Source: an optimization exercise on an open RTL-to-GDS flow (aim: small area). Production flows keep margins and buffers that such runs may drop.
Only simulation tests tie the RTL to the original design; equivalence was not proved.
The series may have gaps, and a smaller design here may also do less where the tests do not look.
Treat power and IR drop as tool artefacts here; the default activity estimate runs too high for this design. The clock port is modelled as an ideal driver; clocking choices that lean on that would not hold on a real chip.

==> design.v <==
`timescale 1ns/1ps
module cache_system_2way #(
    parameter ADDR_WIDTH = 11,
    parameter DATA_WIDTH = 32,   
    parameter L1_BLOCK_SIZE  = 16,
    parameter L1_CACHE_SIZE  = 256,
    parameter L1_NUM_WAYS    = 2,
    parameter L1_NUM_SETS    = L1_CACHE_SIZE / (L1_BLOCK_SIZE * L1_NUM_WAYS),
    parameter L1_INDEX_WIDTH = clog2(L1_NUM_SETS),
    parameter L1_OFFSET_WIDTH= clog2(L1_BLOCK_SIZE),
    parameter L1_TAG_WIDTH   = ADDR_WIDTH - L1_INDEX_WIDTH - L1_OFFSET_WIDTH,
    parameter L2_BLOCK_SIZE  = 16,
    parameter L2_CACHE_SIZE  = 512,
    parameter L2_NUM_WAYS    = 2,
    parameter L2_NUM_SETS    = L2_CACHE_SIZE / (L2_BLOCK_SIZE * L2_NUM_WAYS),
    parameter L2_INDEX_WIDTH = clog2(L2_NUM_SETS),
    parameter L2_OFFSET_WIDTH= clog2(L2_BLOCK_SIZE),
    parameter L2_TAG_WIDTH   = ADDR_WIDTH - L2_INDEX_WIDTH - L2_OFFSET_WIDTH
)(
    input clk,                                       
    input rst,                                       
    input [ADDR_WIDTH-1:0] addr,                     
    input read,                                      
    input [DATA_WIDTH-1:0] mem_rdata,                
    output reg [DATA_WIDTH-1:0] read_data,           
    output reg l1_hit,                               
    output reg l2_hit                                
);
    function integer clog2;
        input integer value;
        integer i;
        begin
            clog2 = 0;
            for (i = value - 1; i > 0; i = i >> 1)
                clog2 = clog2 + 1;
        end
    endfunction
    function integer lru_select;
        input bit_val;
        begin
            if (bit_val) lru_select = 0;
            else lru_select = 1;
        end
    endfunction
    wire [L1_TAG_WIDTH-1:0]   l1_tag   = addr[ADDR_WIDTH-1 -: L1_TAG_WIDTH];
    wire [L1_INDEX_WIDTH-1:0] l1_index = addr[L1_OFFSET_WIDTH +: L1_INDEX_WIDTH];
    wire [L2_TAG_WIDTH-1:0]   l2_tag   = addr[ADDR_WIDTH-1 -: L2_TAG_WIDTH];
    wire [L2_INDEX_WIDTH-1:0] l2_index = addr[L2_OFFSET_WIDTH +: L2_INDEX_WIDTH];
    reg [DATA_WIDTH-1:0]    l1_data [0:L1_NUM_SETS-1][0:L1_NUM_WAYS-1];
    reg [L1_TAG_WIDTH-1:0]  l1_tags [0:L1_NUM_SETS-1][0:L1_NUM_WAYS-1];
    reg                     l1_valid[0:L1_NUM_SETS-1][0:L1_NUM_WAYS-1];
    reg                     l1_lru  [0:L1_NUM_SETS-1];  
    reg [DATA_WIDTH-1:0]    l2_data [0:L2_NUM_SETS-1][0:L2_NUM_WAYS-1];
    reg [L2_TAG_WIDTH-1:0]  l2_tags [0:L2_NUM_SETS-1][0:L2_NUM_WAYS-1];
    reg                     l2_valid[0:L2_NUM_SETS-1][0:L2_NUM_WAYS-1];
    reg                     l2_lru  [0:L2_NUM_SETS-1];  
    integer i, j, w;
    reg [DATA_WIDTH-1:0] mem_data;
    reg l1_found, l2_found;                          
    always @(posedge clk or posedge rst) begin
        if (rst) begin
            for (i = 0; i < L1_NUM_SETS; i = i + 1) begin
                l1_lru[i] <= 0;
                for (j = 0; j < L1_NUM_WAYS; j = j + 1) begin
                    l1_valid[i][j] <= 0;
                    l1_data[i][j]  <= 0;
                    l1_tags[i][j]  <= 0;
                end
            end
            for (i = 0; i < L2_NUM_SETS; i = i + 1) begin
                l2_lru[i] <= 0;
                for (j = 0; j < L2_NUM_WAYS; j = j + 1) begin
                    l2_valid[i][j] <= 0;
                    l2_data[i][j]  <= 0;
                    l2_tags[i][j]  <= 0;
                end
            end
            l1_hit <= 0;
            l2_hit <= 0;
            read_data <= 0;
        end else if (read) begin
            l1_hit <= 0;
            l2_hit <= 0;
            read_data <= 0;
            l1_found = 0;
            l2_found = 0;
            for (w = 0; w < L1_NUM_WAYS; w = w + 1) begin
                if (l1_valid[l1_index][w] && l1_tags[l1_index][w] == l1_tag) begin
                    l1_found = 1;
                    l1_hit <= 1;
                    read_data <= l1_data[l1_index][w];
                    l1_lru[l1_index] <= (w == 1);  
                end
            end
            if (!l1_found) begin
                for (w = 0; w < L2_NUM_WAYS; w = w + 1) begin
                    if (l2_valid[l2_index][w] && l2_tags[l2_index][w] == l2_tag) begin
                        l2_found = 1;
                        l2_hit <= 1;
                        read_data <= l2_data[l2_index][w];
                        j = lru_select(l1_lru[l1_index]);
                        l1_data[l1_index][j] <= l2_data[l2_index][w];
                        l1_tags[l1_index][j] <= l1_tag;
                        l1_valid[l1_index][j] <= 1;
                        l1_lru[l1_index] <= (j == 1);
                    end
                end
                if (!l2_found) begin
                    mem_data = mem_rdata;  
                    j = lru_select(l2_lru[l2_index]);
                    l2_data[l2_index][j] <= mem_data;
                    l2_tags[l2_index][j] <= l2_tag;
                    l2_valid[l2_index][j] <= 1;
                    l2_lru[l2_index] <= (j == 1);
                    j = lru_select(l1_lru[l1_index]);
                    l1_data[l1_index][j] <= mem_data;
                    l1_tags[l1_index][j] <= l1_tag;
                    l1_valid[l1_index][j] <= 1;
                    l1_lru[l1_index] <= (j == 1);
                    read_data <= mem_data;
                end
            end
        end
    end
endmodule
==> run.sh <==
#!/bin/bash
# synth_recipe.tcl (not shown) runs the flow's synth.tcl, then flattens the netlist and writes it again
# the make line also repeats each setting of config.mk as NAME=value (left out here)
make -C /OpenROAD-flow-scripts/flow DESIGN_CONFIG=/design/flow/config.mk WORK_HOME=/design/flow/orfs CLKGATE_MAP_FILE= SYNTH_SCRIPT=/design/flow/synth_recipe.tcl finish
==> config.mk <==
export PLATFORM = sky130hd
export DESIGN_NAME = cache_system_2way
export DESIGN_NICKNAME = cache_system_2way
export VERILOG_FILES = /design/flow/design.v
export SDC_FILE = /design/flow/constraint.sdc
export NUM_CORES = 4
export LEC_CHECK = 0
export CAP_MARGIN = 20
export CORE_MARGIN = 2
export CORE_UTILIZATION = 40
export SLEW_MARGIN = 20
==> constraint.sdc <==
create_clock -name core_clock -period 10.0 [get_ports {clk}]
set_input_delay 2.0000 -clock core_clock [delete_from_list [all_inputs] [get_ports {clk}]]
set_output_delay 2.0000 -clock core_clock [all_outputs]
set_load 0.01 [all_outputs]
==> metrics.md, run 1 <==
| Metric | Value |
|---|---|
| PortBufs | 75 |
| Hold Vio Cnt, Final | 0 |
| Met3 routing resource usage after global routing | 0.0695 |
| Most frequent cells in the layout | sky130_fd_sc_hd__dfrtp_1 (1,802), sky130_fd_sc_hd__mux2_2 (1,073), sky130_fd_sc_hd__nand2_1 (582) |
| Family with the most delay on the worst path | buffers and inverters |
| Outcome | finished clean |
| Initial Util | 0.403 |
| Synthesized-area fraction occupied by adder cells | 0 |
| Number of placement rows | 166 |
| Buffers plus inverters on the worst setup path | 5 |
| Total gr overflow | 0 |
| Placed cell count | 9,064 |
| Worst Setup SP | addr[5] |
| Synthesized net count | 6,743 |
| Peak per-stage delay on the critical path | 0.68 ns |
| Largest fanout on the critical path | 44 |
| Capture instance of the worst register-to-register path | l2_data[28][1]$_DFFE_PP0P_ |
| Critical path endpoint | l1_data[8][12]$_DFFE_PP0P_ |
| Synthesis-to-layout area growth | 11.9% |
| # nets final | 6,622 |
| Post-synth EDFFs | 0 |
| Number of cells in the finished layout apart from fillers | 9,432 |
| Path type of the worst setup path | primary input to flip-flop |
| Reg2reg path depth | 11 |
| Ratio of cells with drive above 1 in the final layout | 0.289 |
| Biggest area contributors in the synthesized netlist | sky130_fd_sc_hd__dfrtp_1 (54%), sky130_fd_sc_hd__mux2_2 (15%), sky130_fd_sc_hd__a22oi_1 (2.7%), sky130_fd_sc_hd__mux2_1 (2.7%), sky130_fd_sc_hd__nand2_1 (2.7%) |
| Slew Limit Headroom | 0.142 |
| Gp weighted congestion | 0.898 |
| Antenna violations before repair | 15 |
| Critical path's most frequent cell | sky130_fd_sc_hd__buf_4 |
| Count of different cell masters after synthesis | 107 |
| Most common cell in the netlist | sky130_fd_sc_hd__dfrtp_1 |
| HPWL after detailed placement | 184,000 um |
| Seq/Total Area, Yosys | 0.545 |
| Max clock buf depth | 3 |
| First-pass GRT wire length | 447,000 um |
| Required time worst endpoint | 10.67 ns |
| Depth of the critical timing path with buffers and inverters included | 14 |
| Slowest stage cell, crit path | sky130_fd_sc_hd__o32ai_1 |
| Post-route antenna net violation count | 0 |
| Maximum number of pins on one net before global-route repair | 186 |
| Met1 Wirelength | 127,000 um |
| Worst EP arrival | 7.88 ns |
| Number of flip-flops in the largest register | 1,024 |
| DRC violations left | 0 |
| Cts bufs inserted | 192 |
| Post-synthesis instance area | 0.0828 mm2 |
| Combinational family with the most area after synthesis | multiplexers |
| Vias per std cell | 6.41 |
| Worst hold stages | 1 |
| Clock Pin Slew Worst Setup and Hold Paths | 0.06 ns |
| Clock tree sinks | 1,802 |
| Max-slew violations | 0 |
| Fraction of registers with async set/reset | 1.00 |
| Worst Min Path Start | l2_valid[2]$_DFFE_PP0P_ |
| Endpoint kind of the worst setup timing path | flip-flop |
| Slack of the worst reg-to-reg path | 4.86 ns |
| Total met2 wirelength after detailed routing | 138,000 um |
| Flip-flop and latch count after synthesis | 1,802 |
| Actual slew at the worst max-slew pin | 1.27 ns |
| Max Clk Rate | 139 MHz |
| Met2 capacity usage during global routing | 0.448 |
| Number of instances in the synthesized netlist | 6,697 |
| Met3 layer wire length in the routed design | 31,700 um |
| Worst Clk Skew | 0.0518 ns |
| Overall track demand over capacity in global routing | 0.294 |
| Most crowded layer after global routing | met2 |
| Overall via count from detail_route | 60,500 |
| Count of hold buffers inserted by post-cts repair | 0 |
| Ratio of final minimum period to clock period | 0.721 |
| Path type of the worst min-delay path | flip-flop to flip-flop |
| Clock insertion delay at the later pin of the skew report | 0.86 ns |
| Number of iterations in the first detailed-routing pass | 8 |
| Clock tree from TritonCTS | built |
| Via count of the first global-routing pass | 59,500 |
| Post-synth top area share | 0.545 |
| Leading cell types by count after synthesis | sky130_fd_sc_hd__dfrtp_1 (1,802), sky130_fd_sc_hd__mux2_2 (1,073), sky130_fd_sc_hd__nand2_1 (587) |
| Resized cells post-CTS | 0 |
| Simple-Gate Fraction of Synth Area | 0.0682 |
| Min Clock Period, post-route | 7.21 ns |
| Setup-failing EPs final | 0 |
| Ys flop type | sky130_fd_sc_hd__dfrtp_1 |
| Post-CTS repair timing setup buffer count | 0 |
| Setup crit start kind | primary input |
| Detailed router's first-iteration violation count | 7,901 |
| Critical register-to-register path startpoint | l1_tags[11][0]$_DFFE_PP0P_ |
| Die ar. | 0.211 mm2 |
| Count of maximum capacitance violations | 0 |
| Post-Route WL | 314,000 um |
| Mux contribution to synthesized area | 0.214 |
| Synth area leader | sky130_fd_sc_hd__dfrtp_1 |
| Hold endpoint | l2_valid[2]$_DFFE_PP0P_ |
| Mean Syn Cell Area | 12.4 um2 |
| Top flop regs | l2_data: 1024 flops, l1_data: 512 flops, l2_tags: 96 flops |
| Complex-gate fraction of the synthesized area | 0.129 |
| Synth Warn # | 9 |
| Setup repair after global routing missed its margin | false |
| Post-detailed-route wirelength per cell | 33.3 um |
| Ordered list of cells on the worst path | buf_6 -> buf_4 -> nand2b_1 -> o32ai_1 -> a2111oi_2 -> and3_1 -> or4_1 -> buf_4 -> nor3_4 -> buf_4 -> buf_4 -> mux2_2 -> o21ai_1 -> o21ai_0 |
| Most common library cell in the layout ignoring fill and taps | sky130_fd_sc_hd__dfrtp_1 |
| Top routing layer in use | met5 |
| Biggest register | l2_data |
| Total Neg Setup Slack | 0 ns |
==> run 1: layout make-up <==
| type | count | area (um2) |
|---|---|---|
| Antenna cell | 8 | 20.0 |
| Clock buffer | 292 | 5780 |
| Clock inverter | 62 | 846 |
| Fill cell | 18400 | 113000 |
| Inverter | 26 | 103 |
| Multi-Input combinational cell | 4227 | 34500 |
| Sequential cell | 1802 | 45100 |
| Tap cell | 2688 | 3360 |
| Timing Repair Buffer | 327 | 2940 |
==> run 1: through the flow <==
stage	hold WS, ns	worst slack [ns]	util	area [um2]
after detailed placement	0.447	2.14	0.418	85800
after CTS	0.461	3.01	0.451	92500
after floorplan	0.425	-17.00	-	82800
after global placement	0.442	2.18	0.418	85800
after global routing	0.475	2.71	0.451	92600
final	0.462	2.79	0.451	92600
### Power grid, run 1

The bar under the picture is 100 um long. Pins as bars on the die edge. Tap cells in gray.
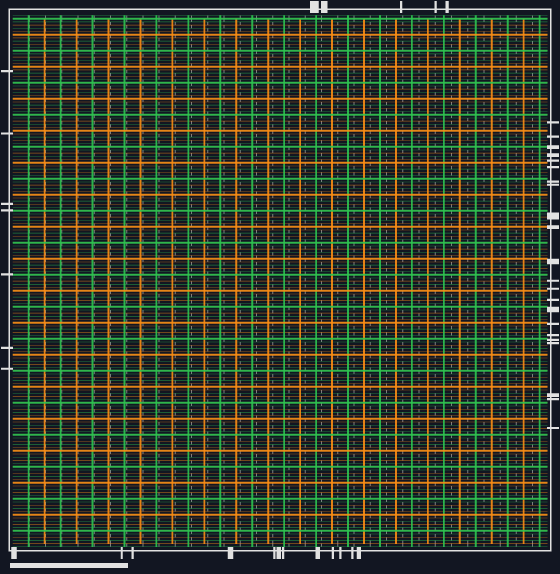
VSS -> green
VDD -> orange
rows = 166
signal pins = 80
met1 rails = 167
met4 straps = 33
core outline area: 0.205 mm2
overall die height: 459 um
Die Wd: 459 um

### IR drop map, run 1

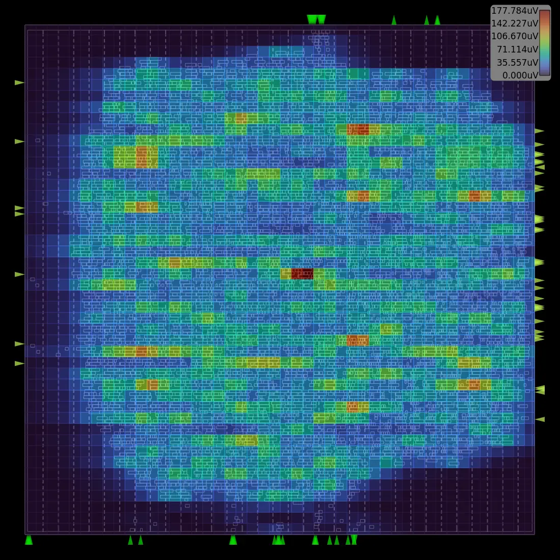

### The clock tree on the layout, run 1

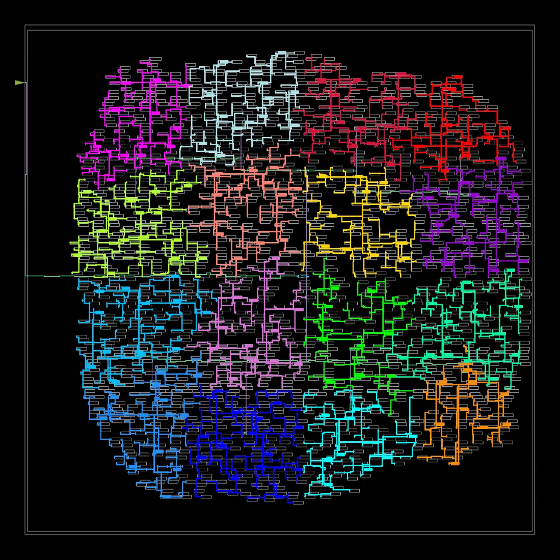
number of flip-flops and latches: 1,802
clock root buffer: sky130_fd_sc_hd__clkbuf_16
H-tree lvl count: 4

### Gate families picked out, run 1

The bar under the picture is 100 um long.
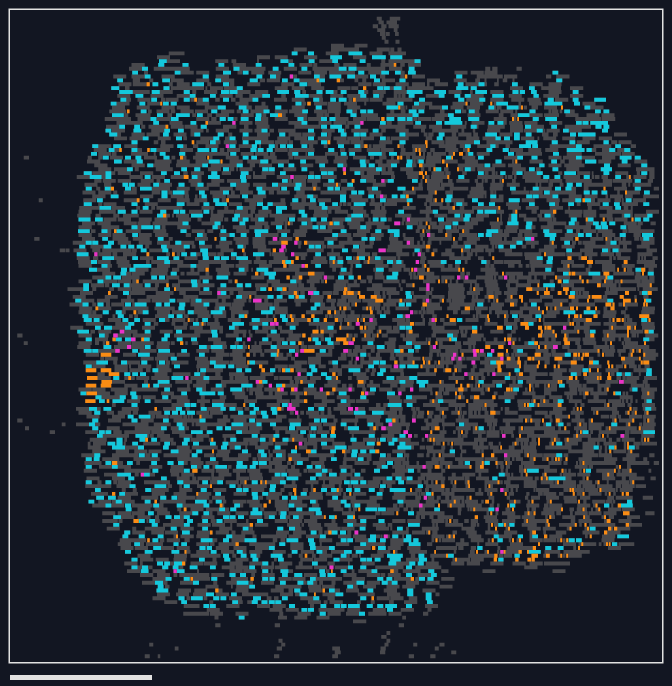

==> run 1 -> run 2 <==
==> design.v (replaced) <==
`timescale 1ns/1ps
module cache_system_2way (
    input             clk,
    input             rst,
    input      [10:0] addr,
    input             read,
    input      [31:0] mem_rdata,
    output     [31:0] read_data,
    output reg        l1_hit,
    output reg        l2_hit
);
    wire [3:0] tg1 = addr[10:7];
    wire [2:0] i1  = addr[6:4];
    wire [2:0] tg2 = addr[10:8];
    wire [3:0] i2  = addr[7:4];
    reg [7:0]  m1, f1;
    reg [15:0] m2, f2;
    reg [3:0] t1_0 [0:7];
    reg [3:0] t1_1 [0:7];
    reg [2:0] t2_0 [0:15];
    reg [2:0] t2_1 [0:15];
    wire m1s = m1[i1];
    wire f1s = f1[i1];
    wire m2s = m2[i2];
    wire f2s = f2[i2];
    wire h1_0 = f1s & (t1_0[i1] == tg1);
    wire h1_1 = (f1s | m1s) & (t1_1[i1] == tg1);
    wire hit1 = h1_0 | h1_1;
    wire h2_0 = f2s & (t2_0[i2] == tg2);
    wire h2_1 = (f2s | m2s) & (t2_1[i2] == tg2);
    wire hit2 = h2_0 | h2_1;
    wire v1 = ~m1s;                  
    wire v2 = ~m2s;                  
    wire miss1 = read & ~hit1;       
    wire miss2 = miss1 & ~hit2;      
    reg        p_l2;                 
    reg  [4:0] p_idx;                
    reg        pend;                 
    reg  [3:0] pdst;
    always @(posedge clk or posedge rst) begin
        if (rst) begin
            m1 <= 8'd0;
            f1 <= 8'd0;
            m2 <= 16'd0;
            f2 <= 16'd0;
            l1_hit <= 1'b0;
            l2_hit <= 1'b0;
            p_l2 <= 1'b0;
            p_idx <= 5'd0;
            pend <= 1'b0;
        end else begin
            pend <= miss1;
            if (read) begin
                l1_hit <= hit1;
                l2_hit <= ~hit1 & hit2;
                if (hit1) begin
                    m1[i1] <= h1_1;
                    p_l2 <= 1'b0;
                    p_idx <= {1'b0, i1, h1_1};
                end else begin
                    m1[i1] <= v1;
                    f1[i1] <= f1s | m1s;
                    p_l2 <= 1'b1;
                    if (hit2) begin
                        p_idx <= {i2, h2_1};
                    end else begin
                        p_idx <= {i2, v2};
                        m2[i2] <= v2;
                        f2[i2] <= f2s | m2s;
                    end
                end
            end
        end
    end
    always @(posedge clk) begin
        if (miss1) begin
            pdst <= {i1, v1};
            if (v1) t1_1[i1] <= tg1;
            else    t1_0[i1] <= tg1;
        end
        if (miss2) begin
            if (v2) t2_1[i2] <= tg2;
            else    t2_0[i2] <= tg2;
        end
    end
    wire [31:0] d1 [0:15];
    wire [31:0] d2 [0:31];
    assign read_data = p_l2 ? d2[p_idx] : d1[p_idx[3:0]];
    genvar k;
    generate
        for (k = 0; k < 16; k = k + 1) begin : g_d1
            reg [31:0] q;
            assign d1[k] = q;
            if (k == 0) begin : g_rst
                always @(posedge clk or posedge rst)
                    if (rst)
                        q <= 32'd0;
                    else if (pend && pdst == k)
                        q <= read_data;
            end else begin : g_nrst
                always @(posedge clk)
                    if (pend && pdst == k)
                        q <= read_data;
            end
        end
        for (k = 0; k < 32; k = k + 1) begin : g_d2
            reg [31:0] q;
            assign d2[k] = q;
            always @(posedge clk)
                if (miss2 && {i2, v2} == k)
                    q <= mem_rdata;
        end
    endgenerate
endmodule
### Gate families picked out, run 2

The bar under the picture is 100 um long.
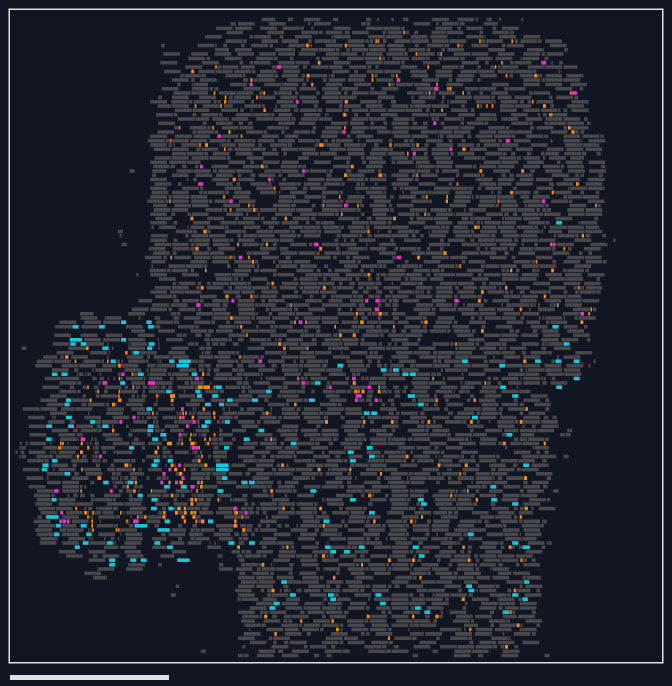
NAND gates -> orange  # cells 339, where spread over the die
AND and OR gates -> magenta  # cells 71
multiplexers -> cyan  # cells 160
number of cells in the finished layout apart from fillers: 6,244
most common library cell in the layout ignoring fill and taps: sky130_fd_sc_hd__edfxtp_1
fraction of area in multi-input gates: 0.175

==> run 2 against run 1 <==
  * Still clean
  * Utilization increased by 1.3 points
  * Worst hold slack improved by 0.028 ns
  * Wire length decreased by 34%
  * Clock-buffer cell count decreased by 71
  * Synthesized cell count decreased by 44%
  * Sequential share of layout area increased by 20 points
  * Setup slack got worse by 1.1 ns
  * Via count decreased by 36%
  * Final cell count decreased by 34%
  * Critical path type is now flip-flop to output pin
  * Highest routed layer unchanged
==> metrics.md, run 2 <==
| Metric | Value |
|---|---|
| Biggest area contributors in the synthesized netlist | sky130_fd_sc_hd__edfxtp_1 (76%), sky130_fd_sc_hd__a22oi_1 (6.2%), sky130_fd_sc_hd__dfrtp_1 (3.4%), sky130_fd_sc_hd__mux2_2 (1.8%), sky130_fd_sc_hd__a221oi_1 (1.1%) |
| Setup crit start kind | flip-flop |
| Met3 layer wire length in the routed design | 20,300 um (-36%) |
| Dominant kind of cell | sequential cells |
| Path type of the worst min-delay path | flip-flop to flip-flop |
| Min Clock Period, post-route | 8.31 ns (+1.10 ns) |
| Resized cells post-CTS | 0 (unchanged) |
| Overall via count from detail_route | 38,900 (-36%) |
| Hold Vio Cnt, Final | 0 (unchanged) |
| Worst Clk Skew | 0.0508 ns (-0.000987 ns) |
| Die ar. | 0.168 mm2 (-20%) |
| Buffers plus inverters on the worst setup path | 2 (-3) |
| Total of fill cells in the finished design | 13,700 (-26%) |
| Post-route standard cell area excluding fillers | 0.0758 mm2 (-18%) |
| Setup repair after global routing missed its margin | false |
| Core outline area | 0.163 mm2 (-20%) |
| Synthesis-to-layout area growth | 15.0% |
| Met3 routing resource usage after global routing | 0.0413 (-0.0282) |
| Family with the most delay on the worst path | simple AND/OR/NAND/NOR gates |
| Outcome | finished clean |
| Critical path's most frequent cell | sky130_fd_sc_hd__nor2_1 |
| Clock insertion delay at the later pin of the skew report | 0.83 ns (-0.03 ns) |
| Post-Route WL | 207,000 um (-34%) |
| Post-synth top area share | 0.760 (+0.215) |
| Ys flop type | sky130_fd_sc_hd__edfxtp_1 |
| Post-CTS repair timing setup buffer count | 0 (unchanged) |
| Worst setup timing slack at the placement stage | 2.05 ns (-0.0927 ns) |
| Synth area leader | sky130_fd_sc_hd__edfxtp_1 |
| Actual slew at the worst max-slew pin | 1.23 ns (-0.0461 ns) |
| Post-detailed-route wirelength per cell | 33.1 um (-0.43%) |
| Leading cell types by count after synthesis | sky130_fd_sc_hd__edfxtp_1 (1,668), sky130_fd_sc_hd__a22oi_1 (543), sky130_fd_sc_hd__nor2_1 (164) |
| DRC violations left | 0 (unchanged) |
| Path type of the worst setup path | flip-flop to output pin |
| Slowest stage cell, crit path | sky130_fd_sc_hd__nor2_4 |
| H-tree lvl count | 4 (unchanged) |
| Slew Limit Headroom | 0.180 (+0.0378) |
| Number of combinational gates with multiple inputs | 1,750 (-59%) |
| Initial Util | 0.404 (+0.000552) |
| Number of flip-flops and latches | 1,757 (-2.5%) |
| Number of iterations in the first detailed-routing pass | 6 (-2) |
| Area taken by multi-input logic gates | 0.0133 mm2 (-61%) |
| Max Clk Rate | 120 MHz (-13%) |
| Clock Pin Slew Worst Setup and Hold Paths | 0.06 ns (about the same) |
| Biggest register | g_d2.q |
| Worst setup margin | 1.69 ns (-1.10 ns) |
| Clock tree from TritonCTS | built |
| Largest fanout on the critical path | 18 (-59%) |
| Cts bufs inserted | 173 (-9.9%) |
| Most crowded layer after global routing | met2 |
| Post-placement cell area | 0.0702 mm2 (-18%) |
| Final-layout worst hold slack | 0.490 ns (+0.0281 ns) |
| Clock tree sinks | 1,757 (-2.5%) |
| Fraction of registers with async set/reset | 0.0507 (-0.949) |
| Gp weighted congestion | 0.820 (-8.7%) |
| Area fraction of clock buffers and clock inverters | 0.0727 (+0.00114) |
| Seq/Total Area, Yosys | 0.794 (+0.249) |
| Post-route antenna net violation count | 0 (unchanged) |
| Diode count | 1 (-7) |
| Top routing layer in use | met5 |
| Placed cell count | 5,923 (-35%) |
| Max-slew violations | 0 (unchanged) |
| Number of instances in the synthesized netlist | 3,743 (-44%) |
| # nets final | 3,978 (-40%) |
| Peak per-stage delay on the critical path | 0.85 ns (+0.17 ns) |
| Seq area share | 0.691 (+0.204) |
| Worst EP arrival | 6.31 ns (-1.57 ns) |
| Endpoint kind of the worst setup timing path | output pin |
| First-pass GRT wire length | 289,000 um (-35%) |
| Die Wd | 410 um (-11%) |
| Number of well taps | 2,175 (-19%) |
| Count of hold buffers inserted by post-cts repair | 0 (unchanged) |
| Count of different cell masters after synthesis | 82 (-23%) |
| Utilization after layout | 0.464 (+0.0131) |
| Register cell area after layout | 0.0523 mm2 (+16%) |
| Via count of the first global-routing pass | 37,600 (-37%) |
| Number of flip-flops in the largest register | 1,024 (unchanged) |
| Top flop regs | g_d2.q: 1024 flops, g_d1.q: 512 flops |
| Maximum number of pins on one net before global-route repair | 64 (-66%) |
| Ordered list of cells on the worst path | nand2b_1 -> nor2_4 -> buf_4 -> a22oi_1 -> nand2_1 -> nor4_1 -> a21oi_1 -> nor2_1 -> nor2_1 -> clkdlybuf4s50_1 |
| Met2 capacity usage during global routing | 0.387 (-0.0610) |
| Overall track demand over capacity in global routing | 0.242 (-0.0518) |
| Total met2 wirelength after detailed routing | 97,800 um (-29%) |
| Mean Syn Cell Area | 17.6 um2 (+42%) |
| Required time worst endpoint | 8.00 ns (-2.67 ns) |
| Count of maximum capacitance violations | 0 (unchanged) |
### IR drop map, run 2

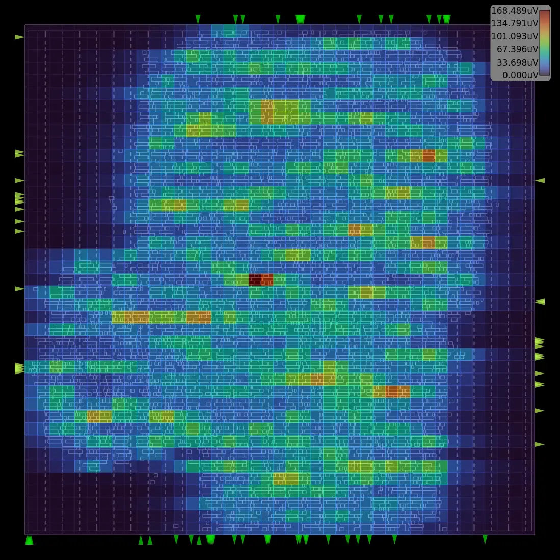

## run 2: worst reg2reg max path: cells and delay by family (launching register included)
kind,cells,cell delay (ns)
simple gates,3,2.06
compound gates,3,1.20
mux,2,0.84
buf+inv,1,0.44
flops,1,0.39
## run 2: cells by family after synthesis
kind of cell	after synthesis	share of synthesized area
compound gates	953	0.112
xor+xnor	11	0.00146
fa+ha+maj	6	0.00114
buf+inv	236	0.0155
flops	1757	0.794
mux	160	0.0281
simple gates	620	0.0477
## run 2: worst paths after layout
kind,startpoint,endpoint,slack [ns],depth (start not counted)
max,p_idx[2]$_DFFE_PP0P_,read_data[23],1.69,10
min in group asynchronous,rst,g_d1[0].q[6]$_DFFE_PP0P_,1.60,2
min,g_d1[0].q[23]$_DFFE_PP0P_,g_d1[0].q[23]$_DFFE_PP0P_,0.49,2
max in group asynchronous,rst,p_idx[4]$_DFFE_PP0P_,7.07,3
max reg2reg,m2[3]$_DFFE_PP0P_,g_d2[25].q[8]$_DFFE_PP_,4.80,9
min reg2reg,g_d1[0].q[23]$_DFFE_PP0P_,g_d1[0].q[23]$_DFFE_PP0P_,0.49,2
### Power grid, run 2

The bar under the picture is 100 um long. Pins as bars on the die edge. Tap cells in gray.
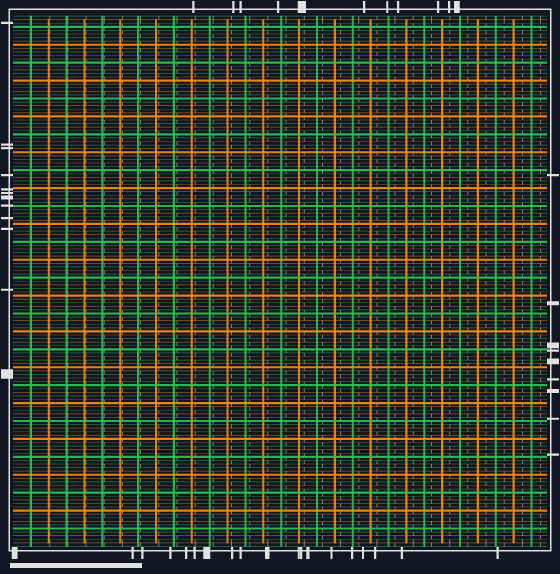

==> run 2 -> run 3 <==
==> design.v (replaced) <==
`timescale 1ns/1ps
module cache_system_2way (
    input             clk,
    input             rst,
    input      [10:0] addr,
    input             read,
    input      [31:0] mem_rdata,
    output     [31:0] read_data,
    output reg        l1_hit,
    output reg        l2_hit
);
    wire [2:0] tg2 = addr[10:8];     
    wire       b   = addr[7];        
    wire [2:0] s   = addr[6:4];      
    wire [3:0] i2  = addr[7:4];      
    reg [7:0]  m1, f1;               
    reg [15:0] m2, f2;               
    reg [95:0] pp;                   
    reg [23:0] po;                   
    reg [2:0] t2 [0:31];             
    reg [15:0] lb;                   
    reg [15:0] lw;                   
    reg [15:0] lo;                   
    reg [2:0] ot [0:7];              
    wire m1s = m1[s];
    wire f1s = f1[s];
    wire m2s = m2[i2];
    wire f2s = f2[i2];
    wire [11:0] pg = pp[s*12 +: 12];
    wire [2:0]  og = po[s*3 +: 3];
    wire [2:0] t2_0 = t2[{s, b, 1'b0}];
    wire [2:0] t2_1 = t2[{s, b, 1'b1}];
    wire tm0 = (t2_0 == tg2);
    wire tm1 = (t2_1 == tg2);
    wire h2_0 = f2s & tm0;
    wire h2_1 = (f2s | m2s) & tm1;
    wire hit2 = h2_0 | h2_1;
    wire otm = (ot[s] == tg2);
    wire lb0 = lb[{s, 1'b0}], lb1 = lb[{s, 1'b1}];
    wire lw0 = lw[{s, 1'b0}], lw1 = lw[{s, 1'b1}];
    wire lo0 = lo[{s, 1'b0}], lo1 = lo[{s, 1'b1}];
    wire h1_0 = f1s & (lb0 == b) & (lo0 ? otm : (lw0 ? tm1 : tm0));
    wire h1_1 = (f1s | m1s) & (lb1 == b) & (lo1 ? otm : (lw1 ? tm1 : tm0));
    wire hit1 = h1_0 | h1_1;
    wire v1 = ~m1s;                  
    wire v2 = ~m2s;                  
    wire u  = m1s;                   
    wire lo_h = h1_1 ? lo1 : lo0;
    wire lw_h = h1_1 ? lw1 : lw0;
    wire [2:0] slot_l1 = lo_h ? og : pg[{b, lw_h} * 3 +: 3];
    wire [2:0] slot_l2 = pg[{b, h2_1} * 3 +: 3];
    wire [2:0] slot_v  = pg[{b, v2} * 3 +: 3];
    wire lb_u = u ? lb1 : lb0;
    wire lw_u = u ? lw1 : lw0;
    wire lo_u = u ? lo1 : lo0;
    wire keep = (f1s | m1s) & ~lo_u & (lb_u == b) & (lw_u == v2);
    wire miss1 = read & ~hit1;
    wire miss2 = miss1 & ~hit2;
    wire [2:0] slot_w = keep ? og : slot_v;      
    reg [2:0] rg;                    
    reg [2:0] rk;                    
    always @(posedge clk or posedge rst) begin
        if (rst) begin
            m1 <= 8'd0;
            f1 <= 8'd0;
            m2 <= 16'd0;
            f2 <= 16'd0;
            pp <= {8{3'd3, 3'd2, 3'd1, 3'd0}};
            po <= {8{3'd4}};
            l1_hit <= 1'b0;
            l2_hit <= 1'b0;
            rg <= 3'd0;
            rk <= 3'd0;
        end else if (read) begin
            l1_hit <= hit1;
            l2_hit <= ~hit1 & hit2;
            rg <= s;
            if (hit1) begin
                m1[s] <= h1_1;
                rk <= slot_l1;
            end else begin
                m1[s] <= v1;
                f1[s] <= f1s | m1s;
                if (hit2) begin
                    rk <= slot_l2;
                end else begin
                    rk <= slot_w;
                    m2[i2] <= v2;
                    f2[i2] <= f2s | m2s;
                    if (keep) begin
                        pp[{s, b, v2} * 3 +: 3] <= og;
                        po[s*3 +: 3] <= slot_v;
                    end
                end
            end
        end
    end
    always @(posedge clk) begin
        if (miss1) begin
            lb[{s, v1}] <= b;
            lo[{s, v1}] <= 1'b0;
            lw[{s, v1}] <= hit2 ? h2_1 : v2;
        end
        if (miss2) begin
            t2[{s, b, v2}] <= tg2;
            if (keep) begin
                lo[{s, u}] <= 1'b1;
                ot[s] <= v2 ? t2_1 : t2_0;
            end
        end
    end
    wire [31:0] dq [0:39];
    assign read_data = dq[rg * 5 + rk];
    genvar g, k;
    generate
        for (g = 0; g < 8; g = g + 1) begin : g_grp
            for (k = 0; k < 5; k = k + 1) begin : g_slot
                reg [31:0] q;
                assign dq[g * 5 + k] = q;
                if (g == 0 && k == 0) begin : g_rst
                    always @(posedge clk or posedge rst)
                        if (rst)
                            q <= 32'd0;
                        else if (miss2 && s == g && slot_w == k)
                            q <= mem_rdata;
                end else begin : g_nrst
                    always @(posedge clk)
                        if (miss2 && s == g && slot_w == k)
                            q <= mem_rdata;
                end
            end
        end
    endgenerate
endmodule
### Power grid, run 3

The bar under the picture is 100 um long. Pins as bars on the die edge. Tap cells in gray.
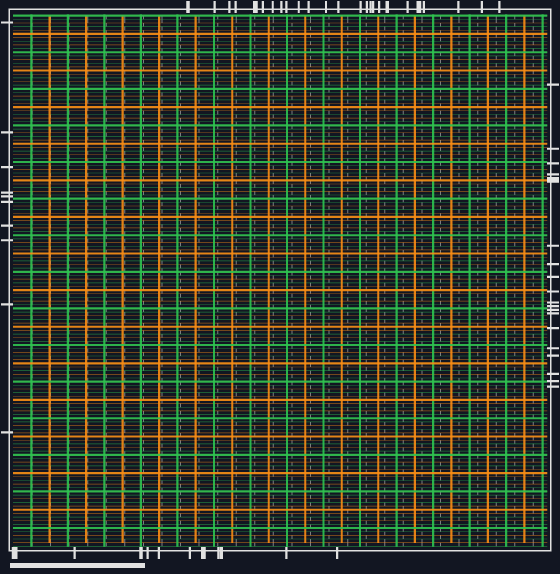
VDD -> orange
VSS -> green
tap cells = 2,058
met1 rails = 146
signal pins = 80
rows = 145
Die Wd: 401 um
overall die height: 401 um

### Local utilization, run 3

The die is cut into 20 by 20 equal tiles; black is low, pale yellow is high, 0 to 100% covered.
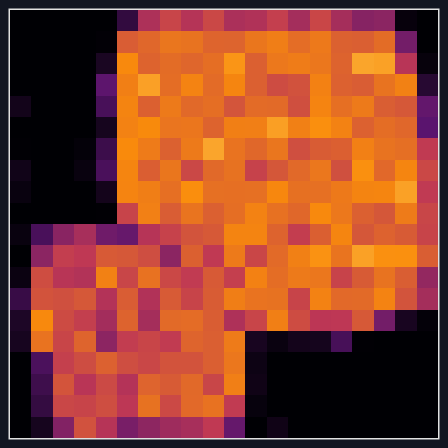
tiles over 75% full = 3.5%
emptiest ninth of the die = lower right
mean over tiles = 44%
core outline area: 0.157 mm2
Initial Util: 0.403
utilization after layout: 0.465

==> run 3 against run 2 <==
  * Critical path depth rose by 3
  * Clock-buffer cell count rose by 18
  * Non-clock buffer count rose by 27
  * Flip-flop and latch count fell by 133
  * Final cell count fell by 0.13%
  * Utilization rose by 0.10 points
  * Critical endpoint is now read_data[19]
  * Largest cell class unchanged
  * Highest routed layer unchanged
==> metrics.md, run 3 <==
| Metric | Value |
|---|---|
| Post-synthesis instance area | 0.0631 mm2 |
| Slowest stage cell, crit path | sky130_fd_sc_hd__nor2_4 |
| Buffers plus inverters on the worst setup path | 2 (unchanged) |
| HPWL after detailed placement | 118,000 um |
| Clock root buffer | sky130_fd_sc_hd__clkbuf_16 |
| Total of fill cells in the finished design | 13,300 (-2.8%) |
| Ys flop type | sky130_fd_sc_hd__edfxtp_1 |
| Biggest register | g_grp.g_slot.q |
| Number of ports placed on the die boundary | 80 |
| Biggest area contributors in the synthesized netlist | sky130_fd_sc_hd__edfxtp_1 (67%), sky130_fd_sc_hd__dfrtp_1 (6.7%), sky130_fd_sc_hd__a22oi_1 (4.7%), sky130_fd_sc_hd__mux2_2 (2.1%), sky130_fd_sc_hd__a22o_1 (2.1%) |
| Post-route standard cell area excluding fillers | 0.0729 mm2 (-3.8%) |
| Min Clock Period, post-route | 8.51 ns (+0.203 ns) |
| Number of placement rows | 145 |
| Largest fanout on the critical path | 18 (unchanged) |
| PortBufs | 75 |
| Worst Setup SP | rg[0]$_DFFE_PP0P_ |
| Max Clk Rate | 117 MHz (-2.4%) |
| Flip-flop and latch count after synthesis | 1,624 |
| Ratio of final minimum period to clock period | 0.851 |
| DRC violations left | 0 (unchanged) |
| Post-detailed-route wirelength per cell | 34.2 um (+3.3%) |
| Maximum number of pins on one net before global-route repair | 87 (+36%) |
| Vias per std cell | 6.44 |
| Clock Pin Slew Worst Setup and Hold Paths | 0.06 ns (about the same) |
| Worst Min Path Start | lo[12]$_DFF_P_ |
| Peak per-stage delay on the critical path | 1.06 ns (+0.21 ns) |
| Setup-failing EPs final | 0 |
| Total Neg Setup Slack | 0 ns |
| Post-CTS repair timing setup buffer count | 0 (unchanged) |
| H-tree lvl count | 4 (unchanged) |
| Post-placement cell area | 0.0676 mm2 (-3.8%) |
| Worst EP arrival | 6.51 ns (+0.20 ns) |
| Worst Clk Skew | 0.0831 ns (+0.0323 ns) |
| Endpoint kind of the worst setup timing path | output pin |
| Post-route antenna net violation count | 0 (unchanged) |
| Fraction of registers with async set/reset | 0.128 (+0.0774) |
| Capture instance of the worst register-to-register path | g_grp[5].g_slot[4].q[9]$_DFFE_PP_ |
| # nets final | 4,112 (+3.4%) |
| Count of hold buffers inserted by post-cts repair | 0 (unchanged) |
| Number of instances in the synthesized netlist | 3,833 (+2.4%) |
| Clock tree sinks | 1,624 (-7.6%) |
| Overall track demand over capacity in global routing | 0.261 (+0.0186) |
| Number of cells in the finished layout apart from fillers | 6,236 (-0.13%) |
| Detailed router's first-iteration violation count | 6,372 |
| Path type of the worst min-delay path | flip-flop to flip-flop |
| Ratio of cells with drive above 1 in the final layout | 0.175 |
| Antenna violations before repair | 7 |
| Post-Route WL | 213,000 um (+3.2%) |
| Number of flip-flops in the largest register | 1,280 (+25%) |
| Hold endpoint | lo[12]$_DFF_P_ |
| Reg2reg path depth | 12 (+3) |
| Worst setup timing slack at the placement stage | 1.99 ns (-0.0617 ns) |
| Clock insertion delay at the later pin of the skew report | 0.84 ns (about the same) |
| Critical path endpoint | read_data[19] |
| Max clock buf depth | 3 |
| Gp weighted congestion | 0.845 (+3.1%) |
| Most frequent cells in the layout | sky130_fd_sc_hd__edfxtp_1 (1,400), sky130_fd_sc_hd__a22oi_1 (397), sky130_fd_sc_hd__nand2_1 (183) |
| Seq/Total Area, Yosys | 0.754 (-0.0398) |
| Actual slew at the worst max-slew pin | 1.20 ns (-0.0316 ns) |
| Overall via count from detail_route | 40,200 (+3.2%) |
| Path type of the worst setup path | flip-flop to output pin |
| Via count of the first global-routing pass | 38,700 (+2.7%) |
| Synth Warn # | 1 |
| Cts bufs inserted | 165 (-4.6%) |
| Depth of the critical timing path with buffers and inverters included | 13 (+3) |
| Worst setup margin | 1.49 ns (-0.203 ns) |
| Critical register-to-register path startpoint | m2[13]$_DFFE_PP0P_ |
| Die ar. | 0.161 mm2 (-4.1%) |
| Placed cell count | 5,928 (+0.084%) |
| Count of different cell masters after synthesis | 83 (+1.2%) |
| Leading cell types by count after synthesis | sky130_fd_sc_hd__edfxtp_1 (1,400), sky130_fd_sc_hd__a22oi_1 (397), sky130_fd_sc_hd__nand2_1 (183) |
| Mean Syn Cell Area | 16.5 um2 (-6.4%) |
| Post-synth top area share | 0.666 (-0.0943) |
| Family with the most delay on the worst path | simple AND/OR/NAND/NOR gates |
| Setup crit start kind | flip-flop |
| First-pass GRT wire length | 299,000 um (+3.5%) |
| Synthesized net count | 3,908 |
| Worst hold stages | 1 (-1) |
| Number of iterations in the first detailed-routing pass | 8 (+2) |
| Slew Limit Headroom | 0.201 (+0.0211) |
| Required time worst endpoint | 8.00 ns (about the same) |
| Most common library cell in the layout ignoring fill and taps | sky130_fd_sc_hd__edfxtp_1 |
| Resized cells post-CTS | 0 (unchanged) |
| Count of maximum capacitance violations | 0 (unchanged) |
| Outcome | finished clean |
| Setup repair after global routing missed its margin | false |
| Post-synth EDFFs | 1,400 |
| Slack of the worst reg-to-reg path | 4.34 ns (-0.46 ns) |
| Synth area leader | sky130_fd_sc_hd__edfxtp_1 |
| Clock tree from TritonCTS | built |
| Final-layout worst hold slack | 0.458 ns (-0.0317 ns) |
| Max-slew violations | 0 (unchanged) |
| Top flop regs | g_grp.g_slot.q: 1280 flops, pp: 96 flops, t2: 96 flops |
| Ordered list of cells on the worst path | ha_1 -> ha_1 -> fa_1 -> a21o_1 -> a21oi_1 -> nand2_1 -> nor2_4 -> buf_4 -> a22oi_1 -> nand4_1 -> nor4_1 -> nand4_1 -> clkdlybuf4s50_1 |
| Hold Vio Cnt, Final | 0 (unchanged) |
| Most common cell in the netlist | sky130_fd_sc_hd__edfxtp_1 |
| Synthesis-to-layout area growth | 15.4% |
| Total gr overflow | 0 |
[run 3: cell type report]
cell class	instances	area, um2	share of cell area
inverters	17	71.3	0.000979
multi-input cells	1977	15100	0.207
clock buffers	239	4590	0.0630
flip-flops and latches	1624	47600	0.653
diodes	2	5.00	0.0000687
well taps	2058	2570	0.0353
repair buffers	252	2180	0.0299
clock inverters	67	733	0.0101
[run 3: layer usage]
metal | vias to the layer above | GRT usage | wire [um]
li1 | 16200 | - | -
met1 | 20800 | 0.366 | 83400
met2 | 2672 | 0.406 | 97500
met3 | 491 | 0.0507 | 24000
met4 | 4 | 0.0907 | 8610
met5 | - | 0 | 23
[run 3: kinds of logic after synthesis]
kind of cell,Yosys count,share of synthesized area
simple gates,749,0.0608
mux,252,0.0463
flops,1624,0.754
buf+inv,232,0.0147
compound gates,921,0.115
xor+xnor,26,0.00361
fa+ha+maj,29,0.00587
### Gate families picked out, run 3

The bar under the picture is 100 um long.
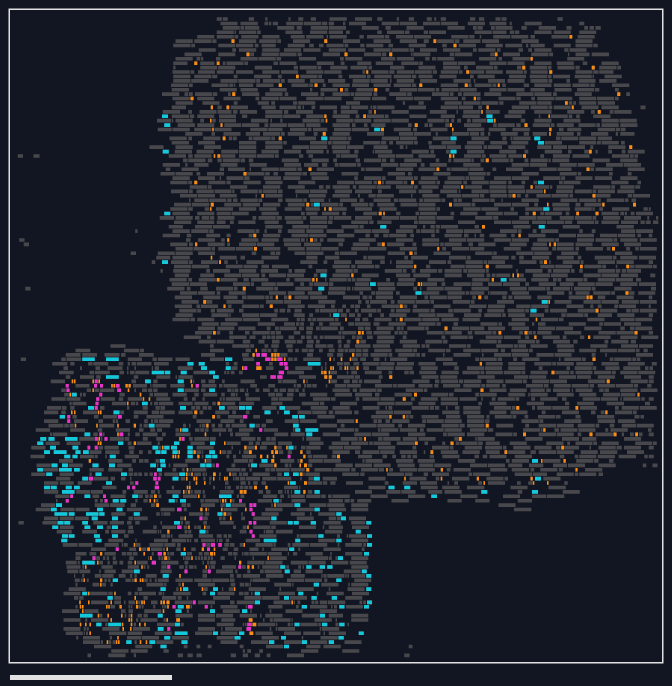

==> run 3 -> run 4 <==
--- a/design.v
+++ b/design.v
@@ -17,5 +17,4 @@
     reg [15:0] m2, f2;               
     reg [95:0] pp;                   
-    reg [23:0] po;                   
     reg [2:0] t2 [0:31];             
     reg [15:0] lb;                   
@@ -28,5 +27,5 @@
     wire f2s = f2[i2];
     wire [11:0] pg = pp[s*12 +: 12];
-    wire [2:0]  og = po[s*3 +: 3];
+    wire [2:0]  og = pg[2:0] ^ pg[5:3] ^ pg[8:6] ^ pg[11:9] ^ 3'd4;
     wire [2:0] t2_0 = t2[{s, b, 1'b0}];
     wire [2:0] t2_1 = t2[{s, b, 1'b1}];
@@ -67,9 +66,8 @@
             f2 <= 16'd0;
             pp <= {8{3'd3, 3'd2, 3'd1, 3'd0}};
-            po <= {8{3'd4}};
             l1_hit <= 1'b0;
             l2_hit <= 1'b0;
             rg <= 3'd0;
-            rk <= 3'd0;
+            rk <= 3'd7;              
         end else if (read) begin
             l1_hit <= hit1;
@@ -88,8 +86,6 @@
                     m2[i2] <= v2;
                     f2[i2] <= f2s | m2s;
-                    if (keep) begin
+                    if (keep)
                         pp[{s, b, v2} * 3 +: 3] <= og;
-                        po[s*3 +: 3] <= slot_v;
-                    end
                 end
             end
@@ -110,6 +106,13 @@
         end
     end
+    reg [31:0] rd_or;
     wire [31:0] dq [0:39];
-    assign read_data = dq[rg * 5 + rk];
+    integer n;
+    always @(*) begin
+        rd_or = 32'd0;
+        for (n = 0; n < 40; n = n + 1)
+            rd_or = rd_or | ({32{rg == n / 5 && rk == n % 5}} & dq[n]);
+    end
+    assign read_data = rd_or;
     genvar g, k;
     generate
@@ -118,15 +121,7 @@
                 reg [31:0] q;
                 assign dq[g * 5 + k] = q;
-                if (g == 0 && k == 0) begin : g_rst
-                    always @(posedge clk or posedge rst)
-                        if (rst)
-                            q <= 32'd0;
-                        else if (miss2 && s == g && slot_w == k)
-                            q <= mem_rdata;
-                end else begin : g_nrst
-                    always @(posedge clk)
-                        if (miss2 && s == g && slot_w == k)
-                            q <= mem_rdata;
-                end
+                always @(posedge clk)
+                    if (miss2 && s == g && slot_w == k)
+                        q <= mem_rdata;
             end
         end
### Gate families picked out, run 4

The bar under the picture is 100 um long.
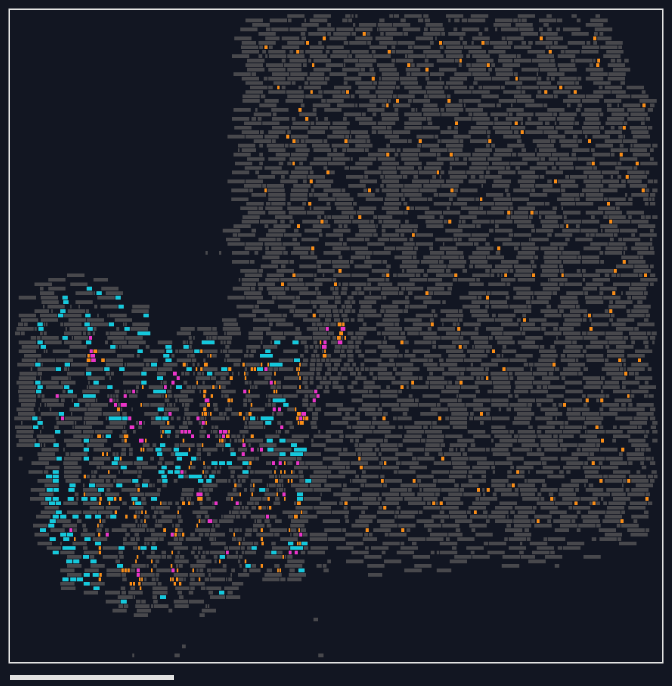
multiplexers -> cyan  # cells 193
AND and OR gates -> magenta  # cells 71
NAND gates -> orange  # cells 330, where spread over the die
fraction of area in multi-input gates: 0.199
number of cells in the finished layout apart from fillers: 6,004

==> run 4 against run 3 <==
  * Register-to-register slack lost 0.41 ns
  * Flip-flop and latch count decreased by 24
  * Non-clock buffer count down 34
  * Cell area down 2.5%
  * Synthesized area is 2.3% lower
  * Utilization is 0.26 points lower
  * Maximum frequency rose by 12%
  * Sequential share of layout area increased by 1.0 points
  * Global-route usage is essentially flat
  * Final cell count is 3.7% lower
  * Wire length is 2.5% lower
  * Critical path type is now primary input to flip-flop
  * Largest cell class unchanged
==> metrics.md, run 4 <==
| Metric | Value |
|---|---|
| Combinational family with the most area after synthesis | compound AO/OA/AOI/OAI gates |
| Leading cell types by count after synthesis | sky130_fd_sc_hd__edfxtp_1 (1,432), sky130_fd_sc_hd__a22oi_1 (419), sky130_fd_sc_hd__a22o_1 (154) |
| Worst Setup SP | addr[7] |
| Most common cell in the netlist | sky130_fd_sc_hd__edfxtp_1 |
| Initial Util | 0.402 (-0.00151) |
| Post-detailed-route wirelength per cell | 34.7 um (+1.3%) |
| Total met2 wirelength after detailed routing | 98,000 um (+0.58%) |
| Capture instance of the worst register-to-register path | g_grp[4].g_slot[4].q[26]$_DFFE_PP_ |
| Min Clock Period, post-route | 7.63 ns (-0.880 ns) |
| Most common library cell in the layout ignoring fill and taps | sky130_fd_sc_hd__edfxtp_1 |
| Core outline area | 0.154 mm2 (-2.0%) |
| Placed cell count | 5,711 (-3.7%) |
| Family with the most delay on the worst path | simple AND/OR/NAND/NOR gates |
| Post-synth top area share | 0.697 (+0.0314) |
| Critical register-to-register path startpoint | m2[0]$_DFFE_PP0P_ |
| Met3 layer wire length in the routed design | 23,500 um (-2.2%) |
| Met1 Wirelength | 79,300 um (-4.9%) |
| DRC violations left | 0 (unchanged) |
| Top flop regs | g_grp.g_slot.q: 1280 flops, pp: 96 flops, t2: 96 flops |
| Post-Route WL | 208,000 um (-2.5%) |
| Worst setup timing slack at the placement stage | 1.65 ns (-0.336 ns) |
| Overall track demand over capacity in global routing | 0.261 (about the same) |
| Fraction of registers with async set/reset | 0.0950 (-0.0331) |
| # nets final | 3,898 (-5.2%) |
| Reg2reg path depth | 11 (-1) |
| Post-synthesis instance area | 0.0617 mm2 (-2.3%) |
| Hold Vio Cnt, Final | 0 (unchanged) |
| Count of different cell masters after synthesis | 77 (-7.2%) |
| Endpoint kind of the worst setup timing path | flip-flop |
| Simple-Gate Fraction of Synth Area | 0.0536 (-0.00716) |
| Die Wd | 397 um (-1.2%) |
| Ys flop type | sky130_fd_sc_hd__edfxtp_1 |
| Detailed router's first-iteration violation count | 5,431 (-15%) |
| Clock root buffer | sky130_fd_sc_hd__clkbuf_16 |
| Setup crit start kind | primary input |
| Synth Warn # | 1 (unchanged) |
| HPWL after detailed placement | 111,000 um (-6.0%) |
| Clock Pin Slew Worst Setup and Hold Paths | 0.06 ns (about the same) |
| Met3 routing resource usage after global routing | 0.0519 (+0.00116) |
| Total of fill cells in the finished design | 13,100 (-1.8%) |
| Largest fanout on the critical path | 46 (+28) |
| Register cell area after layout | 0.0472 mm2 (-0.94%) |
| Synthesized net count | 3,726 (-4.7%) |
| Antenna violations before repair | 12 (+5) |
| Slack of the worst reg-to-reg path | 3.93 ns (-0.41 ns) |
| Biggest register | g_grp.g_slot.q |
| Path type of the worst setup path | primary input to flip-flop |
| Count of hold buffers inserted by post-cts repair | 0 (unchanged) |
| Post-CTS repair timing setup buffer count | 0 (unchanged) |
| Setup-failing EPs final | 0 (unchanged) |
| Count of maximum capacitance violations | 0 (unchanged) |
| Worst Clk Skew | 0.0739 ns (-0.00928 ns) |
| Most crowded layer after global routing | met2 |
| Synth area leader | sky130_fd_sc_hd__edfxtp_1 |
| Met2 capacity usage during global routing | 0.421 (+0.0144) |
| Ratio of cells with drive above 1 in the final layout | 0.162 (-0.0124) |
| Worst setup margin | 2.37 ns (+0.880 ns) |
| Peak per-stage delay on the critical path | 0.90 ns (-0.16 ns) |
| Via count of the first global-routing pass | 37,000 (-4.2%) |
| Clock insertion delay at the later pin of the skew report | 0.82 ns (-0.02 ns) |
| Number of instances in the synthesized netlist | 3,661 (-4.5%) |
| Mux contribution to synthesized area | 0.0363 (-0.0100) |
| Complex-gate fraction of the synthesized area | 0.122 (+0.00713) |
| Number of placement rows | 144 (-0.69%) |
| Clock tree from TritonCTS | built |
| Critical path endpoint | g_grp[4].g_slot[4].q[26]$_DFFE_PP_ |
| Die ar. | 0.157 mm2 (-2.3%) |
| Outcome | finished clean |
| Number of flip-flops in the largest register | 1,280 (unchanged) |
| Number of iterations in the first detailed-routing pass | 6 (-2) |
| Post-route antenna net violation count | 0 (unchanged) |
| Synthesized-area fraction occupied by adder cells | 0.00385 (-0.00201) |
| Depth of the critical timing path with buffers and inverters included | 14 (+1) |
| Overall die height | 397 um (-1.2%) |
| Ratio of final minimum period to clock period | 0.763 (-0.0880) |
| Total gr overflow | 0 (unchanged) |
| Post-placement cell area | 0.0659 mm2 (-2.5%) |
| First-pass GRT wire length | 289,000 um (-3.2%) |
| H-tree lvl count | 4 (unchanged) |
| Synthesis-to-layout area growth | 15.2% |
| Max clock buf depth | 3 (unchanged) |
| Post-synth EDFFs | 1,432 (+2.3%) |
| Post-route standard cell area excluding fillers | 0.0710 mm2 (-2.5%) |
### The clock tree on the layout, run 4

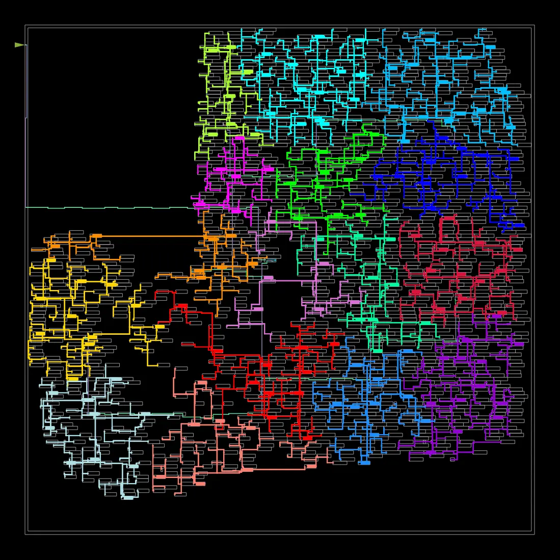
cts bufs inserted: 164
clock tree sinks: 1,600
number of flip-flops and latches: 1,600

## run 4: worst min-delay path by stage
stage                        startpoint  depth (start not counted)             to
after CTS                 lo[8]$_DFF_P_                          2  lo[8]$_DFF_P_
final                     lo[8]$_DFF_P_                          2  lo[8]$_DFF_P_
after global routing      lo[8]$_DFF_P_                          2  lo[8]$_DFF_P_
after detailed placement  lo[8]$_DFF_P_                          2  lo[8]$_DFF_P_
after floorplan           lo[8]$_DFF_P_                          2  lo[8]$_DFF_P_
after global placement    lo[8]$_DFF_P_                          2  lo[8]$_DFF_P_
## run 4: final cells by class
cell class	count	area share
Antenna cell	1	0.0000352
Clock buffer	208	0.0607
Inverter	24	0.00134
Timing Repair Buffer	218	0.0272
Multi-Input combinational cell	1825	0.199
Clock inverter	84	0.0118
Tap cell	2044	0.0360
Sequential cell	1600	0.664
### IR drop map, run 4

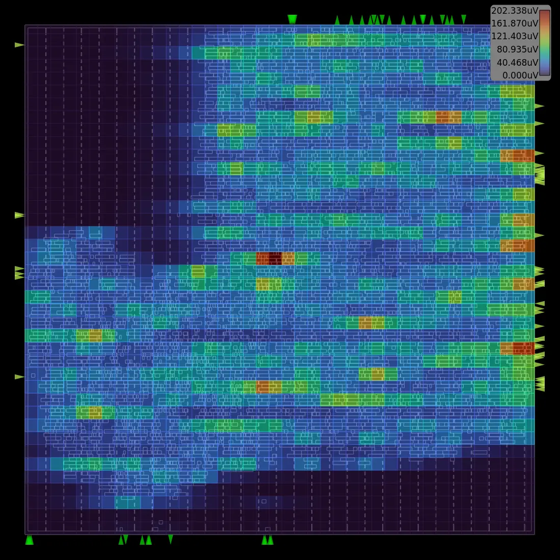

==> run 4 -> run 5 <==
==> flow/run.sh (new file) <==
#!/bin/bash
# Own layout flow: the standard flow (standard.sh) with
#  * an area-oriented ABC script in the standard synthesis (flow/area.abc;
#    Yosys's abc command is wrapped so that only its -script argument changes,
#    registers are mapped by dfflibmap before ABC exactly as in standard.sh synth),
#  * clock tree options: no dummy loads, chosen clock buffers and clustering,
#  * a small buffer cell for the port buffers.
# Each tool's output goes to a log file in the work folder (make.log, and
# ORFS's per-step logs under orfs/logs/).
set -euo pipefail
W=$PWD
{
  echo "proc abc {args} {"
  echo "  set i [lsearch -exact \$args -script]"
  echo "  if {\$i >= 0} { lset args [expr {\$i + 1}] {$W/flow/area.abc} }"
  echo "  yosys abc {*}\$args"
  echo "}"
  cat "$W/synth_recipe.tcl"
} > "$W/flow_synth.tcl"

CTS="-sink_clustering_enable -repair_clock_nets -dont_use_dummy_load"
CTS="$CTS $(cat "$W/flow/cts_args.txt")"

bash "$W/standard.sh" \
  "SYNTH_SCRIPT=$W/flow_synth.tcl" \
  "CTS_ARGS=$CTS" \
  "BUFFER_PORTS_ARGS=-buffer_cell sky130_fd_sc_hd__buf_1" \
  "${FLOW_TARGET:-finish}" > "$W/make.log" 2>&1
==> flow/area.abc (new file) <==
&get -n
&st
&syn2
&dch
&nf -R 1000 -p -F 8 -A 8
&put
topo
==> flow/cts_args.txt (new file) <==
-sink_clustering_size 25 -sink_clustering_max_diameter 90 -buf_list {sky130_fd_sc_hd__clkbuf_16}
==> standard.sh (new file) <==
#!/bin/bash
# synth_recipe.tcl (not shown) runs the flow's synth.tcl, then flattens the netlist and writes it again
# the make line also repeats each setting of config.mk as NAME=value (left out here)
make -C /OpenROAD-flow-scripts/flow DESIGN_CONFIG=/design/flow/config.mk WORK_HOME=/design/flow/orfs CLKGATE_MAP_FILE= SYNTH_SCRIPT=/design/flow/synth_recipe.tcl "${@:-finish}"
--- a/config.mk
+++ b/config.mk
@@ -6,6 +6,6 @@
 export NUM_CORES = 4
 export LEC_CHECK = 0
-export CAP_MARGIN = 20
+export CAP_MARGIN = 0
 export CORE_MARGIN = 2
-export CORE_UTILIZATION = 40
-export SLEW_MARGIN = 20
+export CORE_UTILIZATION = 72
+export SLEW_MARGIN = 0
removed: run.sh
### IR drop map, run 5

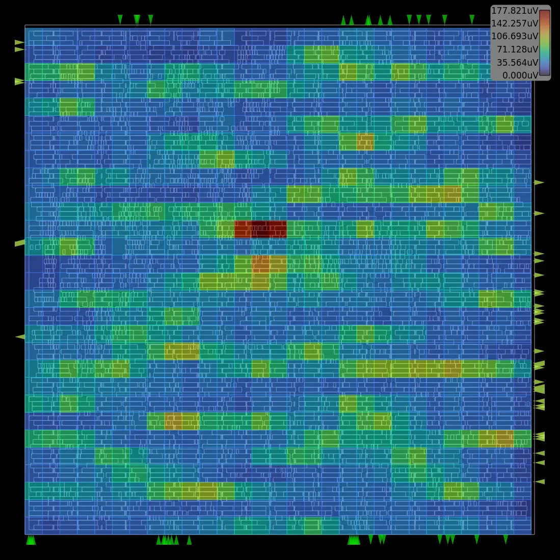

==> run 5 against run 4 <==
  * Still clean on timing, DRC and antenna
  * Maximum frequency shrank 2.6%
  * Utilization increased by 32 points
  * Synthesized cell count decreased by 4.9%
  * Global-route usage grew 10 points
  * Highest routed layer unchanged
  * Synthesized area fell by 3.3%
  * Setup slack lost 0.20 ns
  * Via count is 7.0% lower
  * Non-clock buffer count fell by 13
  * Clock-buffer cell count fell by 134
==> metrics.md, run 5 <==
| Metric | Value |
|---|---|
| Simple-Gate Fraction of Synth Area | 0.0696 (+0.0159) |
| # nets final | 3,828 (-1.8%) |
| DRC violations left | 0 (unchanged) |
| Post-route standard cell area excluding fillers | 0.0646 mm2 (-9.1%) |
| Total met2 wirelength after detailed routing | 73,900 um (-25%) |
| HPWL after detailed placement | 94,200 um (-15%) |
| Antenna violations before repair | 7 (-5) |
| Clock tree from TritonCTS | built |
| Initial Util | 0.726 (+0.325) |
| Slack of the worst reg-to-reg path | 4.46 ns (+0.53 ns) |
| Worst Clk Skew | 0.0767 ns (+0.00283 ns) |
| Depth of the critical timing path with buffers and inverters included | 13 (-1) |
| Count of different cell masters after synthesis | 45 (-42%) |
| Total gr overflow | 0 (unchanged) |
| Post-Route WL | 154,000 um (-26%) |
| Number of cells in the finished layout apart from fillers | 4,837 (-19%) |
| Hold endpoint | lo[7]$_DFF_P_ |
| Hold Vio Cnt, Final | 0 (unchanged) |
| Min Clock Period, post-route | 7.84 ns (+0.204 ns) |
| First-pass GRT wire length | 226,000 um (-22%) |
| Clock insertion delay at the later pin of the skew report | 0.67 ns (-0.15 ns) |
| Number of instances in the synthesized netlist | 3,482 (-4.9%) |
| Outcome | finished clean |
| Synth area leader | sky130_fd_sc_hd__edfxtp_1 |
| Setup-failing EPs final | 0 (unchanged) |
| Ratio of final minimum period to clock period | 0.784 (+0.0204) |
| Placed cell count | 4,757 (-17%) |
| Mux contribution to synthesized area | 0.0248 (-0.0115) |
| Complex-gate fraction of the synthesized area | 0.104 (-0.0177) |
| Ys flop type | sky130_fd_sc_hd__edfxtp_1 |
| Ratio of cells with drive above 1 in the final layout | 0.107 (-0.0553) |
| Most crowded layer after global routing | met2 |
| Met3 layer wire length in the routed design | 18,800 um (-20%) |
| Top flop regs | g_grp.g_slot.q: 1280 flops, pp: 96 flops, t2: 96 flops |
| Combinational family with the most area after synthesis | compound AO/OA/AOI/OAI gates |
| Cts bufs inserted | 74 (-55%) |
| Setup crit start kind | primary input |
| Synth Warn # | 1 (unchanged) |
| Post-CTS repair timing setup buffer count | 0 (unchanged) |
| Peak per-stage delay on the critical path | 0.86 ns (-0.04 ns) |
| Clock tree sinks | 1,600 (unchanged) |
| Post-synth EDFFs | 1,432 (unchanged) |
| Count of hold buffers inserted by post-cts repair | 0 (unchanged) |
| Worst setup margin | 2.16 ns (-0.204 ns) |
| Biggest register | g_grp.g_slot.q |
| Worst hold stages | 2 (unchanged) |
| Via count of the first global-routing pass | 35,400 (-4.6%) |
| Capture instance of the worst register-to-register path | g_grp[6].g_slot[2].q[22]$_DFFE_PP_ |
| Post-route antenna net violation count | 0 (unchanged) |
| Leading cell types by count after synthesis | sky130_fd_sc_hd__edfxtp_1 (1,432), sky130_fd_sc_hd__nand2_1 (418), sky130_fd_sc_hd__a222oi_1 (218) |
| Post-placement cell area | 0.0627 mm2 (-4.9%) |
| PortBufs | 75 |
| Die Wd | 292 um (-26%) |
| Overall track demand over capacity in global routing | 0.365 (+0.104) |
| Required time worst endpoint | 10.36 ns |
| Detailed router's first-iteration violation count | 6,056 (+12%) |
| Post-synth top area share | 0.721 (+0.0238) |
| Met1 Wirelength | 55,300 um (-30%) |
| Largest fanout on the critical path | 41 (-11%) |
| Clock Pin Slew Worst Setup and Hold Paths | 0.10 ns (+0.04 ns) |
| Met3 routing resource usage after global routing | 0.0616 (+0.00971) |
| Family with the most delay on the worst path | simple AND/OR/NAND/NOR gates |
| Die ar. | 0.0852 mm2 (-46%) |
| Number of flip-flops in the largest register | 1,280 (unchanged) |
| Total Neg Setup Slack | 0 ns |
| Critical register-to-register path startpoint | m2[10]$_DFFE_PP0P_ |
| Worst Setup SP | addr[4] |
| Met2 capacity usage during global routing | 0.587 (+0.166) |
| Fraction of registers with async set/reset | 0.0950 (unchanged) |
| H-tree lvl count | 3 (-1) |
| Number of placement rows | 105 (-27%) |
| Most common cell in the netlist | sky130_fd_sc_hd__edfxtp_1 |
| Post-detailed-route wirelength per cell | 31.8 um (-8.2%) |
| Number of iterations in the first detailed-routing pass | 7 (+1) |
| Synthesized-area fraction occupied by adder cells | 0.00399 (+0.000131) |
| Clock root buffer | sky130_fd_sc_hd__clkbuf_16 |
| Critical path endpoint | g_grp[6].g_slot[2].q[22]$_DFFE_PP_ |
| Most common library cell in the layout ignoring fill and taps | sky130_fd_sc_hd__edfxtp_1 |
| Synthesis-to-layout area growth | 8.24% |
| Endpoint kind of the worst setup timing path | flip-flop |
| Count of maximum capacitance violations | 0 (unchanged) |
### Power grid, run 5

The bar under the picture is 100 um long. Pins as bars on the die edge. Tap cells in gray.
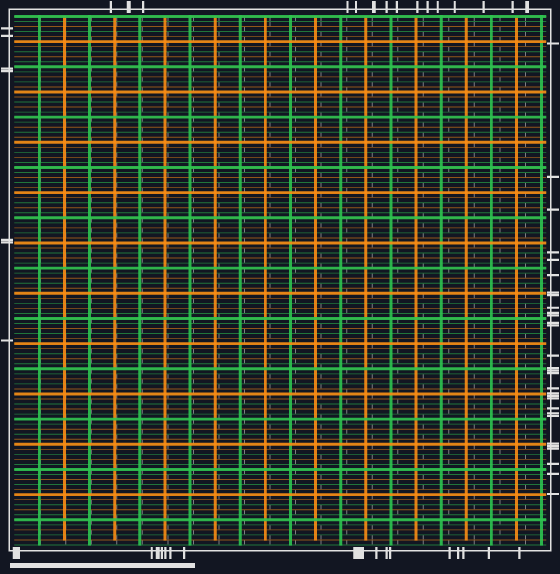
VDD -> orange
VSS -> green
met4 straps = 21
met5 straps = 21
signal pins = 80
rows = 105
core outline area: 0.0821 mm2
overall die height: 292 um

## run 5: cell count changes after synthesis, moves of 34 or more
cell,delta
sky130_fd_sc_hd__nand4_1,-57
sky130_fd_sc_hd__buf_1,-34
sky130_fd_sc_hd__clkbuf_1,-147
sky130_fd_sc_hd__a22o_1,-66
sky130_fd_sc_hd__nand2_1,+313
sky130_fd_sc_hd__mux2i_1,-78
sky130_fd_sc_hd__a22oi_1,-231
sky130_fd_sc_hd__mux4_2,+40
sky130_fd_sc_hd__o21ai_0,+109
sky130_fd_sc_hd__mux2_2,-93
sky130_fd_sc_hd__a221oi_1,-99
sky130_fd_sc_hd__a21oi_1,+68
sky130_fd_sc_hd__o2bb2ai_1,-43
sky130_fd_sc_hd__a222oi_1,+217
## run 5: logic make-up after synthesis
logic type	after synthesis
multiplexers	77
flip-flops	1600
buffers and inverters	15
adder cells (fa/ha/maj)	19
AND/OR/NAND/NOR	924
XOR/XNOR	39
AO/OA/AOI/OAI	808
## run 5: final cells by class
cell class	count	area, um2
inverters	15	61.3
clock buffers	74	1850
repair buffers	205	1290
diodes	6	15.0
multi-input cells	1867	12800
fillers	4389	17600
well taps	1070	1340
flip-flops and latches	1600	47200
### Gate families picked out, run 5

The bar under the picture is 100 um long.
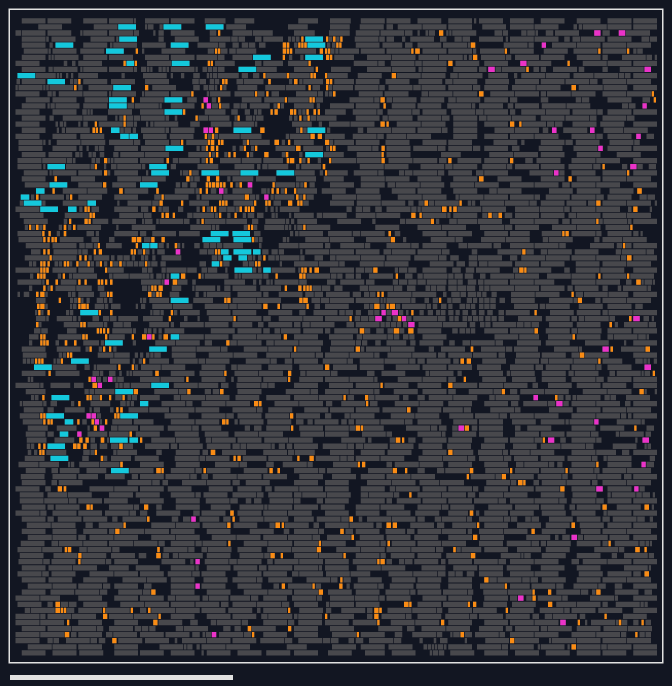

==> run 5 -> run 6 <==
--- a/config.mk
+++ b/config.mk
@@ -8,4 +8,4 @@
 export CAP_MARGIN = 0
 export CORE_MARGIN = 2
-export CORE_UTILIZATION = 72
+export CORE_UTILIZATION = 80
 export SLEW_MARGIN = 0
### Gate families picked out, run 6

The bar under the picture is 100 um long.
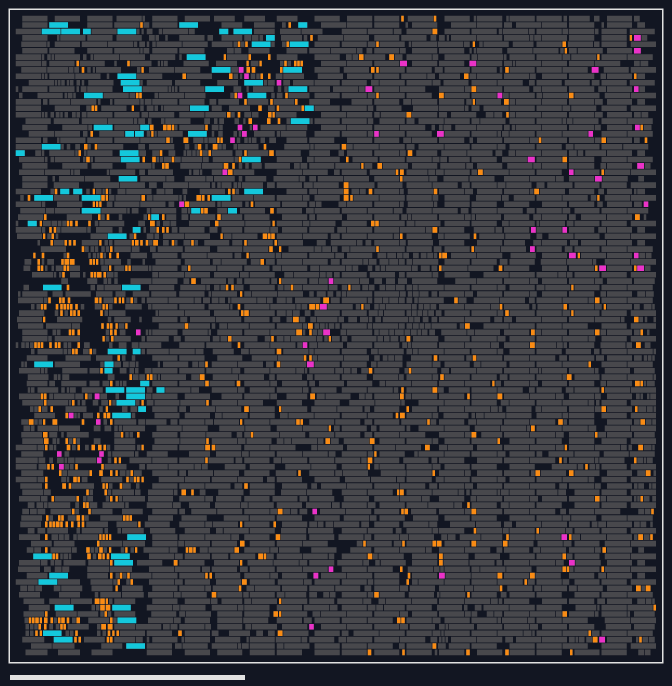
multiplexers -> cyan  # cells 77
AND and OR gates -> magenta  # cells 55, where spread over the die
NAND gates -> orange  # cells 614, where spread over the die
fraction of area in multi-input gates: 0.199
number of cells in the finished layout apart from fillers: 4,724

### Power grid, run 6

The bar under the picture is 100 um long. Pins as bars on the die edge. Tap cells in gray.
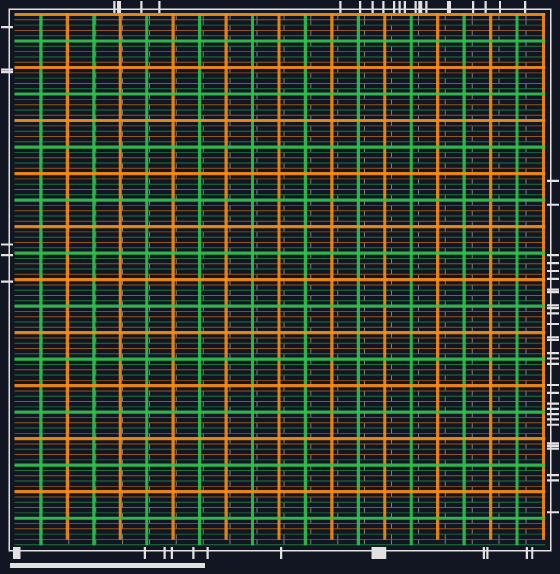
VSS -> green
VDD -> orange
tap cells = 969
rows = 100
overall die height: 277 um
core outline area: 0.0741 mm2
Die Wd: 277 um

==> run 6 against run 5 <==
  * Non-clock buffer count decreased by 8
  * Critical path depth increased by 5
  * Largest cell class unchanged
  * Worst hold slack got worse by 0.0019 ns
  * Setup slack got worse by 0.63 ns
  * Cell area decreased by 0.33%
  * Register-to-register slack got worse by 0.12 ns
  * Synthesized area unchanged
==> metrics.md, run 6 <==
| Metric | Value |
|---|---|
| Outcome | finished clean |
| Number of well taps | 969 (-9.4%) |
| Critical path endpoint | g_grp[6].g_slot[0].q[3]$_DFFE_PP_ |
| Vias per std cell | 8.12 |
| Synthesis-to-layout area growth | 7.89% |
| Most common library cell in the layout ignoring fill and taps | sky130_fd_sc_hd__edfxtp_1 |
| Ratio of cells with drive above 1 in the final layout | 0.103 (-0.00374) |
| Min Clock Period, post-route | 8.47 ns (+0.628 ns) |
| Placed cell count | 4,648 (-2.3%) |
| Post-route antenna net violation count | 0 (unchanged) |
| Top routing layer in use | met5 |
| Worst Setup SP | addr[4] |
| Ordered list of cells on the worst path | clkbuf_4 -> clkinv_1 -> nand2_1 -> o21ai_0 -> nor3_1 -> nor2_1 -> a21oi_1 -> xor2_1 -> nor3_1 -> mux2i_1 -> nand2_1 -> o21ai_0 -> nor3b_1 -> a41oi_1 -> nand2_1 -> nor2_1 -> nand3_1 -> nor2_4 |
| Number of combinational gates with multiple inputs | 1,867 (unchanged) |
| Count of maximum capacitance violations | 0 (unchanged) |
| Synth area leader | sky130_fd_sc_hd__edfxtp_1 |
| Via count of the first global-routing pass | 38,100 (+7.8%) |
| Largest fanout on the critical path | 32 (-22%) |
| Worst Clk Skew | 0.0620 ns (-0.0147 ns) |
| Required time worst endpoint | 10.25 ns (-0.11 ns) |
| Synth Warn # | 1 (unchanged) |
| Worst hold stages | 2 (unchanged) |
| Number of placement rows | 100 (-4.8%) |
| Peak per-stage delay on the critical path | 1.08 ns (+0.22 ns) |
| Clock root buffer | sky130_fd_sc_hd__clkbuf_16 |
| Post-synth top area share | 0.721 (unchanged) |
| Slack of the worst reg-to-reg path | 4.34 ns (-0.12 ns) |
| Met1 Wirelength | 50,300 um (-9.0%) |
| Number of ports placed on the die boundary | 80 |
| Critical register-to-register path startpoint | t2[0][1]$_DFFE_PP_ |
| Area fraction of clock buffers and clock inverters | 0.0284 (-0.000294) |
| Met3 layer wire length in the routed design | 27,100 um (+44%) |
| Dominant kind of cell | sequential cells |
| Initial Util | 0.805 (+0.0788) |
| H-tree lvl count | 3 (unchanged) |
| Top flop regs | g_grp.g_slot.q: 1280 flops, pp: 96 flops, t2: 96 flops |
| Gp weighted congestion | 0.927 |
| Seq area share | 0.733 (+0.00243) |
| First-pass GRT wire length | 249,000 um (+10%) |
| Post-synthesis instance area | 0.0596 mm2 |
| Actual slew at the worst max-slew pin | 1.18 ns |
| Path type of the worst min-delay path | flip-flop to flip-flop |
| Biggest register | g_grp.g_slot.q |
| PortBufs | 75 (unchanged) |
| Total met2 wirelength after detailed routing | 78,800 um (+6.7%) |
| Post-route standard cell area excluding fillers | 0.0643 mm2 (-0.33%) |
| # nets final | 3,819 (-0.24%) |
| Clock insertion delay at the later pin of the skew report | 0.68 ns (about the same) |
| DRC violations left | 0 (unchanged) |
| Mean Syn Cell Area | 17.1 um2 |
| Most common cell in the netlist | sky130_fd_sc_hd__edfxtp_1 |
| Clock Pin Slew Worst Setup and Hold Paths | 0.09 ns (about the same) |
| Area taken by multi-input logic gates | 0.0128 mm2 (unchanged) |
| Clock tree sinks | 1,600 (unchanged) |
| Fraction of registers with async set/reset | 0.0950 (unchanged) |
| Setup-failing EPs final | 0 (unchanged) |
| Ratio of final minimum period to clock period | 0.847 (+0.0628) |
| Diode count | 3 (-3) |
| Max Clk Rate | 118 MHz |
| Post-Route WL | 170,000 um (+11%) |
| Resized cells post-CTS | 0 |
| Register cell area after layout | 0.0472 mm2 (unchanged) |
| Family with the most delay on the worst path | simple AND/OR/NAND/NOR gates |
| Slowest stage cell, crit path | sky130_fd_sc_hd__nor2_4 |
| Total Neg Setup Slack | 0 ns (unchanged) |
| HPWL after detailed placement | 96,700 um (+2.6%) |
| Buffers plus inverters on the worst setup path | 2 |
| Post-synth EDFFs | 1,432 (unchanged) |
| Total of fill cells in the finished design | 2,950 (-33%) |
| Path type of the worst setup path | primary input to flip-flop |
| Post-detailed-route wirelength per cell | 36.0 um (+13%) |
| Total gr overflow | 0 (unchanged) |
| Number of instances in the synthesized netlist | 3,482 (unchanged) |
| Capture instance of the worst register-to-register path | g_grp[6].g_slot[0].q[3]$_DFFE_PP_ |
| Depth of the critical timing path with buffers and inverters included | 18 (+5) |
| Clock buffer cells | 73 (-1.4%) |
| Non-clock buffers | 197 (-3.9%) |
| Hold endpoint | lo[1]$_DFF_P_ |
| Number of flip-flops in the largest register | 1,280 (unchanged) |
| Setup repair after global routing missed its margin | false |
| Setup crit start kind | primary input |
| Non-clock buffers, area share | 0.0192 (-0.000789) |
| Cts bufs inserted | 73 (-1.4%) |
| Clock tree from TritonCTS | built |
| Count of hold buffers inserted by post-cts repair | 0 (unchanged) |
| Ys flop type | sky130_fd_sc_hd__edfxtp_1 |
| Post-placement cell area | 0.0625 mm2 (-0.29%) |
| Number of iterations in the first detailed-routing pass | 14 (+7) |
| Post-CTS repair timing setup buffer count | 0 (unchanged) |
| Overall track demand over capacity in global routing | 0.450 (+0.0853) |
| Die ar. | 0.0768 mm2 (-9.9%) |
| Antenna violations before repair | 9 (+2) |
| Count of different cell masters after synthesis | 45 (unchanged) |
| Hold Vio Cnt, Final | 0 (unchanged) |
| Detailed router's first-iteration violation count | 8,690 (+43%) |
| Number of flip-flops and latches | 1,600 (unchanged) |
| Endpoint kind of the worst setup timing path | flip-flop |
| Signal inverters | 15 (unchanged) |
| Leading cell types by count after synthesis | sky130_fd_sc_hd__edfxtp_1 (1,432), sky130_fd_sc_hd__nand2_1 (418), sky130_fd_sc_hd__a222oi_1 (218) |
run 6: cell types whose count changed in the layout (fill, tap and decap cells not counted), sizes merged:
cell	previous run	this run
diode	6	3
clkbuf	99	92
buf	180	178
run 6: metrics by stage:
stage                     hold WS (ns)  setup slack (ns)
final                            0.464              1.53
after floorplan                  0.431              1.63
after global routing             0.485              1.23
after global placement           0.440              1.47
after detailed placement         0.452              1.21
after CTS                        0.464              1.78
run 6: kinds of logic (layout without fill, tap and decap cells):
group | Yosys count | after routing | share of synthesized area
other cells | 0 | 3 | 0
compound gates | 808 | 808 | 0.104
fa+ha+maj | 19 | 19 | 0.00399
xor+xnor | 39 | 39 | 0.00573
mux | 77 | 77 | 0.0248
flops | 1600 | 1600 | 0.791
buf+inv | 15 | 285 | 0.000944
simple gates | 924 | 924 | 0.0696
run 6: routing by layer:
metal,vias up,global-route usage
met4,6,0.290
met1,18300,0.578
met2,4206,0.700
met3,902,0.115
met5,-,0
li1,15000,-
### Local utilization, run 6

The die is cut into 28 by 28 equal tiles; black is low, pale yellow is high, 0 to 100% covered.
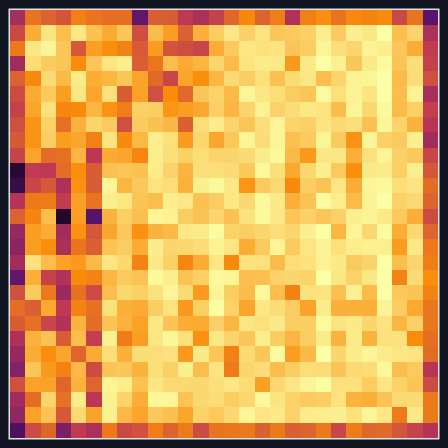

==> run 6 -> run 7 <==
==> flow/cts_args.txt (replaced) <==
-sink_clustering_size 30 -sink_clustering_max_diameter 100 -buf_list {sky130_fd_sc_hd__clkbuf_16}
### Local utilization, run 7

The die is cut into 28 by 28 equal tiles; black is low, pale yellow is high, 0 to 100% covered.
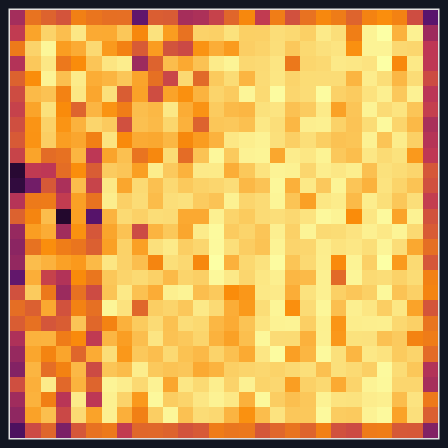
fullest tile = 100%
mean over tiles = 82%
tiles over 75% full = 75%
Initial Util: 0.805
utilization after layout: 0.864

==> run 7 against run 6 <==
  * Still clean
  * Die area unchanged
  * Flip-flop and latch count is the same
  * Cell area fell by 0.55%
  * Maximum frequency decreased by 0.36%
==> metrics.md, run 7 <==
| Metric | Value |
|---|---|
| Capture instance of the worst register-to-register path | g_grp[6].g_slot[0].q[8]$_DFFE_PP_ |
| Worst Clk Skew | 0.0926 ns (+0.0306 ns) |
| Clock Pin Slew Worst Setup and Hold Paths | 0.11 ns (+0.02 ns) |
| Biggest register | g_grp.g_slot.q |
| Post-route standard cell area excluding fillers | 0.0640 mm2 (-0.55%) |
| Seq/Total Area, Yosys | 0.791 |
| Number of instances in the synthesized netlist | 3,482 (unchanged) |
| Number of flip-flops and latches | 1,600 (unchanged) |
| Count of maximum capacitance violations | 0 (unchanged) |
| Most common cell in the netlist | sky130_fd_sc_hd__edfxtp_1 |
| Required time worst endpoint | 10.27 ns (+0.02 ns) |
| Fraction of registers with async set/reset | 0.0950 (unchanged) |
| Placed cell count | 4,648 (unchanged) |
| Total gr overflow | 0 (unchanged) |
| Setup-failing EPs final | 0 (unchanged) |
| Die Wd | 277 um (unchanged) |
| Setup crit start kind | primary input |
| Count of different cell masters after synthesis | 45 (unchanged) |
| Synth Warn # | 1 (unchanged) |
| Flip-flop and latch count after synthesis | 1,600 |
| Area taken by multi-input logic gates | 0.0128 mm2 (unchanged) |
| Max Clk Rate | 118 MHz (-0.36%) |
| Via count of the first global-routing pass | 37,700 (-1.2%) |
| Post-detailed-route wirelength per cell | 35.4 um (-1.8%) |
| Reg2reg path depth | 16 |
| Number of placement rows | 100 (unchanged) |
| Simple-Gate Fraction of Synth Area | 0.0696 (unchanged) |
| Number of combinational gates with multiple inputs | 1,867 (unchanged) |
| Number of iterations in the first detailed-routing pass | 10 (-4) |
| Outcome | finished clean |
| Core outline area | 0.0741 mm2 (unchanged) |
| First-pass GRT wire length | 244,000 um (-1.8%) |
| Register cell area after layout | 0.0472 mm2 (unchanged) |
| Post-Route WL | 167,000 um (-2.1%) |
| Non-clock buffers, area share | 0.0193 (+0.000107) |
| Non-clock buffers | 197 (unchanged) |
| Dominant kind of cell | sequential cells |
| Total of fill cells in the finished design | 3,064 (+3.9%) |
| PortBufs | 75 (unchanged) |
| Overall die height | 277 um (unchanged) |
| Signal inverters | 15 (unchanged) |
| Clock tree from TritonCTS | built |
| Antenna violations before repair | 4 (-5) |
| Worst Setup SP | addr[4] |
| Post-placement cell area | 0.0625 mm2 (unchanged) |
| Largest fanout on the critical path | 32 (unchanged) |
| Top routing layer in use | met5 |
| Post-synthesis xor/xnor area fraction | 0.00573 (unchanged) |
| Synthesized-area fraction occupied by adder cells | 0.00399 (unchanged) |
| Diode count | 1 (-2) |
| Mean Syn Cell Area | 17.1 um2 (unchanged) |
| Critical path endpoint | g_grp[6].g_slot[0].q[8]$_DFFE_PP_ |
| Area fraction of clock buffers and clock inverters | 0.0231 (-0.00532) |
| Critical register-to-register path startpoint | t2[2][1]$_DFFE_PP_ |
| Post-synth top area share | 0.721 (unchanged) |
| Maximum number of pins on one net before global-route repair | 82 |
| Worst setup timing slack at the placement stage | 1.21 ns (unchanged) |
| Clock buffer cells | 59 (-19%) |
| Clock root buffer | sky130_fd_sc_hd__clkbuf_16 |
| Path type of the worst setup path | primary input to flip-flop |
| Ys flop type | sky130_fd_sc_hd__edfxtp_1 |
| Slew Limit Headroom | 0.191 |
| Total Neg Setup Slack | 0 ns (unchanged) |
| Min Clock Period, post-route | 8.50 ns (+0.0307 ns) |
| Ratio of final minimum period to clock period | 0.850 (+0.00307) |
| DRC violations left | 0 (unchanged) |
| Most frequent cells in the layout | sky130_fd_sc_hd__edfxtp_1 (1,432), sky130_fd_sc_hd__nand2_1 (418), sky130_fd_sc_hd__a222oi_1 (218) |
| Hold endpoint | lo[6]$_DFF_P_ |
| Max-slew violations | 0 |
| Synthesis-to-layout area growth | 7.29% |
| Die ar. | 0.0768 mm2 (unchanged) |
| Post-route antenna net violation count | 0 (unchanged) |
| Path type of the worst min-delay path | flip-flop to flip-flop |
| Top flop regs | g_grp.g_slot.q: 1280 flops, pp: 96 flops, t2: 96 flops |
| Actual slew at the worst max-slew pin | 1.21 ns (+0.0274 ns) |
| # nets final | 3,805 (-0.37%) |
| Met3 layer wire length in the routed design | 25,900 um (-4.5%) |
| Worst EP arrival | 8.76 ns |
| Synth area leader | sky130_fd_sc_hd__edfxtp_1 |
| Most common library cell in the layout ignoring fill and taps | sky130_fd_sc_hd__edfxtp_1 |
| Number of flip-flops in the largest register | 1,280 (unchanged) |
| Clock insertion delay at the later pin of the skew report | 0.72 ns (+0.04 ns) |
| Combinational family with the most area after synthesis | compound AO/OA/AOI/OAI gates |
| Worst Min Path Start | lo[6]$_DFF_P_ |
| Number of cells in the finished layout apart from fillers | 4,708 (-0.34%) |
| Complex-gate fraction of the synthesized area | 0.104 (unchanged) |
| Clock tree sinks | 1,600 (unchanged) |
| Overall track demand over capacity in global routing | 0.440 (-0.00983) |
| Final-layout worst hold slack | 0.470 ns (+0.00614 ns) |
| Endpoint kind of the worst setup timing path | flip-flop |
| Count of hold buffers inserted by post-cts repair | 0 (unchanged) |
| Worst setup margin | 1.50 ns (-0.0307 ns) |
| Slack of the worst reg-to-reg path | 4.33 ns (about the same) |
| HPWL after detailed placement | 96,700 um (unchanged) |
| Post-synth EDFFs | 1,432 (unchanged) |
| Max clock buf depth | 3 |
| Vias per std cell | 8.05 (-0.84%) |
| Synthesized net count | 3,547 |
| Detailed router's first-iteration violation count | 8,290 (-4.6%) |
| Resized cells post-CTS | 0 (unchanged) |
| Number of ports placed on the die boundary | 80 (unchanged) |
| Fraction of area in multi-input gates | 0.201 (+0.00111) |
| Seq area share | 0.737 (+0.00407) |
| Post-synthesis instance area | 0.0596 mm2 (unchanged) |
| Hold Vio Cnt, Final | 0 (unchanged) |
| Met1 Wirelength | 49,500 um (-1.8%) |
| Setup repair after global routing missed its margin | false |
| Ratio of cells with drive above 1 in the final layout | 0.100 (-0.00336) |
| Worst hold stages | 2 (unchanged) |
| Total met2 wirelength after detailed routing | 78,500 um (-0.37%) |
| Number of well taps | 969 (unchanged) |
| Overall via count from detail_route | 37,900 |
| Gp weighted congestion | 0.927 (unchanged) |
| Mux contribution to synthesized area | 0.0248 (unchanged) |
| Post-CTS repair timing setup buffer count | 0 (unchanged) |
| Leading cell types by count after synthesis | sky130_fd_sc_hd__edfxtp_1 (1,432), sky130_fd_sc_hd__nand2_1 (418), sky130_fd_sc_hd__a222oi_1 (218) |
| Biggest area contributors in the synthesized netlist | sky130_fd_sc_hd__edfxtp_1 (72%), sky130_fd_sc_hd__dfrtp_1 (4.9%), sky130_fd_sc_hd__a222oi_1 (3.7%), sky130_fd_sc_hd__nand2_1 (2.6%), sky130_fd_sc_hd__a22oi_1 (2.4%) |
### The clock tree on the layout, run 7

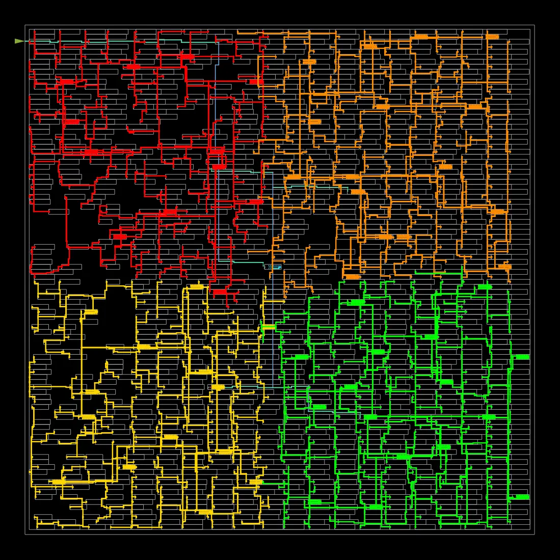
cts bufs inserted: 59
H-tree lvl count: 2

[run 7: critical path, cell delays in order]
cell,delay (ns)
sky130_fd_sc_hd__clkbuf_4,0.46
sky130_fd_sc_hd__clkinv_1,0.72
sky130_fd_sc_hd__nand2_1,0.75
sky130_fd_sc_hd__o21ai_0,0.19
sky130_fd_sc_hd__nor3_1,0.29
sky130_fd_sc_hd__nor2_1,0.10
sky130_fd_sc_hd__a21oi_1,0.25
sky130_fd_sc_hd__xor2_1,0.18
sky130_fd_sc_hd__nor3_1,0.12
sky130_fd_sc_hd__mux2i_1,0.14
sky130_fd_sc_hd__nand2_1,0.07
sky130_fd_sc_hd__o21ai_0,0.11
sky130_fd_sc_hd__nor3b_1,0.14
sky130_fd_sc_hd__a41oi_1,0.29
sky130_fd_sc_hd__nand2_1,0.38
sky130_fd_sc_hd__nor2_1,0.73
sky130_fd_sc_hd__nand3_1,0.69
sky130_fd_sc_hd__nor2_4,1.07
[run 7: per-layer routing]
| layer | track usage | vias to the layer above |
|---|---|---|
| met5 | 0 | - |
| met3 | 0.104 | 798 |
| met1 | 0.569 | 18200 |
| met2 | 0.700 | 4014 |
| met4 | 0.256 | 4 |
| li1 | - | 14900 |
### Gate families picked out, run 7

The bar under the picture is 100 um long.
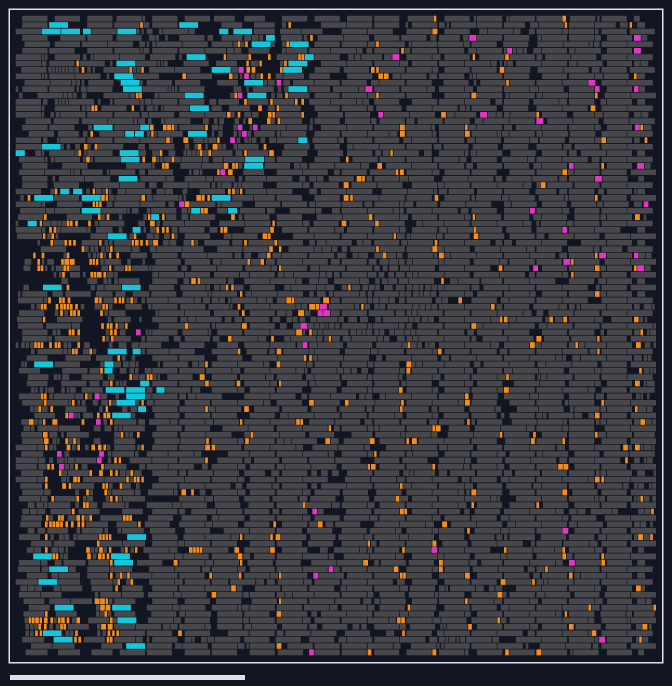

==> run 7 -> run 8 <==
--- a/design.v
+++ b/design.v
@@ -16,5 +16,5 @@
     reg [7:0]  m1, f1;               
     reg [15:0] m2, f2;               
-    reg [95:0] pp;                   
+    reg [63:0] pc;                   
     reg [2:0] t2 [0:31];             
     reg [15:0] lb;                   
@@ -26,6 +26,19 @@
     wire m2s = m2[i2];
     wire f2s = f2[i2];
-    wire [11:0] pg = pp[s*12 +: 12];
-    wire [2:0]  og = pg[2:0] ^ pg[5:3] ^ pg[8:6] ^ pg[11:9] ^ 3'd4;
+    wire [7:0] pcs = pc[s*8 +: 8];
+    wire [2:0] og  = (pcs[2:0] > 3'd4) ? 3'd4 : pcs[2:0];
+    wire [1:0] r0  = pcs[4:3];
+    wire [1:0] a1c = (pcs[6:5] == 2'd3) ? 2'd2 : pcs[6:5];
+    wire [1:0] r1  = a1c + {1'b0, a1c >= r0};
+    wire [1:0] rlo = (r0 < r1) ? r0 : r1;
+    wire [1:0] rhi = (r0 < r1) ? r1 : r0;
+    wire [1:0] x1  = {1'b0, pcs[7]} + {1'b0, {1'b0, pcs[7]} >= rlo};
+    wire [1:0] r2  = x1 + {1'b0, x1 >= rhi};
+    wire [1:0] r3  = r0 ^ r1 ^ r2;
+    wire [2:0] p0  = {1'b0, r0} + {2'b0, {1'b0, r0} >= og};
+    wire [2:0] p1  = {1'b0, r1} + {2'b0, {1'b0, r1} >= og};
+    wire [2:0] p2  = {1'b0, r2} + {2'b0, {1'b0, r2} >= og};
+    wire [2:0] p3  = {1'b0, r3} + {2'b0, {1'b0, r3} >= og};
+    wire [11:0] pg = {p3, p2, p1, p0};
     wire [2:0] t2_0 = t2[{s, b, 1'b0}];
     wire [2:0] t2_1 = t2[{s, b, 1'b1}];
@@ -57,4 +70,15 @@
     wire miss2 = miss1 & ~hit2;
     wire [2:0] slot_w = keep ? og : slot_v;      
+    wire [1:0] ev = {b, v2};
+    wire [2:0] q0 = (ev == 2'd0) ? og : p0;
+    wire [2:0] q1 = (ev == 2'd1) ? og : p1;
+    wire [2:0] q2 = (ev == 2'd2) ? og : p2;
+    wire [2:0] q3 = (ev == 2'd3) ? og : p3;
+    wire [1:0] n0 = q0 - {2'b0, q0 > slot_v};
+    wire [1:0] n1 = q1 - {2'b0, q1 > slot_v};
+    wire [1:0] n2 = q2 - {2'b0, q2 > slot_v};
+    wire [1:0] c1 = n1 - {1'b0, n1 > n0};
+    wire [1:0] c2 = n2 - {1'b0, n2 > n0} - {1'b0, n2 > n1};
+    wire [7:0] pc_new = {c2[0], c1, n0, slot_v};
     reg [2:0] rg;                    
     reg [2:0] rk;                    
@@ -65,5 +89,5 @@
             m2 <= 16'd0;
             f2 <= 16'd0;
-            pp <= {8{3'd3, 3'd2, 3'd1, 3'd0}};
+            pc <= 64'd0;
             l1_hit <= 1'b0;
             l2_hit <= 1'b0;
@@ -87,5 +111,5 @@
                     f2[i2] <= f2s | m2s;
                     if (keep)
-                        pp[{s, b, v2} * 3 +: 3] <= og;
+                        pc[s*8 +: 8] <= pc_new;
                 end
             end
==> flow/cts_args.txt (replaced) <==
-sink_clustering_size 25 -sink_clustering_max_diameter 90 -buf_list {sky130_fd_sc_hd__clkbuf_16}
### Gate families picked out, run 8

The bar under the picture is 100 um long.
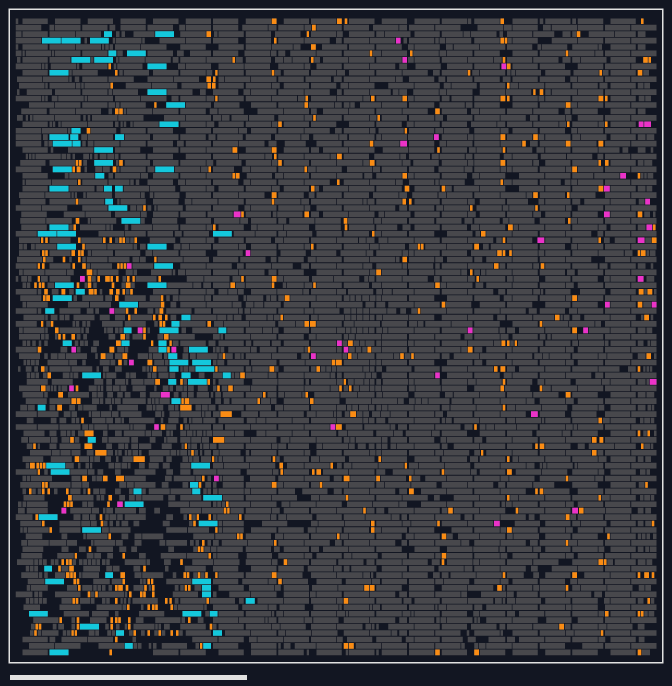
AND and OR gates -> magenta  # cells 43
NAND gates -> orange  # cells 503, where spread over the die
multiplexers -> cyan  # cells 94, where a vertical strip on the left
number of cells in the finished layout apart from fillers: 4,708
fraction of area in multi-input gates: 0.202

### Power grid, run 8

The bar under the picture is 100 um long. Pins as bars on the die edge. Tap cells in gray.
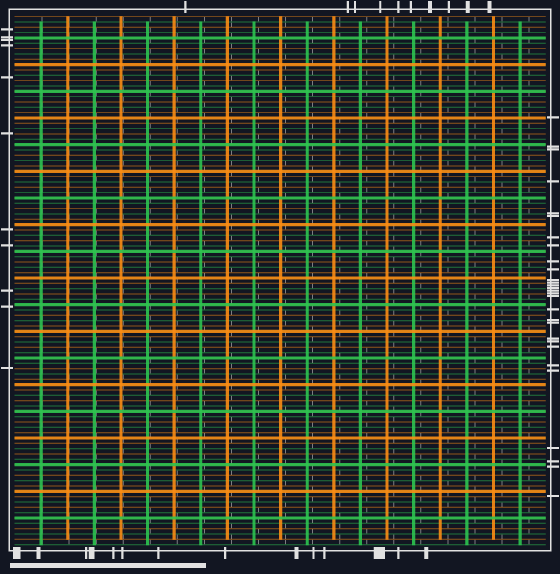
VSS -> green
VDD -> orange
met5 straps = 19
tap cells = 959
rows = 99
met4 straps = 19
met1 rails = 100
overall die height: 275 um
core outline area: 0.0730 mm2
Die Wd: 275 um

==> run 8 against run 7 <==
  * The layout now fails its checks (max-capacitance violations, max-slew violations, negative setup slack)
  * Sequential share of layout area shrank 2.5 points
  * Clock-buffer cell count grew 14
  * Flip-flop and latch count decreased by 32
==> metrics.md, run 8 <==
| Metric | Value |
|---|---|
| Post-detailed-route wirelength per cell | 40.7 um (+15%) |
| Slowest stage cell, crit path | sky130_fd_sc_hd__nor2_4 |
| Utilization after layout | 0.891 (+0.0275) |
| Area taken by multi-input logic gates | 0.0132 mm2 (+2.5%) |
| Resized cells post-CTS | 15 (+15) |
| Register cell area after layout | 0.0463 mm2 (-1.8%) |
| Max Clk Rate | 99.0 MHz (-16%) |
| Placed cell count | 4,620 (-0.60%) |
| Setup crit start kind | primary input |
| Mean Syn Cell Area | 17.4 um2 (+1.4%) |
| Clock root buffer | sky130_fd_sc_hd__clkbuf_16 |
| Hold Vio Cnt, Final | 0 (unchanged) |
| Die ar. | 0.0758 mm2 (-1.2%) |
| Max clock buf depth | 3 (unchanged) |
| Via count of the first global-routing pass | 39,000 (+3.6%) |
| Overall via count from detail_route | 39,900 (+5.2%) |
| Capture instance of the worst register-to-register path | g_grp[0].g_slot[3].q[15]$_DFFE_PP_ |
| Count of maximum capacitance violations | 1 (+1) |
| Ratio of cells with drive above 1 in the final layout | 0.135 (+0.0351) |
| Max-slew violations | 29 (+29) |
| Post-placement cell area | 0.0628 mm2 (+0.51%) |
| Outcome | complete, but fails checks |
| Synthesis-to-layout area growth | 10.4% |
| Buffers plus inverters on the worst setup path | 8 (+6) |
| Endpoint kind of the worst setup timing path | flip-flop |
| Number of flip-flops in the largest register | 1,280 (unchanged) |
| Number of placement rows | 99 (-1.0%) |
| Maximum number of pins on one net before global-route repair | 85 (+3.7%) |
| Signal inverters | 44 (+29) |
| H-tree lvl count | 3 (+1) |
| Number of combinational gates with multiple inputs | 1,782 (-4.6%) |
| Number of instances in the synthesized netlist | 3,394 (-2.5%) |
| Clock tree from TritonCTS | built |
| Seq area share | 0.712 (-0.0248) |
| Hold endpoint | lo[8]$_DFF_P_ |
| Dominant kind of cell | sequential cells |
| Most frequent cells in the layout | sky130_fd_sc_hd__edfxtp_1 (1,432), sky130_fd_sc_hd__nand2_1 (306), sky130_fd_sc_hd__a222oi_1 (224) |
| Depth of the critical timing path with buffers and inverters included | 39 (+21) |
| PortBufs | 75 (unchanged) |
| HPWL after detailed placement | 104,000 um (+7.7%) |
| Top flop regs | g_grp.g_slot.q: 1280 flops, t2: 96 flops, pc: 64 flops |
| Seq/Total Area, Yosys | 0.786 (-0.00461) |
| Worst EP arrival | 10.49 ns (+1.73 ns) |
| Slew Limit Headroom | -0.161 (-0.352) |
| Total Neg Setup Slack | -3.88 ns (-3.88 ns) |
| Ratio of final minimum period to clock period | 1.01 (+0.161) |
| Critical path's most frequent cell | sky130_fd_sc_hd__ha_1 |
| Clock insertion delay at the later pin of the skew report | 0.69 ns (-0.03 ns) |
| Biggest register | g_grp.g_slot.q |
| Cts bufs inserted | 73 (+24%) |
| Count of different cell masters after synthesis | 49 (+8.9%) |
| Synth area leader | sky130_fd_sc_hd__edfxtp_1 |
| Total gr overflow | 0 (unchanged) |
| Slack of the worst reg-to-reg path | 1.00 ns (-3.33 ns) |
| Total of fill cells in the finished design | 2,433 (-21%) |
| Worst Clk Skew | 0.124 ns (+0.0318 ns) |
| Path type of the worst min-delay path | flip-flop to flip-flop |
| Critical register-to-register path startpoint | pc[22]$_DFFE_PP0P_ |
| Leading cell types by count after synthesis | sky130_fd_sc_hd__edfxtp_1 (1,432), sky130_fd_sc_hd__nand2_1 (313), sky130_fd_sc_hd__a222oi_1 (224) |
| Synthesized net count | 3,492 (-1.6%) |
| Layout check faults | max-capacitance violations, max-slew violations, negative setup slack |
| Non-clock buffers | 278 (+41%) |
| Setup-failing EPs final | 91 (+91) |
| Required time worst endpoint | 10.39 ns (+0.12 ns) |
| Actual slew at the worst max-slew pin | 1.73 ns (+0.515 ns) |
| # nets final | 3,845 (+1.1%) |
| Clock Pin Slew Worst Setup and Hold Paths | 0.09 ns (-0.02 ns) |
| Post-route antenna net violation count | 0 (unchanged) |
| Worst setup margin | -0.105 ns (-1.61 ns) |
| Gp weighted congestion | 0.977 (+5.4%) |
| Diode count | 4 (+3) |
| Number of ports placed on the die boundary | 80 (unchanged) |
| First-pass GRT wire length | 272,000 um (+11%) |
| Clock tree sinks | 1,568 (-2.0%) |
| Antenna violations before repair | 11 (+7) |
| Flip-flop and latch count after synthesis | 1,568 (-2.0%) |
| Biggest area contributors in the synthesized netlist | sky130_fd_sc_hd__edfxtp_1 (73%), sky130_fd_sc_hd__dfrtp_1 (5.0%), sky130_fd_sc_hd__a222oi_1 (3.8%), sky130_fd_sc_hd__a22oi_1 (2.4%), sky130_fd_sc_hd__mux4_2 (2.0%) |
| Largest fanout on the critical path | 18 (-44%) |
| Post-synth EDFFs | 1,432 (unchanged) |
| Final-layout worst hold slack | 0.487 ns (+0.0166 ns) |
| Post-synth top area share | 0.730 (+0.00880) |
| Critical path endpoint | g_grp[0].g_slot[3].q[15]$_DFFE_PP_ |
| Min Clock Period, post-route | 10.11 ns (+1.61 ns) |
| Fraction of registers with async set/reset | 0.0765 (-0.0185) |
| Most common library cell in the layout ignoring fill and taps | sky130_fd_sc_hd__edfxtp_1 |
| Post-route standard cell area excluding fillers | 0.0650 mm2 (+1.6%) |
| Post-Route WL | 192,000 um (+15%) |
| Reg2reg path depth | 38 (+22) |
| Worst Setup SP | addr[4] |
| Overall track demand over capacity in global routing | 0.512 (+0.0715) |
| Worst setup timing slack at the placement stage | -0.736 ns (-1.94 ns) |
| Worst hold stages | 2 (unchanged) |
| Number of iterations in the first detailed-routing pass | 13 (+3) |
| Post-synthesis instance area | 0.0589 mm2 (-1.2%) |
| Family with the most delay on the worst path | adder cells |
| Path type of the worst setup path | primary input to flip-flop |
| Count of hold buffers inserted by post-cts repair | 0 (unchanged) |
| Non-clock buffers, area share | 0.0361 (+0.0167) |
| Initial Util | 0.808 (+0.00242) |
| Worst Min Path Start | lo[8]$_DFF_P_ |
| Synth Warn # | 1 (unchanged) |
| Number of flip-flops and latches | 1,568 (-2.0%) |
| DRC violations left | 0 (unchanged) |
| Number of well taps | 959 (-1.0%) |
| Area fraction of clock buffers and clock inverters | 0.0281 (+0.00501) |
| Most common cell in the netlist | sky130_fd_sc_hd__edfxtp_1 |
| Clock buffer cells | 73 (+24%) |
| Ys flop type | sky130_fd_sc_hd__edfxtp_1 |
| Post-CTS repair timing setup buffer count | 9 (+9) |
| Peak per-stage delay on the critical path | 0.67 ns (-0.40 ns) |
| Detailed router's first-iteration violation count | 9,681 (+17%) |
| Vias per std cell | 8.47 (+5.2%) |
==> run 8: cell types whose count changed after synthesis, moves of 14 or more <==
cell and delta:
sky130_fd_sc_hd__nand3_1 -14, sky130_fd_sc_hd__dfstp_2 -32, sky130_fd_sc_hd__ha_1 +33, sky130_fd_sc_hd__nand2_1 -105, sky130_fd_sc_hd__nor3_1 -14, sky130_fd_sc_hd__mux2i_1 +19, sky130_fd_sc_hd__clkinv_1 +29, sky130_fd_sc_hd__a21oi_1 -23
sky130_fd_sc_hd__o21ai_0 +17
==> run 8: kinds of logic (layout without fill, tap and decap cells) <==
| family | after synthesis | count (layout) | synth area share |
|---|---|---|---|
| compound gates | 805 | 805 | 0.106 |
| xor+xnor | 33 | 33 | 0.00491 |
| fa+ha+maj | 54 | 54 | 0.0114 |
| buf+inv | 44 | 395 | 0.00280 |
| flops | 1568 | 1568 | 0.786 |
| mux | 94 | 94 | 0.0275 |
| other cells | 0 | 4 | 0 |
| simple gates | 796 | 796 | 0.0616 |
==> run 8: metal layers <==
layer,up-vias,GRT usage,part of all wire
met4,12,0.375,0.10
met2,5038,0.771,0.44
met3,1295,0.182,0.18
met1,18700,0.620,0.28
met5,-,0.00125,0.00041
li1,14900,-,-
==> run 8 -> run 9 <==
==> flow/area.abc (replaced) <==
&get -n
&st
&dc2
&syn3
&dch
&nf -R 1000 -p -F 8 -A 8
&put
&get -n
&st
&dc2
&syn3
&dch
&nf -R 1000 -p -F 8 -A 8
&put
topo
--- a/config.mk
+++ b/config.mk
@@ -9,3 +9,4 @@
 export CORE_MARGIN = 2
 export CORE_UTILIZATION = 80
+export PLACE_DENSITY = 0.85
 export SLEW_MARGIN = 0
==> run 9 against run 8 <==
  * The run now fails in clock tree synthesis
  * Synthesized cell count about the same
  * Synthesized area down 0.57%
==> metrics.md, run 9 <==
| Metric | Value |
|---|---|
| Number of placement rows | 99 (unchanged) |
| Ys flop type | sky130_fd_sc_hd__edfxtp_1 |
| Gp weighted congestion | 0.967 (-1.0%) |
| Biggest area contributors in the synthesized netlist | sky130_fd_sc_hd__edfxtp_1 (73%), sky130_fd_sc_hd__dfrtp_1 (5.0%), sky130_fd_sc_hd__a222oi_1 (4.2%), sky130_fd_sc_hd__a22oi_1 (2.4%), sky130_fd_sc_hd__nand2_1 (2.1%) |
| Clock tree sinks | 1,568 (unchanged) |
| Synthesized net count | 3,495 (+0.086%) |
| Post-synth EDFFs | 1,432 (unchanged) |
| Most common cell in the netlist | sky130_fd_sc_hd__edfxtp_1 |
| Placed cell count | 4,688 (+1.5%) |
| Outcome | did not finish |
| Synth Warn # | 1 (unchanged) |
| Number of ports placed on the die boundary | 80 (unchanged) |
| Post-CTS repair timing setup buffer count | 13 (+4) |
| Leading cell types by count after synthesis | sky130_fd_sc_hd__edfxtp_1 (1,432), sky130_fd_sc_hd__nand2_1 (321), sky130_fd_sc_hd__a222oi_1 (245) |
| Clock root buffer | sky130_fd_sc_hd__clkbuf_16 |
| Post-synth top area share | 0.734 (+0.00416) |
| Seq/Total Area, Yosys | 0.791 (+0.00448) |
| Count of different cell masters after synthesis | 51 (+4.1%) |
| PortBufs | 75 (unchanged) |
| Initial Util | 0.806 (-0.00184) |
| Synth area leader | sky130_fd_sc_hd__edfxtp_1 |
| Tool Error | [ERROR DPL-0033] detailed placement checks failed during check placement. |
| Die Wd | 275 um (-0.28%) |
| Flip-flop and latch count after synthesis | 1,568 (unchanged) |
| Cts bufs inserted | 73 (unchanged) |
| Mean Syn Cell Area | 17.2 um2 (-0.65%) |
| HPWL after detailed placement | 119,000 um (+14%) |
| Count of hold buffers inserted by post-cts repair | 0 (unchanged) |
| Stage where the run ended | clock tree synthesis |
| Number of instances in the synthesized netlist | 3,397 (+0.088%) |
| Overall die height | 275 um (-0.28%) |
| H-tree lvl count | 3 (unchanged) |
| Max clock buf depth | 3 (unchanged) |
| Post-synthesis instance area | 0.0586 mm2 (-0.57%) |
| Resized cells post-CTS | 65 (+50) |
| Fraction of registers with async set/reset | 0.0765 (unchanged) |
run 9: how the worst max path moves through the flow:
stage | endpoint | slack, ns | depth (start not counted)
3_5_place_dp | pc[15]$_DFFE_PP0P_ | -0.99 | 50
2_1_floorplan | pc[15]$_DFFE_PP0P_ | 0.02 | 47
3_3_place_gp | pc[15]$_DFFE_PP0P_ | -0.61 | 50
run 9: cell families after synthesis:
kind of cell,synth area share
AO/OA/AOI/OAI,0.111
XOR/XNOR,0.00478
adder cells (fa/ha/maj),0.0114
buffers and inverters,0.00231
flip-flops,0.791
multiplexers,0.0154
AND/OR/NAND/NOR,0.0647
run 9: stage by stage:
step / worst slack [ns] / instance area, um2
after detailed placement: -0.988 / 63500
after global placement: -0.607 / 63500
after floorplan: 0.0151 / 58800

==> notes/layouts.md <==
Pictures saved along the way, in no particular order.

IR drop map.
Plate I
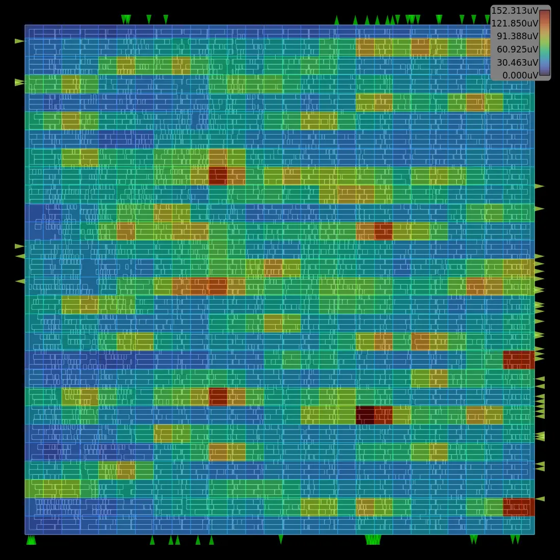
Plate II
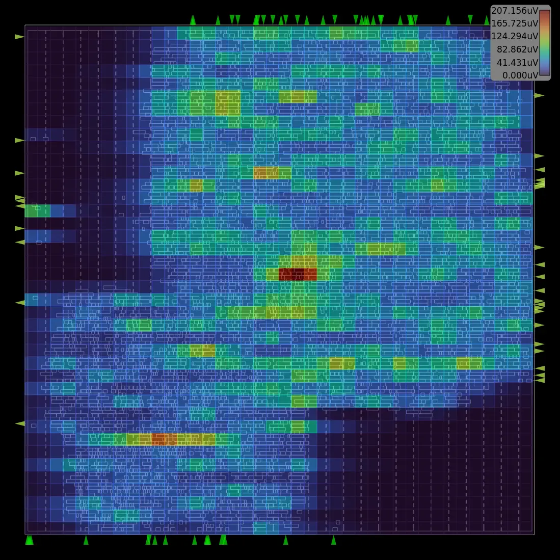
Plate III
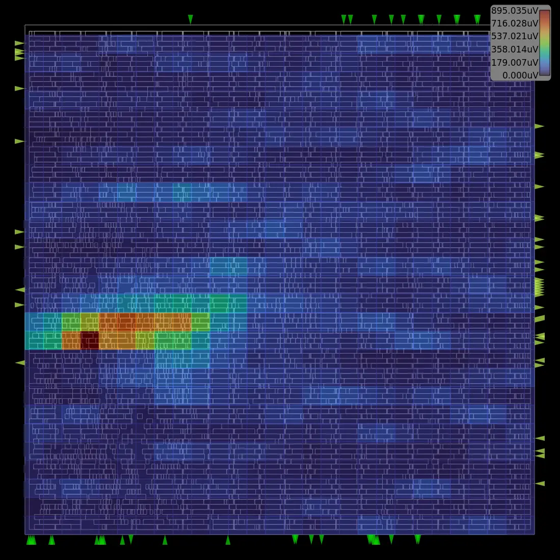
Plate II comes from run 3.
Plate I comes from run 7.
Plate III comes from run 8.


==> layout pictures side by side <==
The clock tree on the layout.
(a)
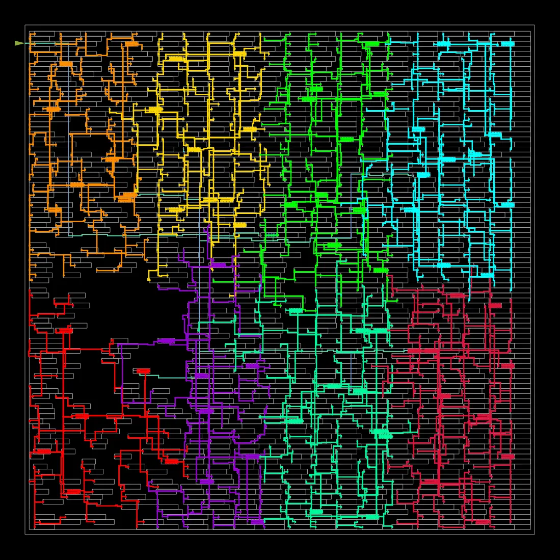
(b)
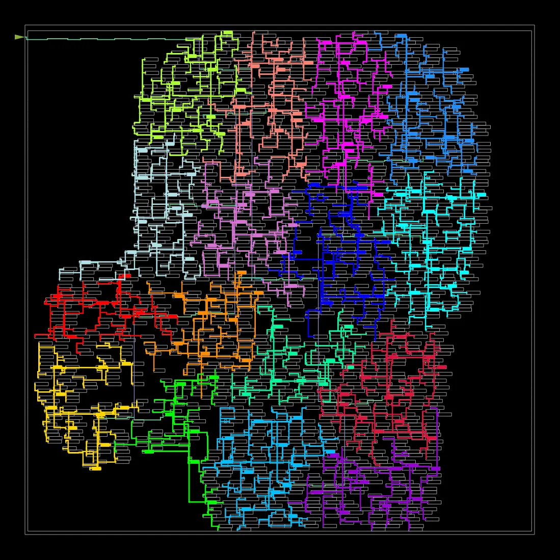
(c)
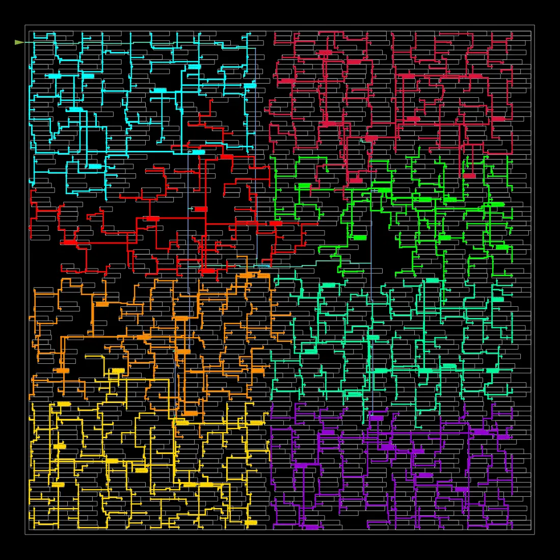
(d)
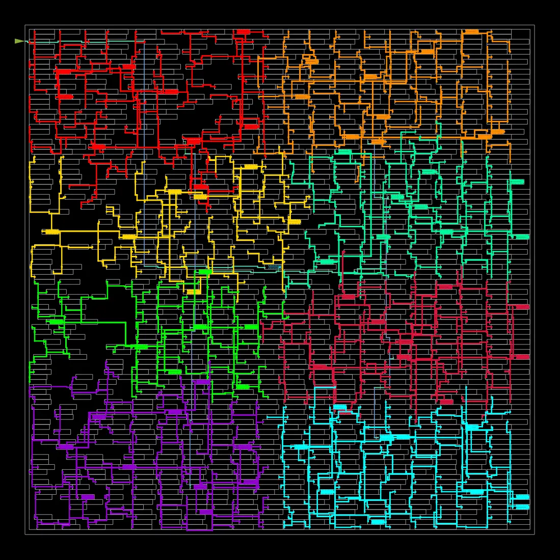
(e)
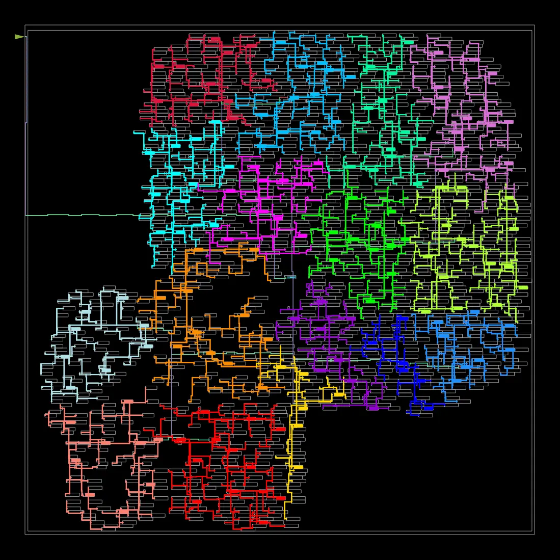
run 8 -> (a)
run 6 -> (d)
run 5 -> (c)
run 2 -> (b)
run 3 -> (e)

static timing again, ports no longer ideal:
The results above use ideal ports. As a check the final layouts listed here were re-extracted and re-timed, cells and wires unchanged.
Step 1, drivers: a clkbuf_16 drives clk and a buf_2 each remaining input, both assumed.
Step 2 moves the port delays by t, midway between the first and last clock arrival at a register: inputs arrive t later, outputs are due t later. That takes back most of the time a late clock gives input paths.
Slacks: no drivers / after step 1 / after step 2; pairs: no drivers / after step 1.
run | shift t [ns] | setup slack, ns | worst setup path at the end | latest minus earliest clock arrival (ns) | cell pins on the clock port's net
run 1 | 0.925 | 2.789 / 2.839 / 1.914 | input to register | 0.052 / 0.053 | 1
run 2 | 0.889 | 1.689 / 1.601 / 2.022 | input to register | 0.051 / 0.051 | 1
run 3 | 0.879 | 1.486 / 1.404 / 1.878 | input to register | 0.083 / 0.084 | 1
run 4 | 0.855 | 2.366 / 2.320 / 1.465 | input to register | 0.080 / 0.080 | 1
run 5 | 0.702 | 2.162 / 2.207 / 1.506 | input to register | 0.077 / 0.077 | 1
run 6 | 0.720 | 1.534 / 1.577 / 0.857 | input to register | 0.062 / 0.062 | 1
run 7 | 0.738 | 1.503 / 1.545 / 0.807 | input to register | 0.093 / 0.092 | 1
run 8 | 0.698 | -0.105 / -0.102 / -0.800 | input to register | 0.124 / 0.124 | 1
For run 4, which loses most, drivers alone change the setup slack by -0.046 ns; drivers and shift together by -0.901 ns.
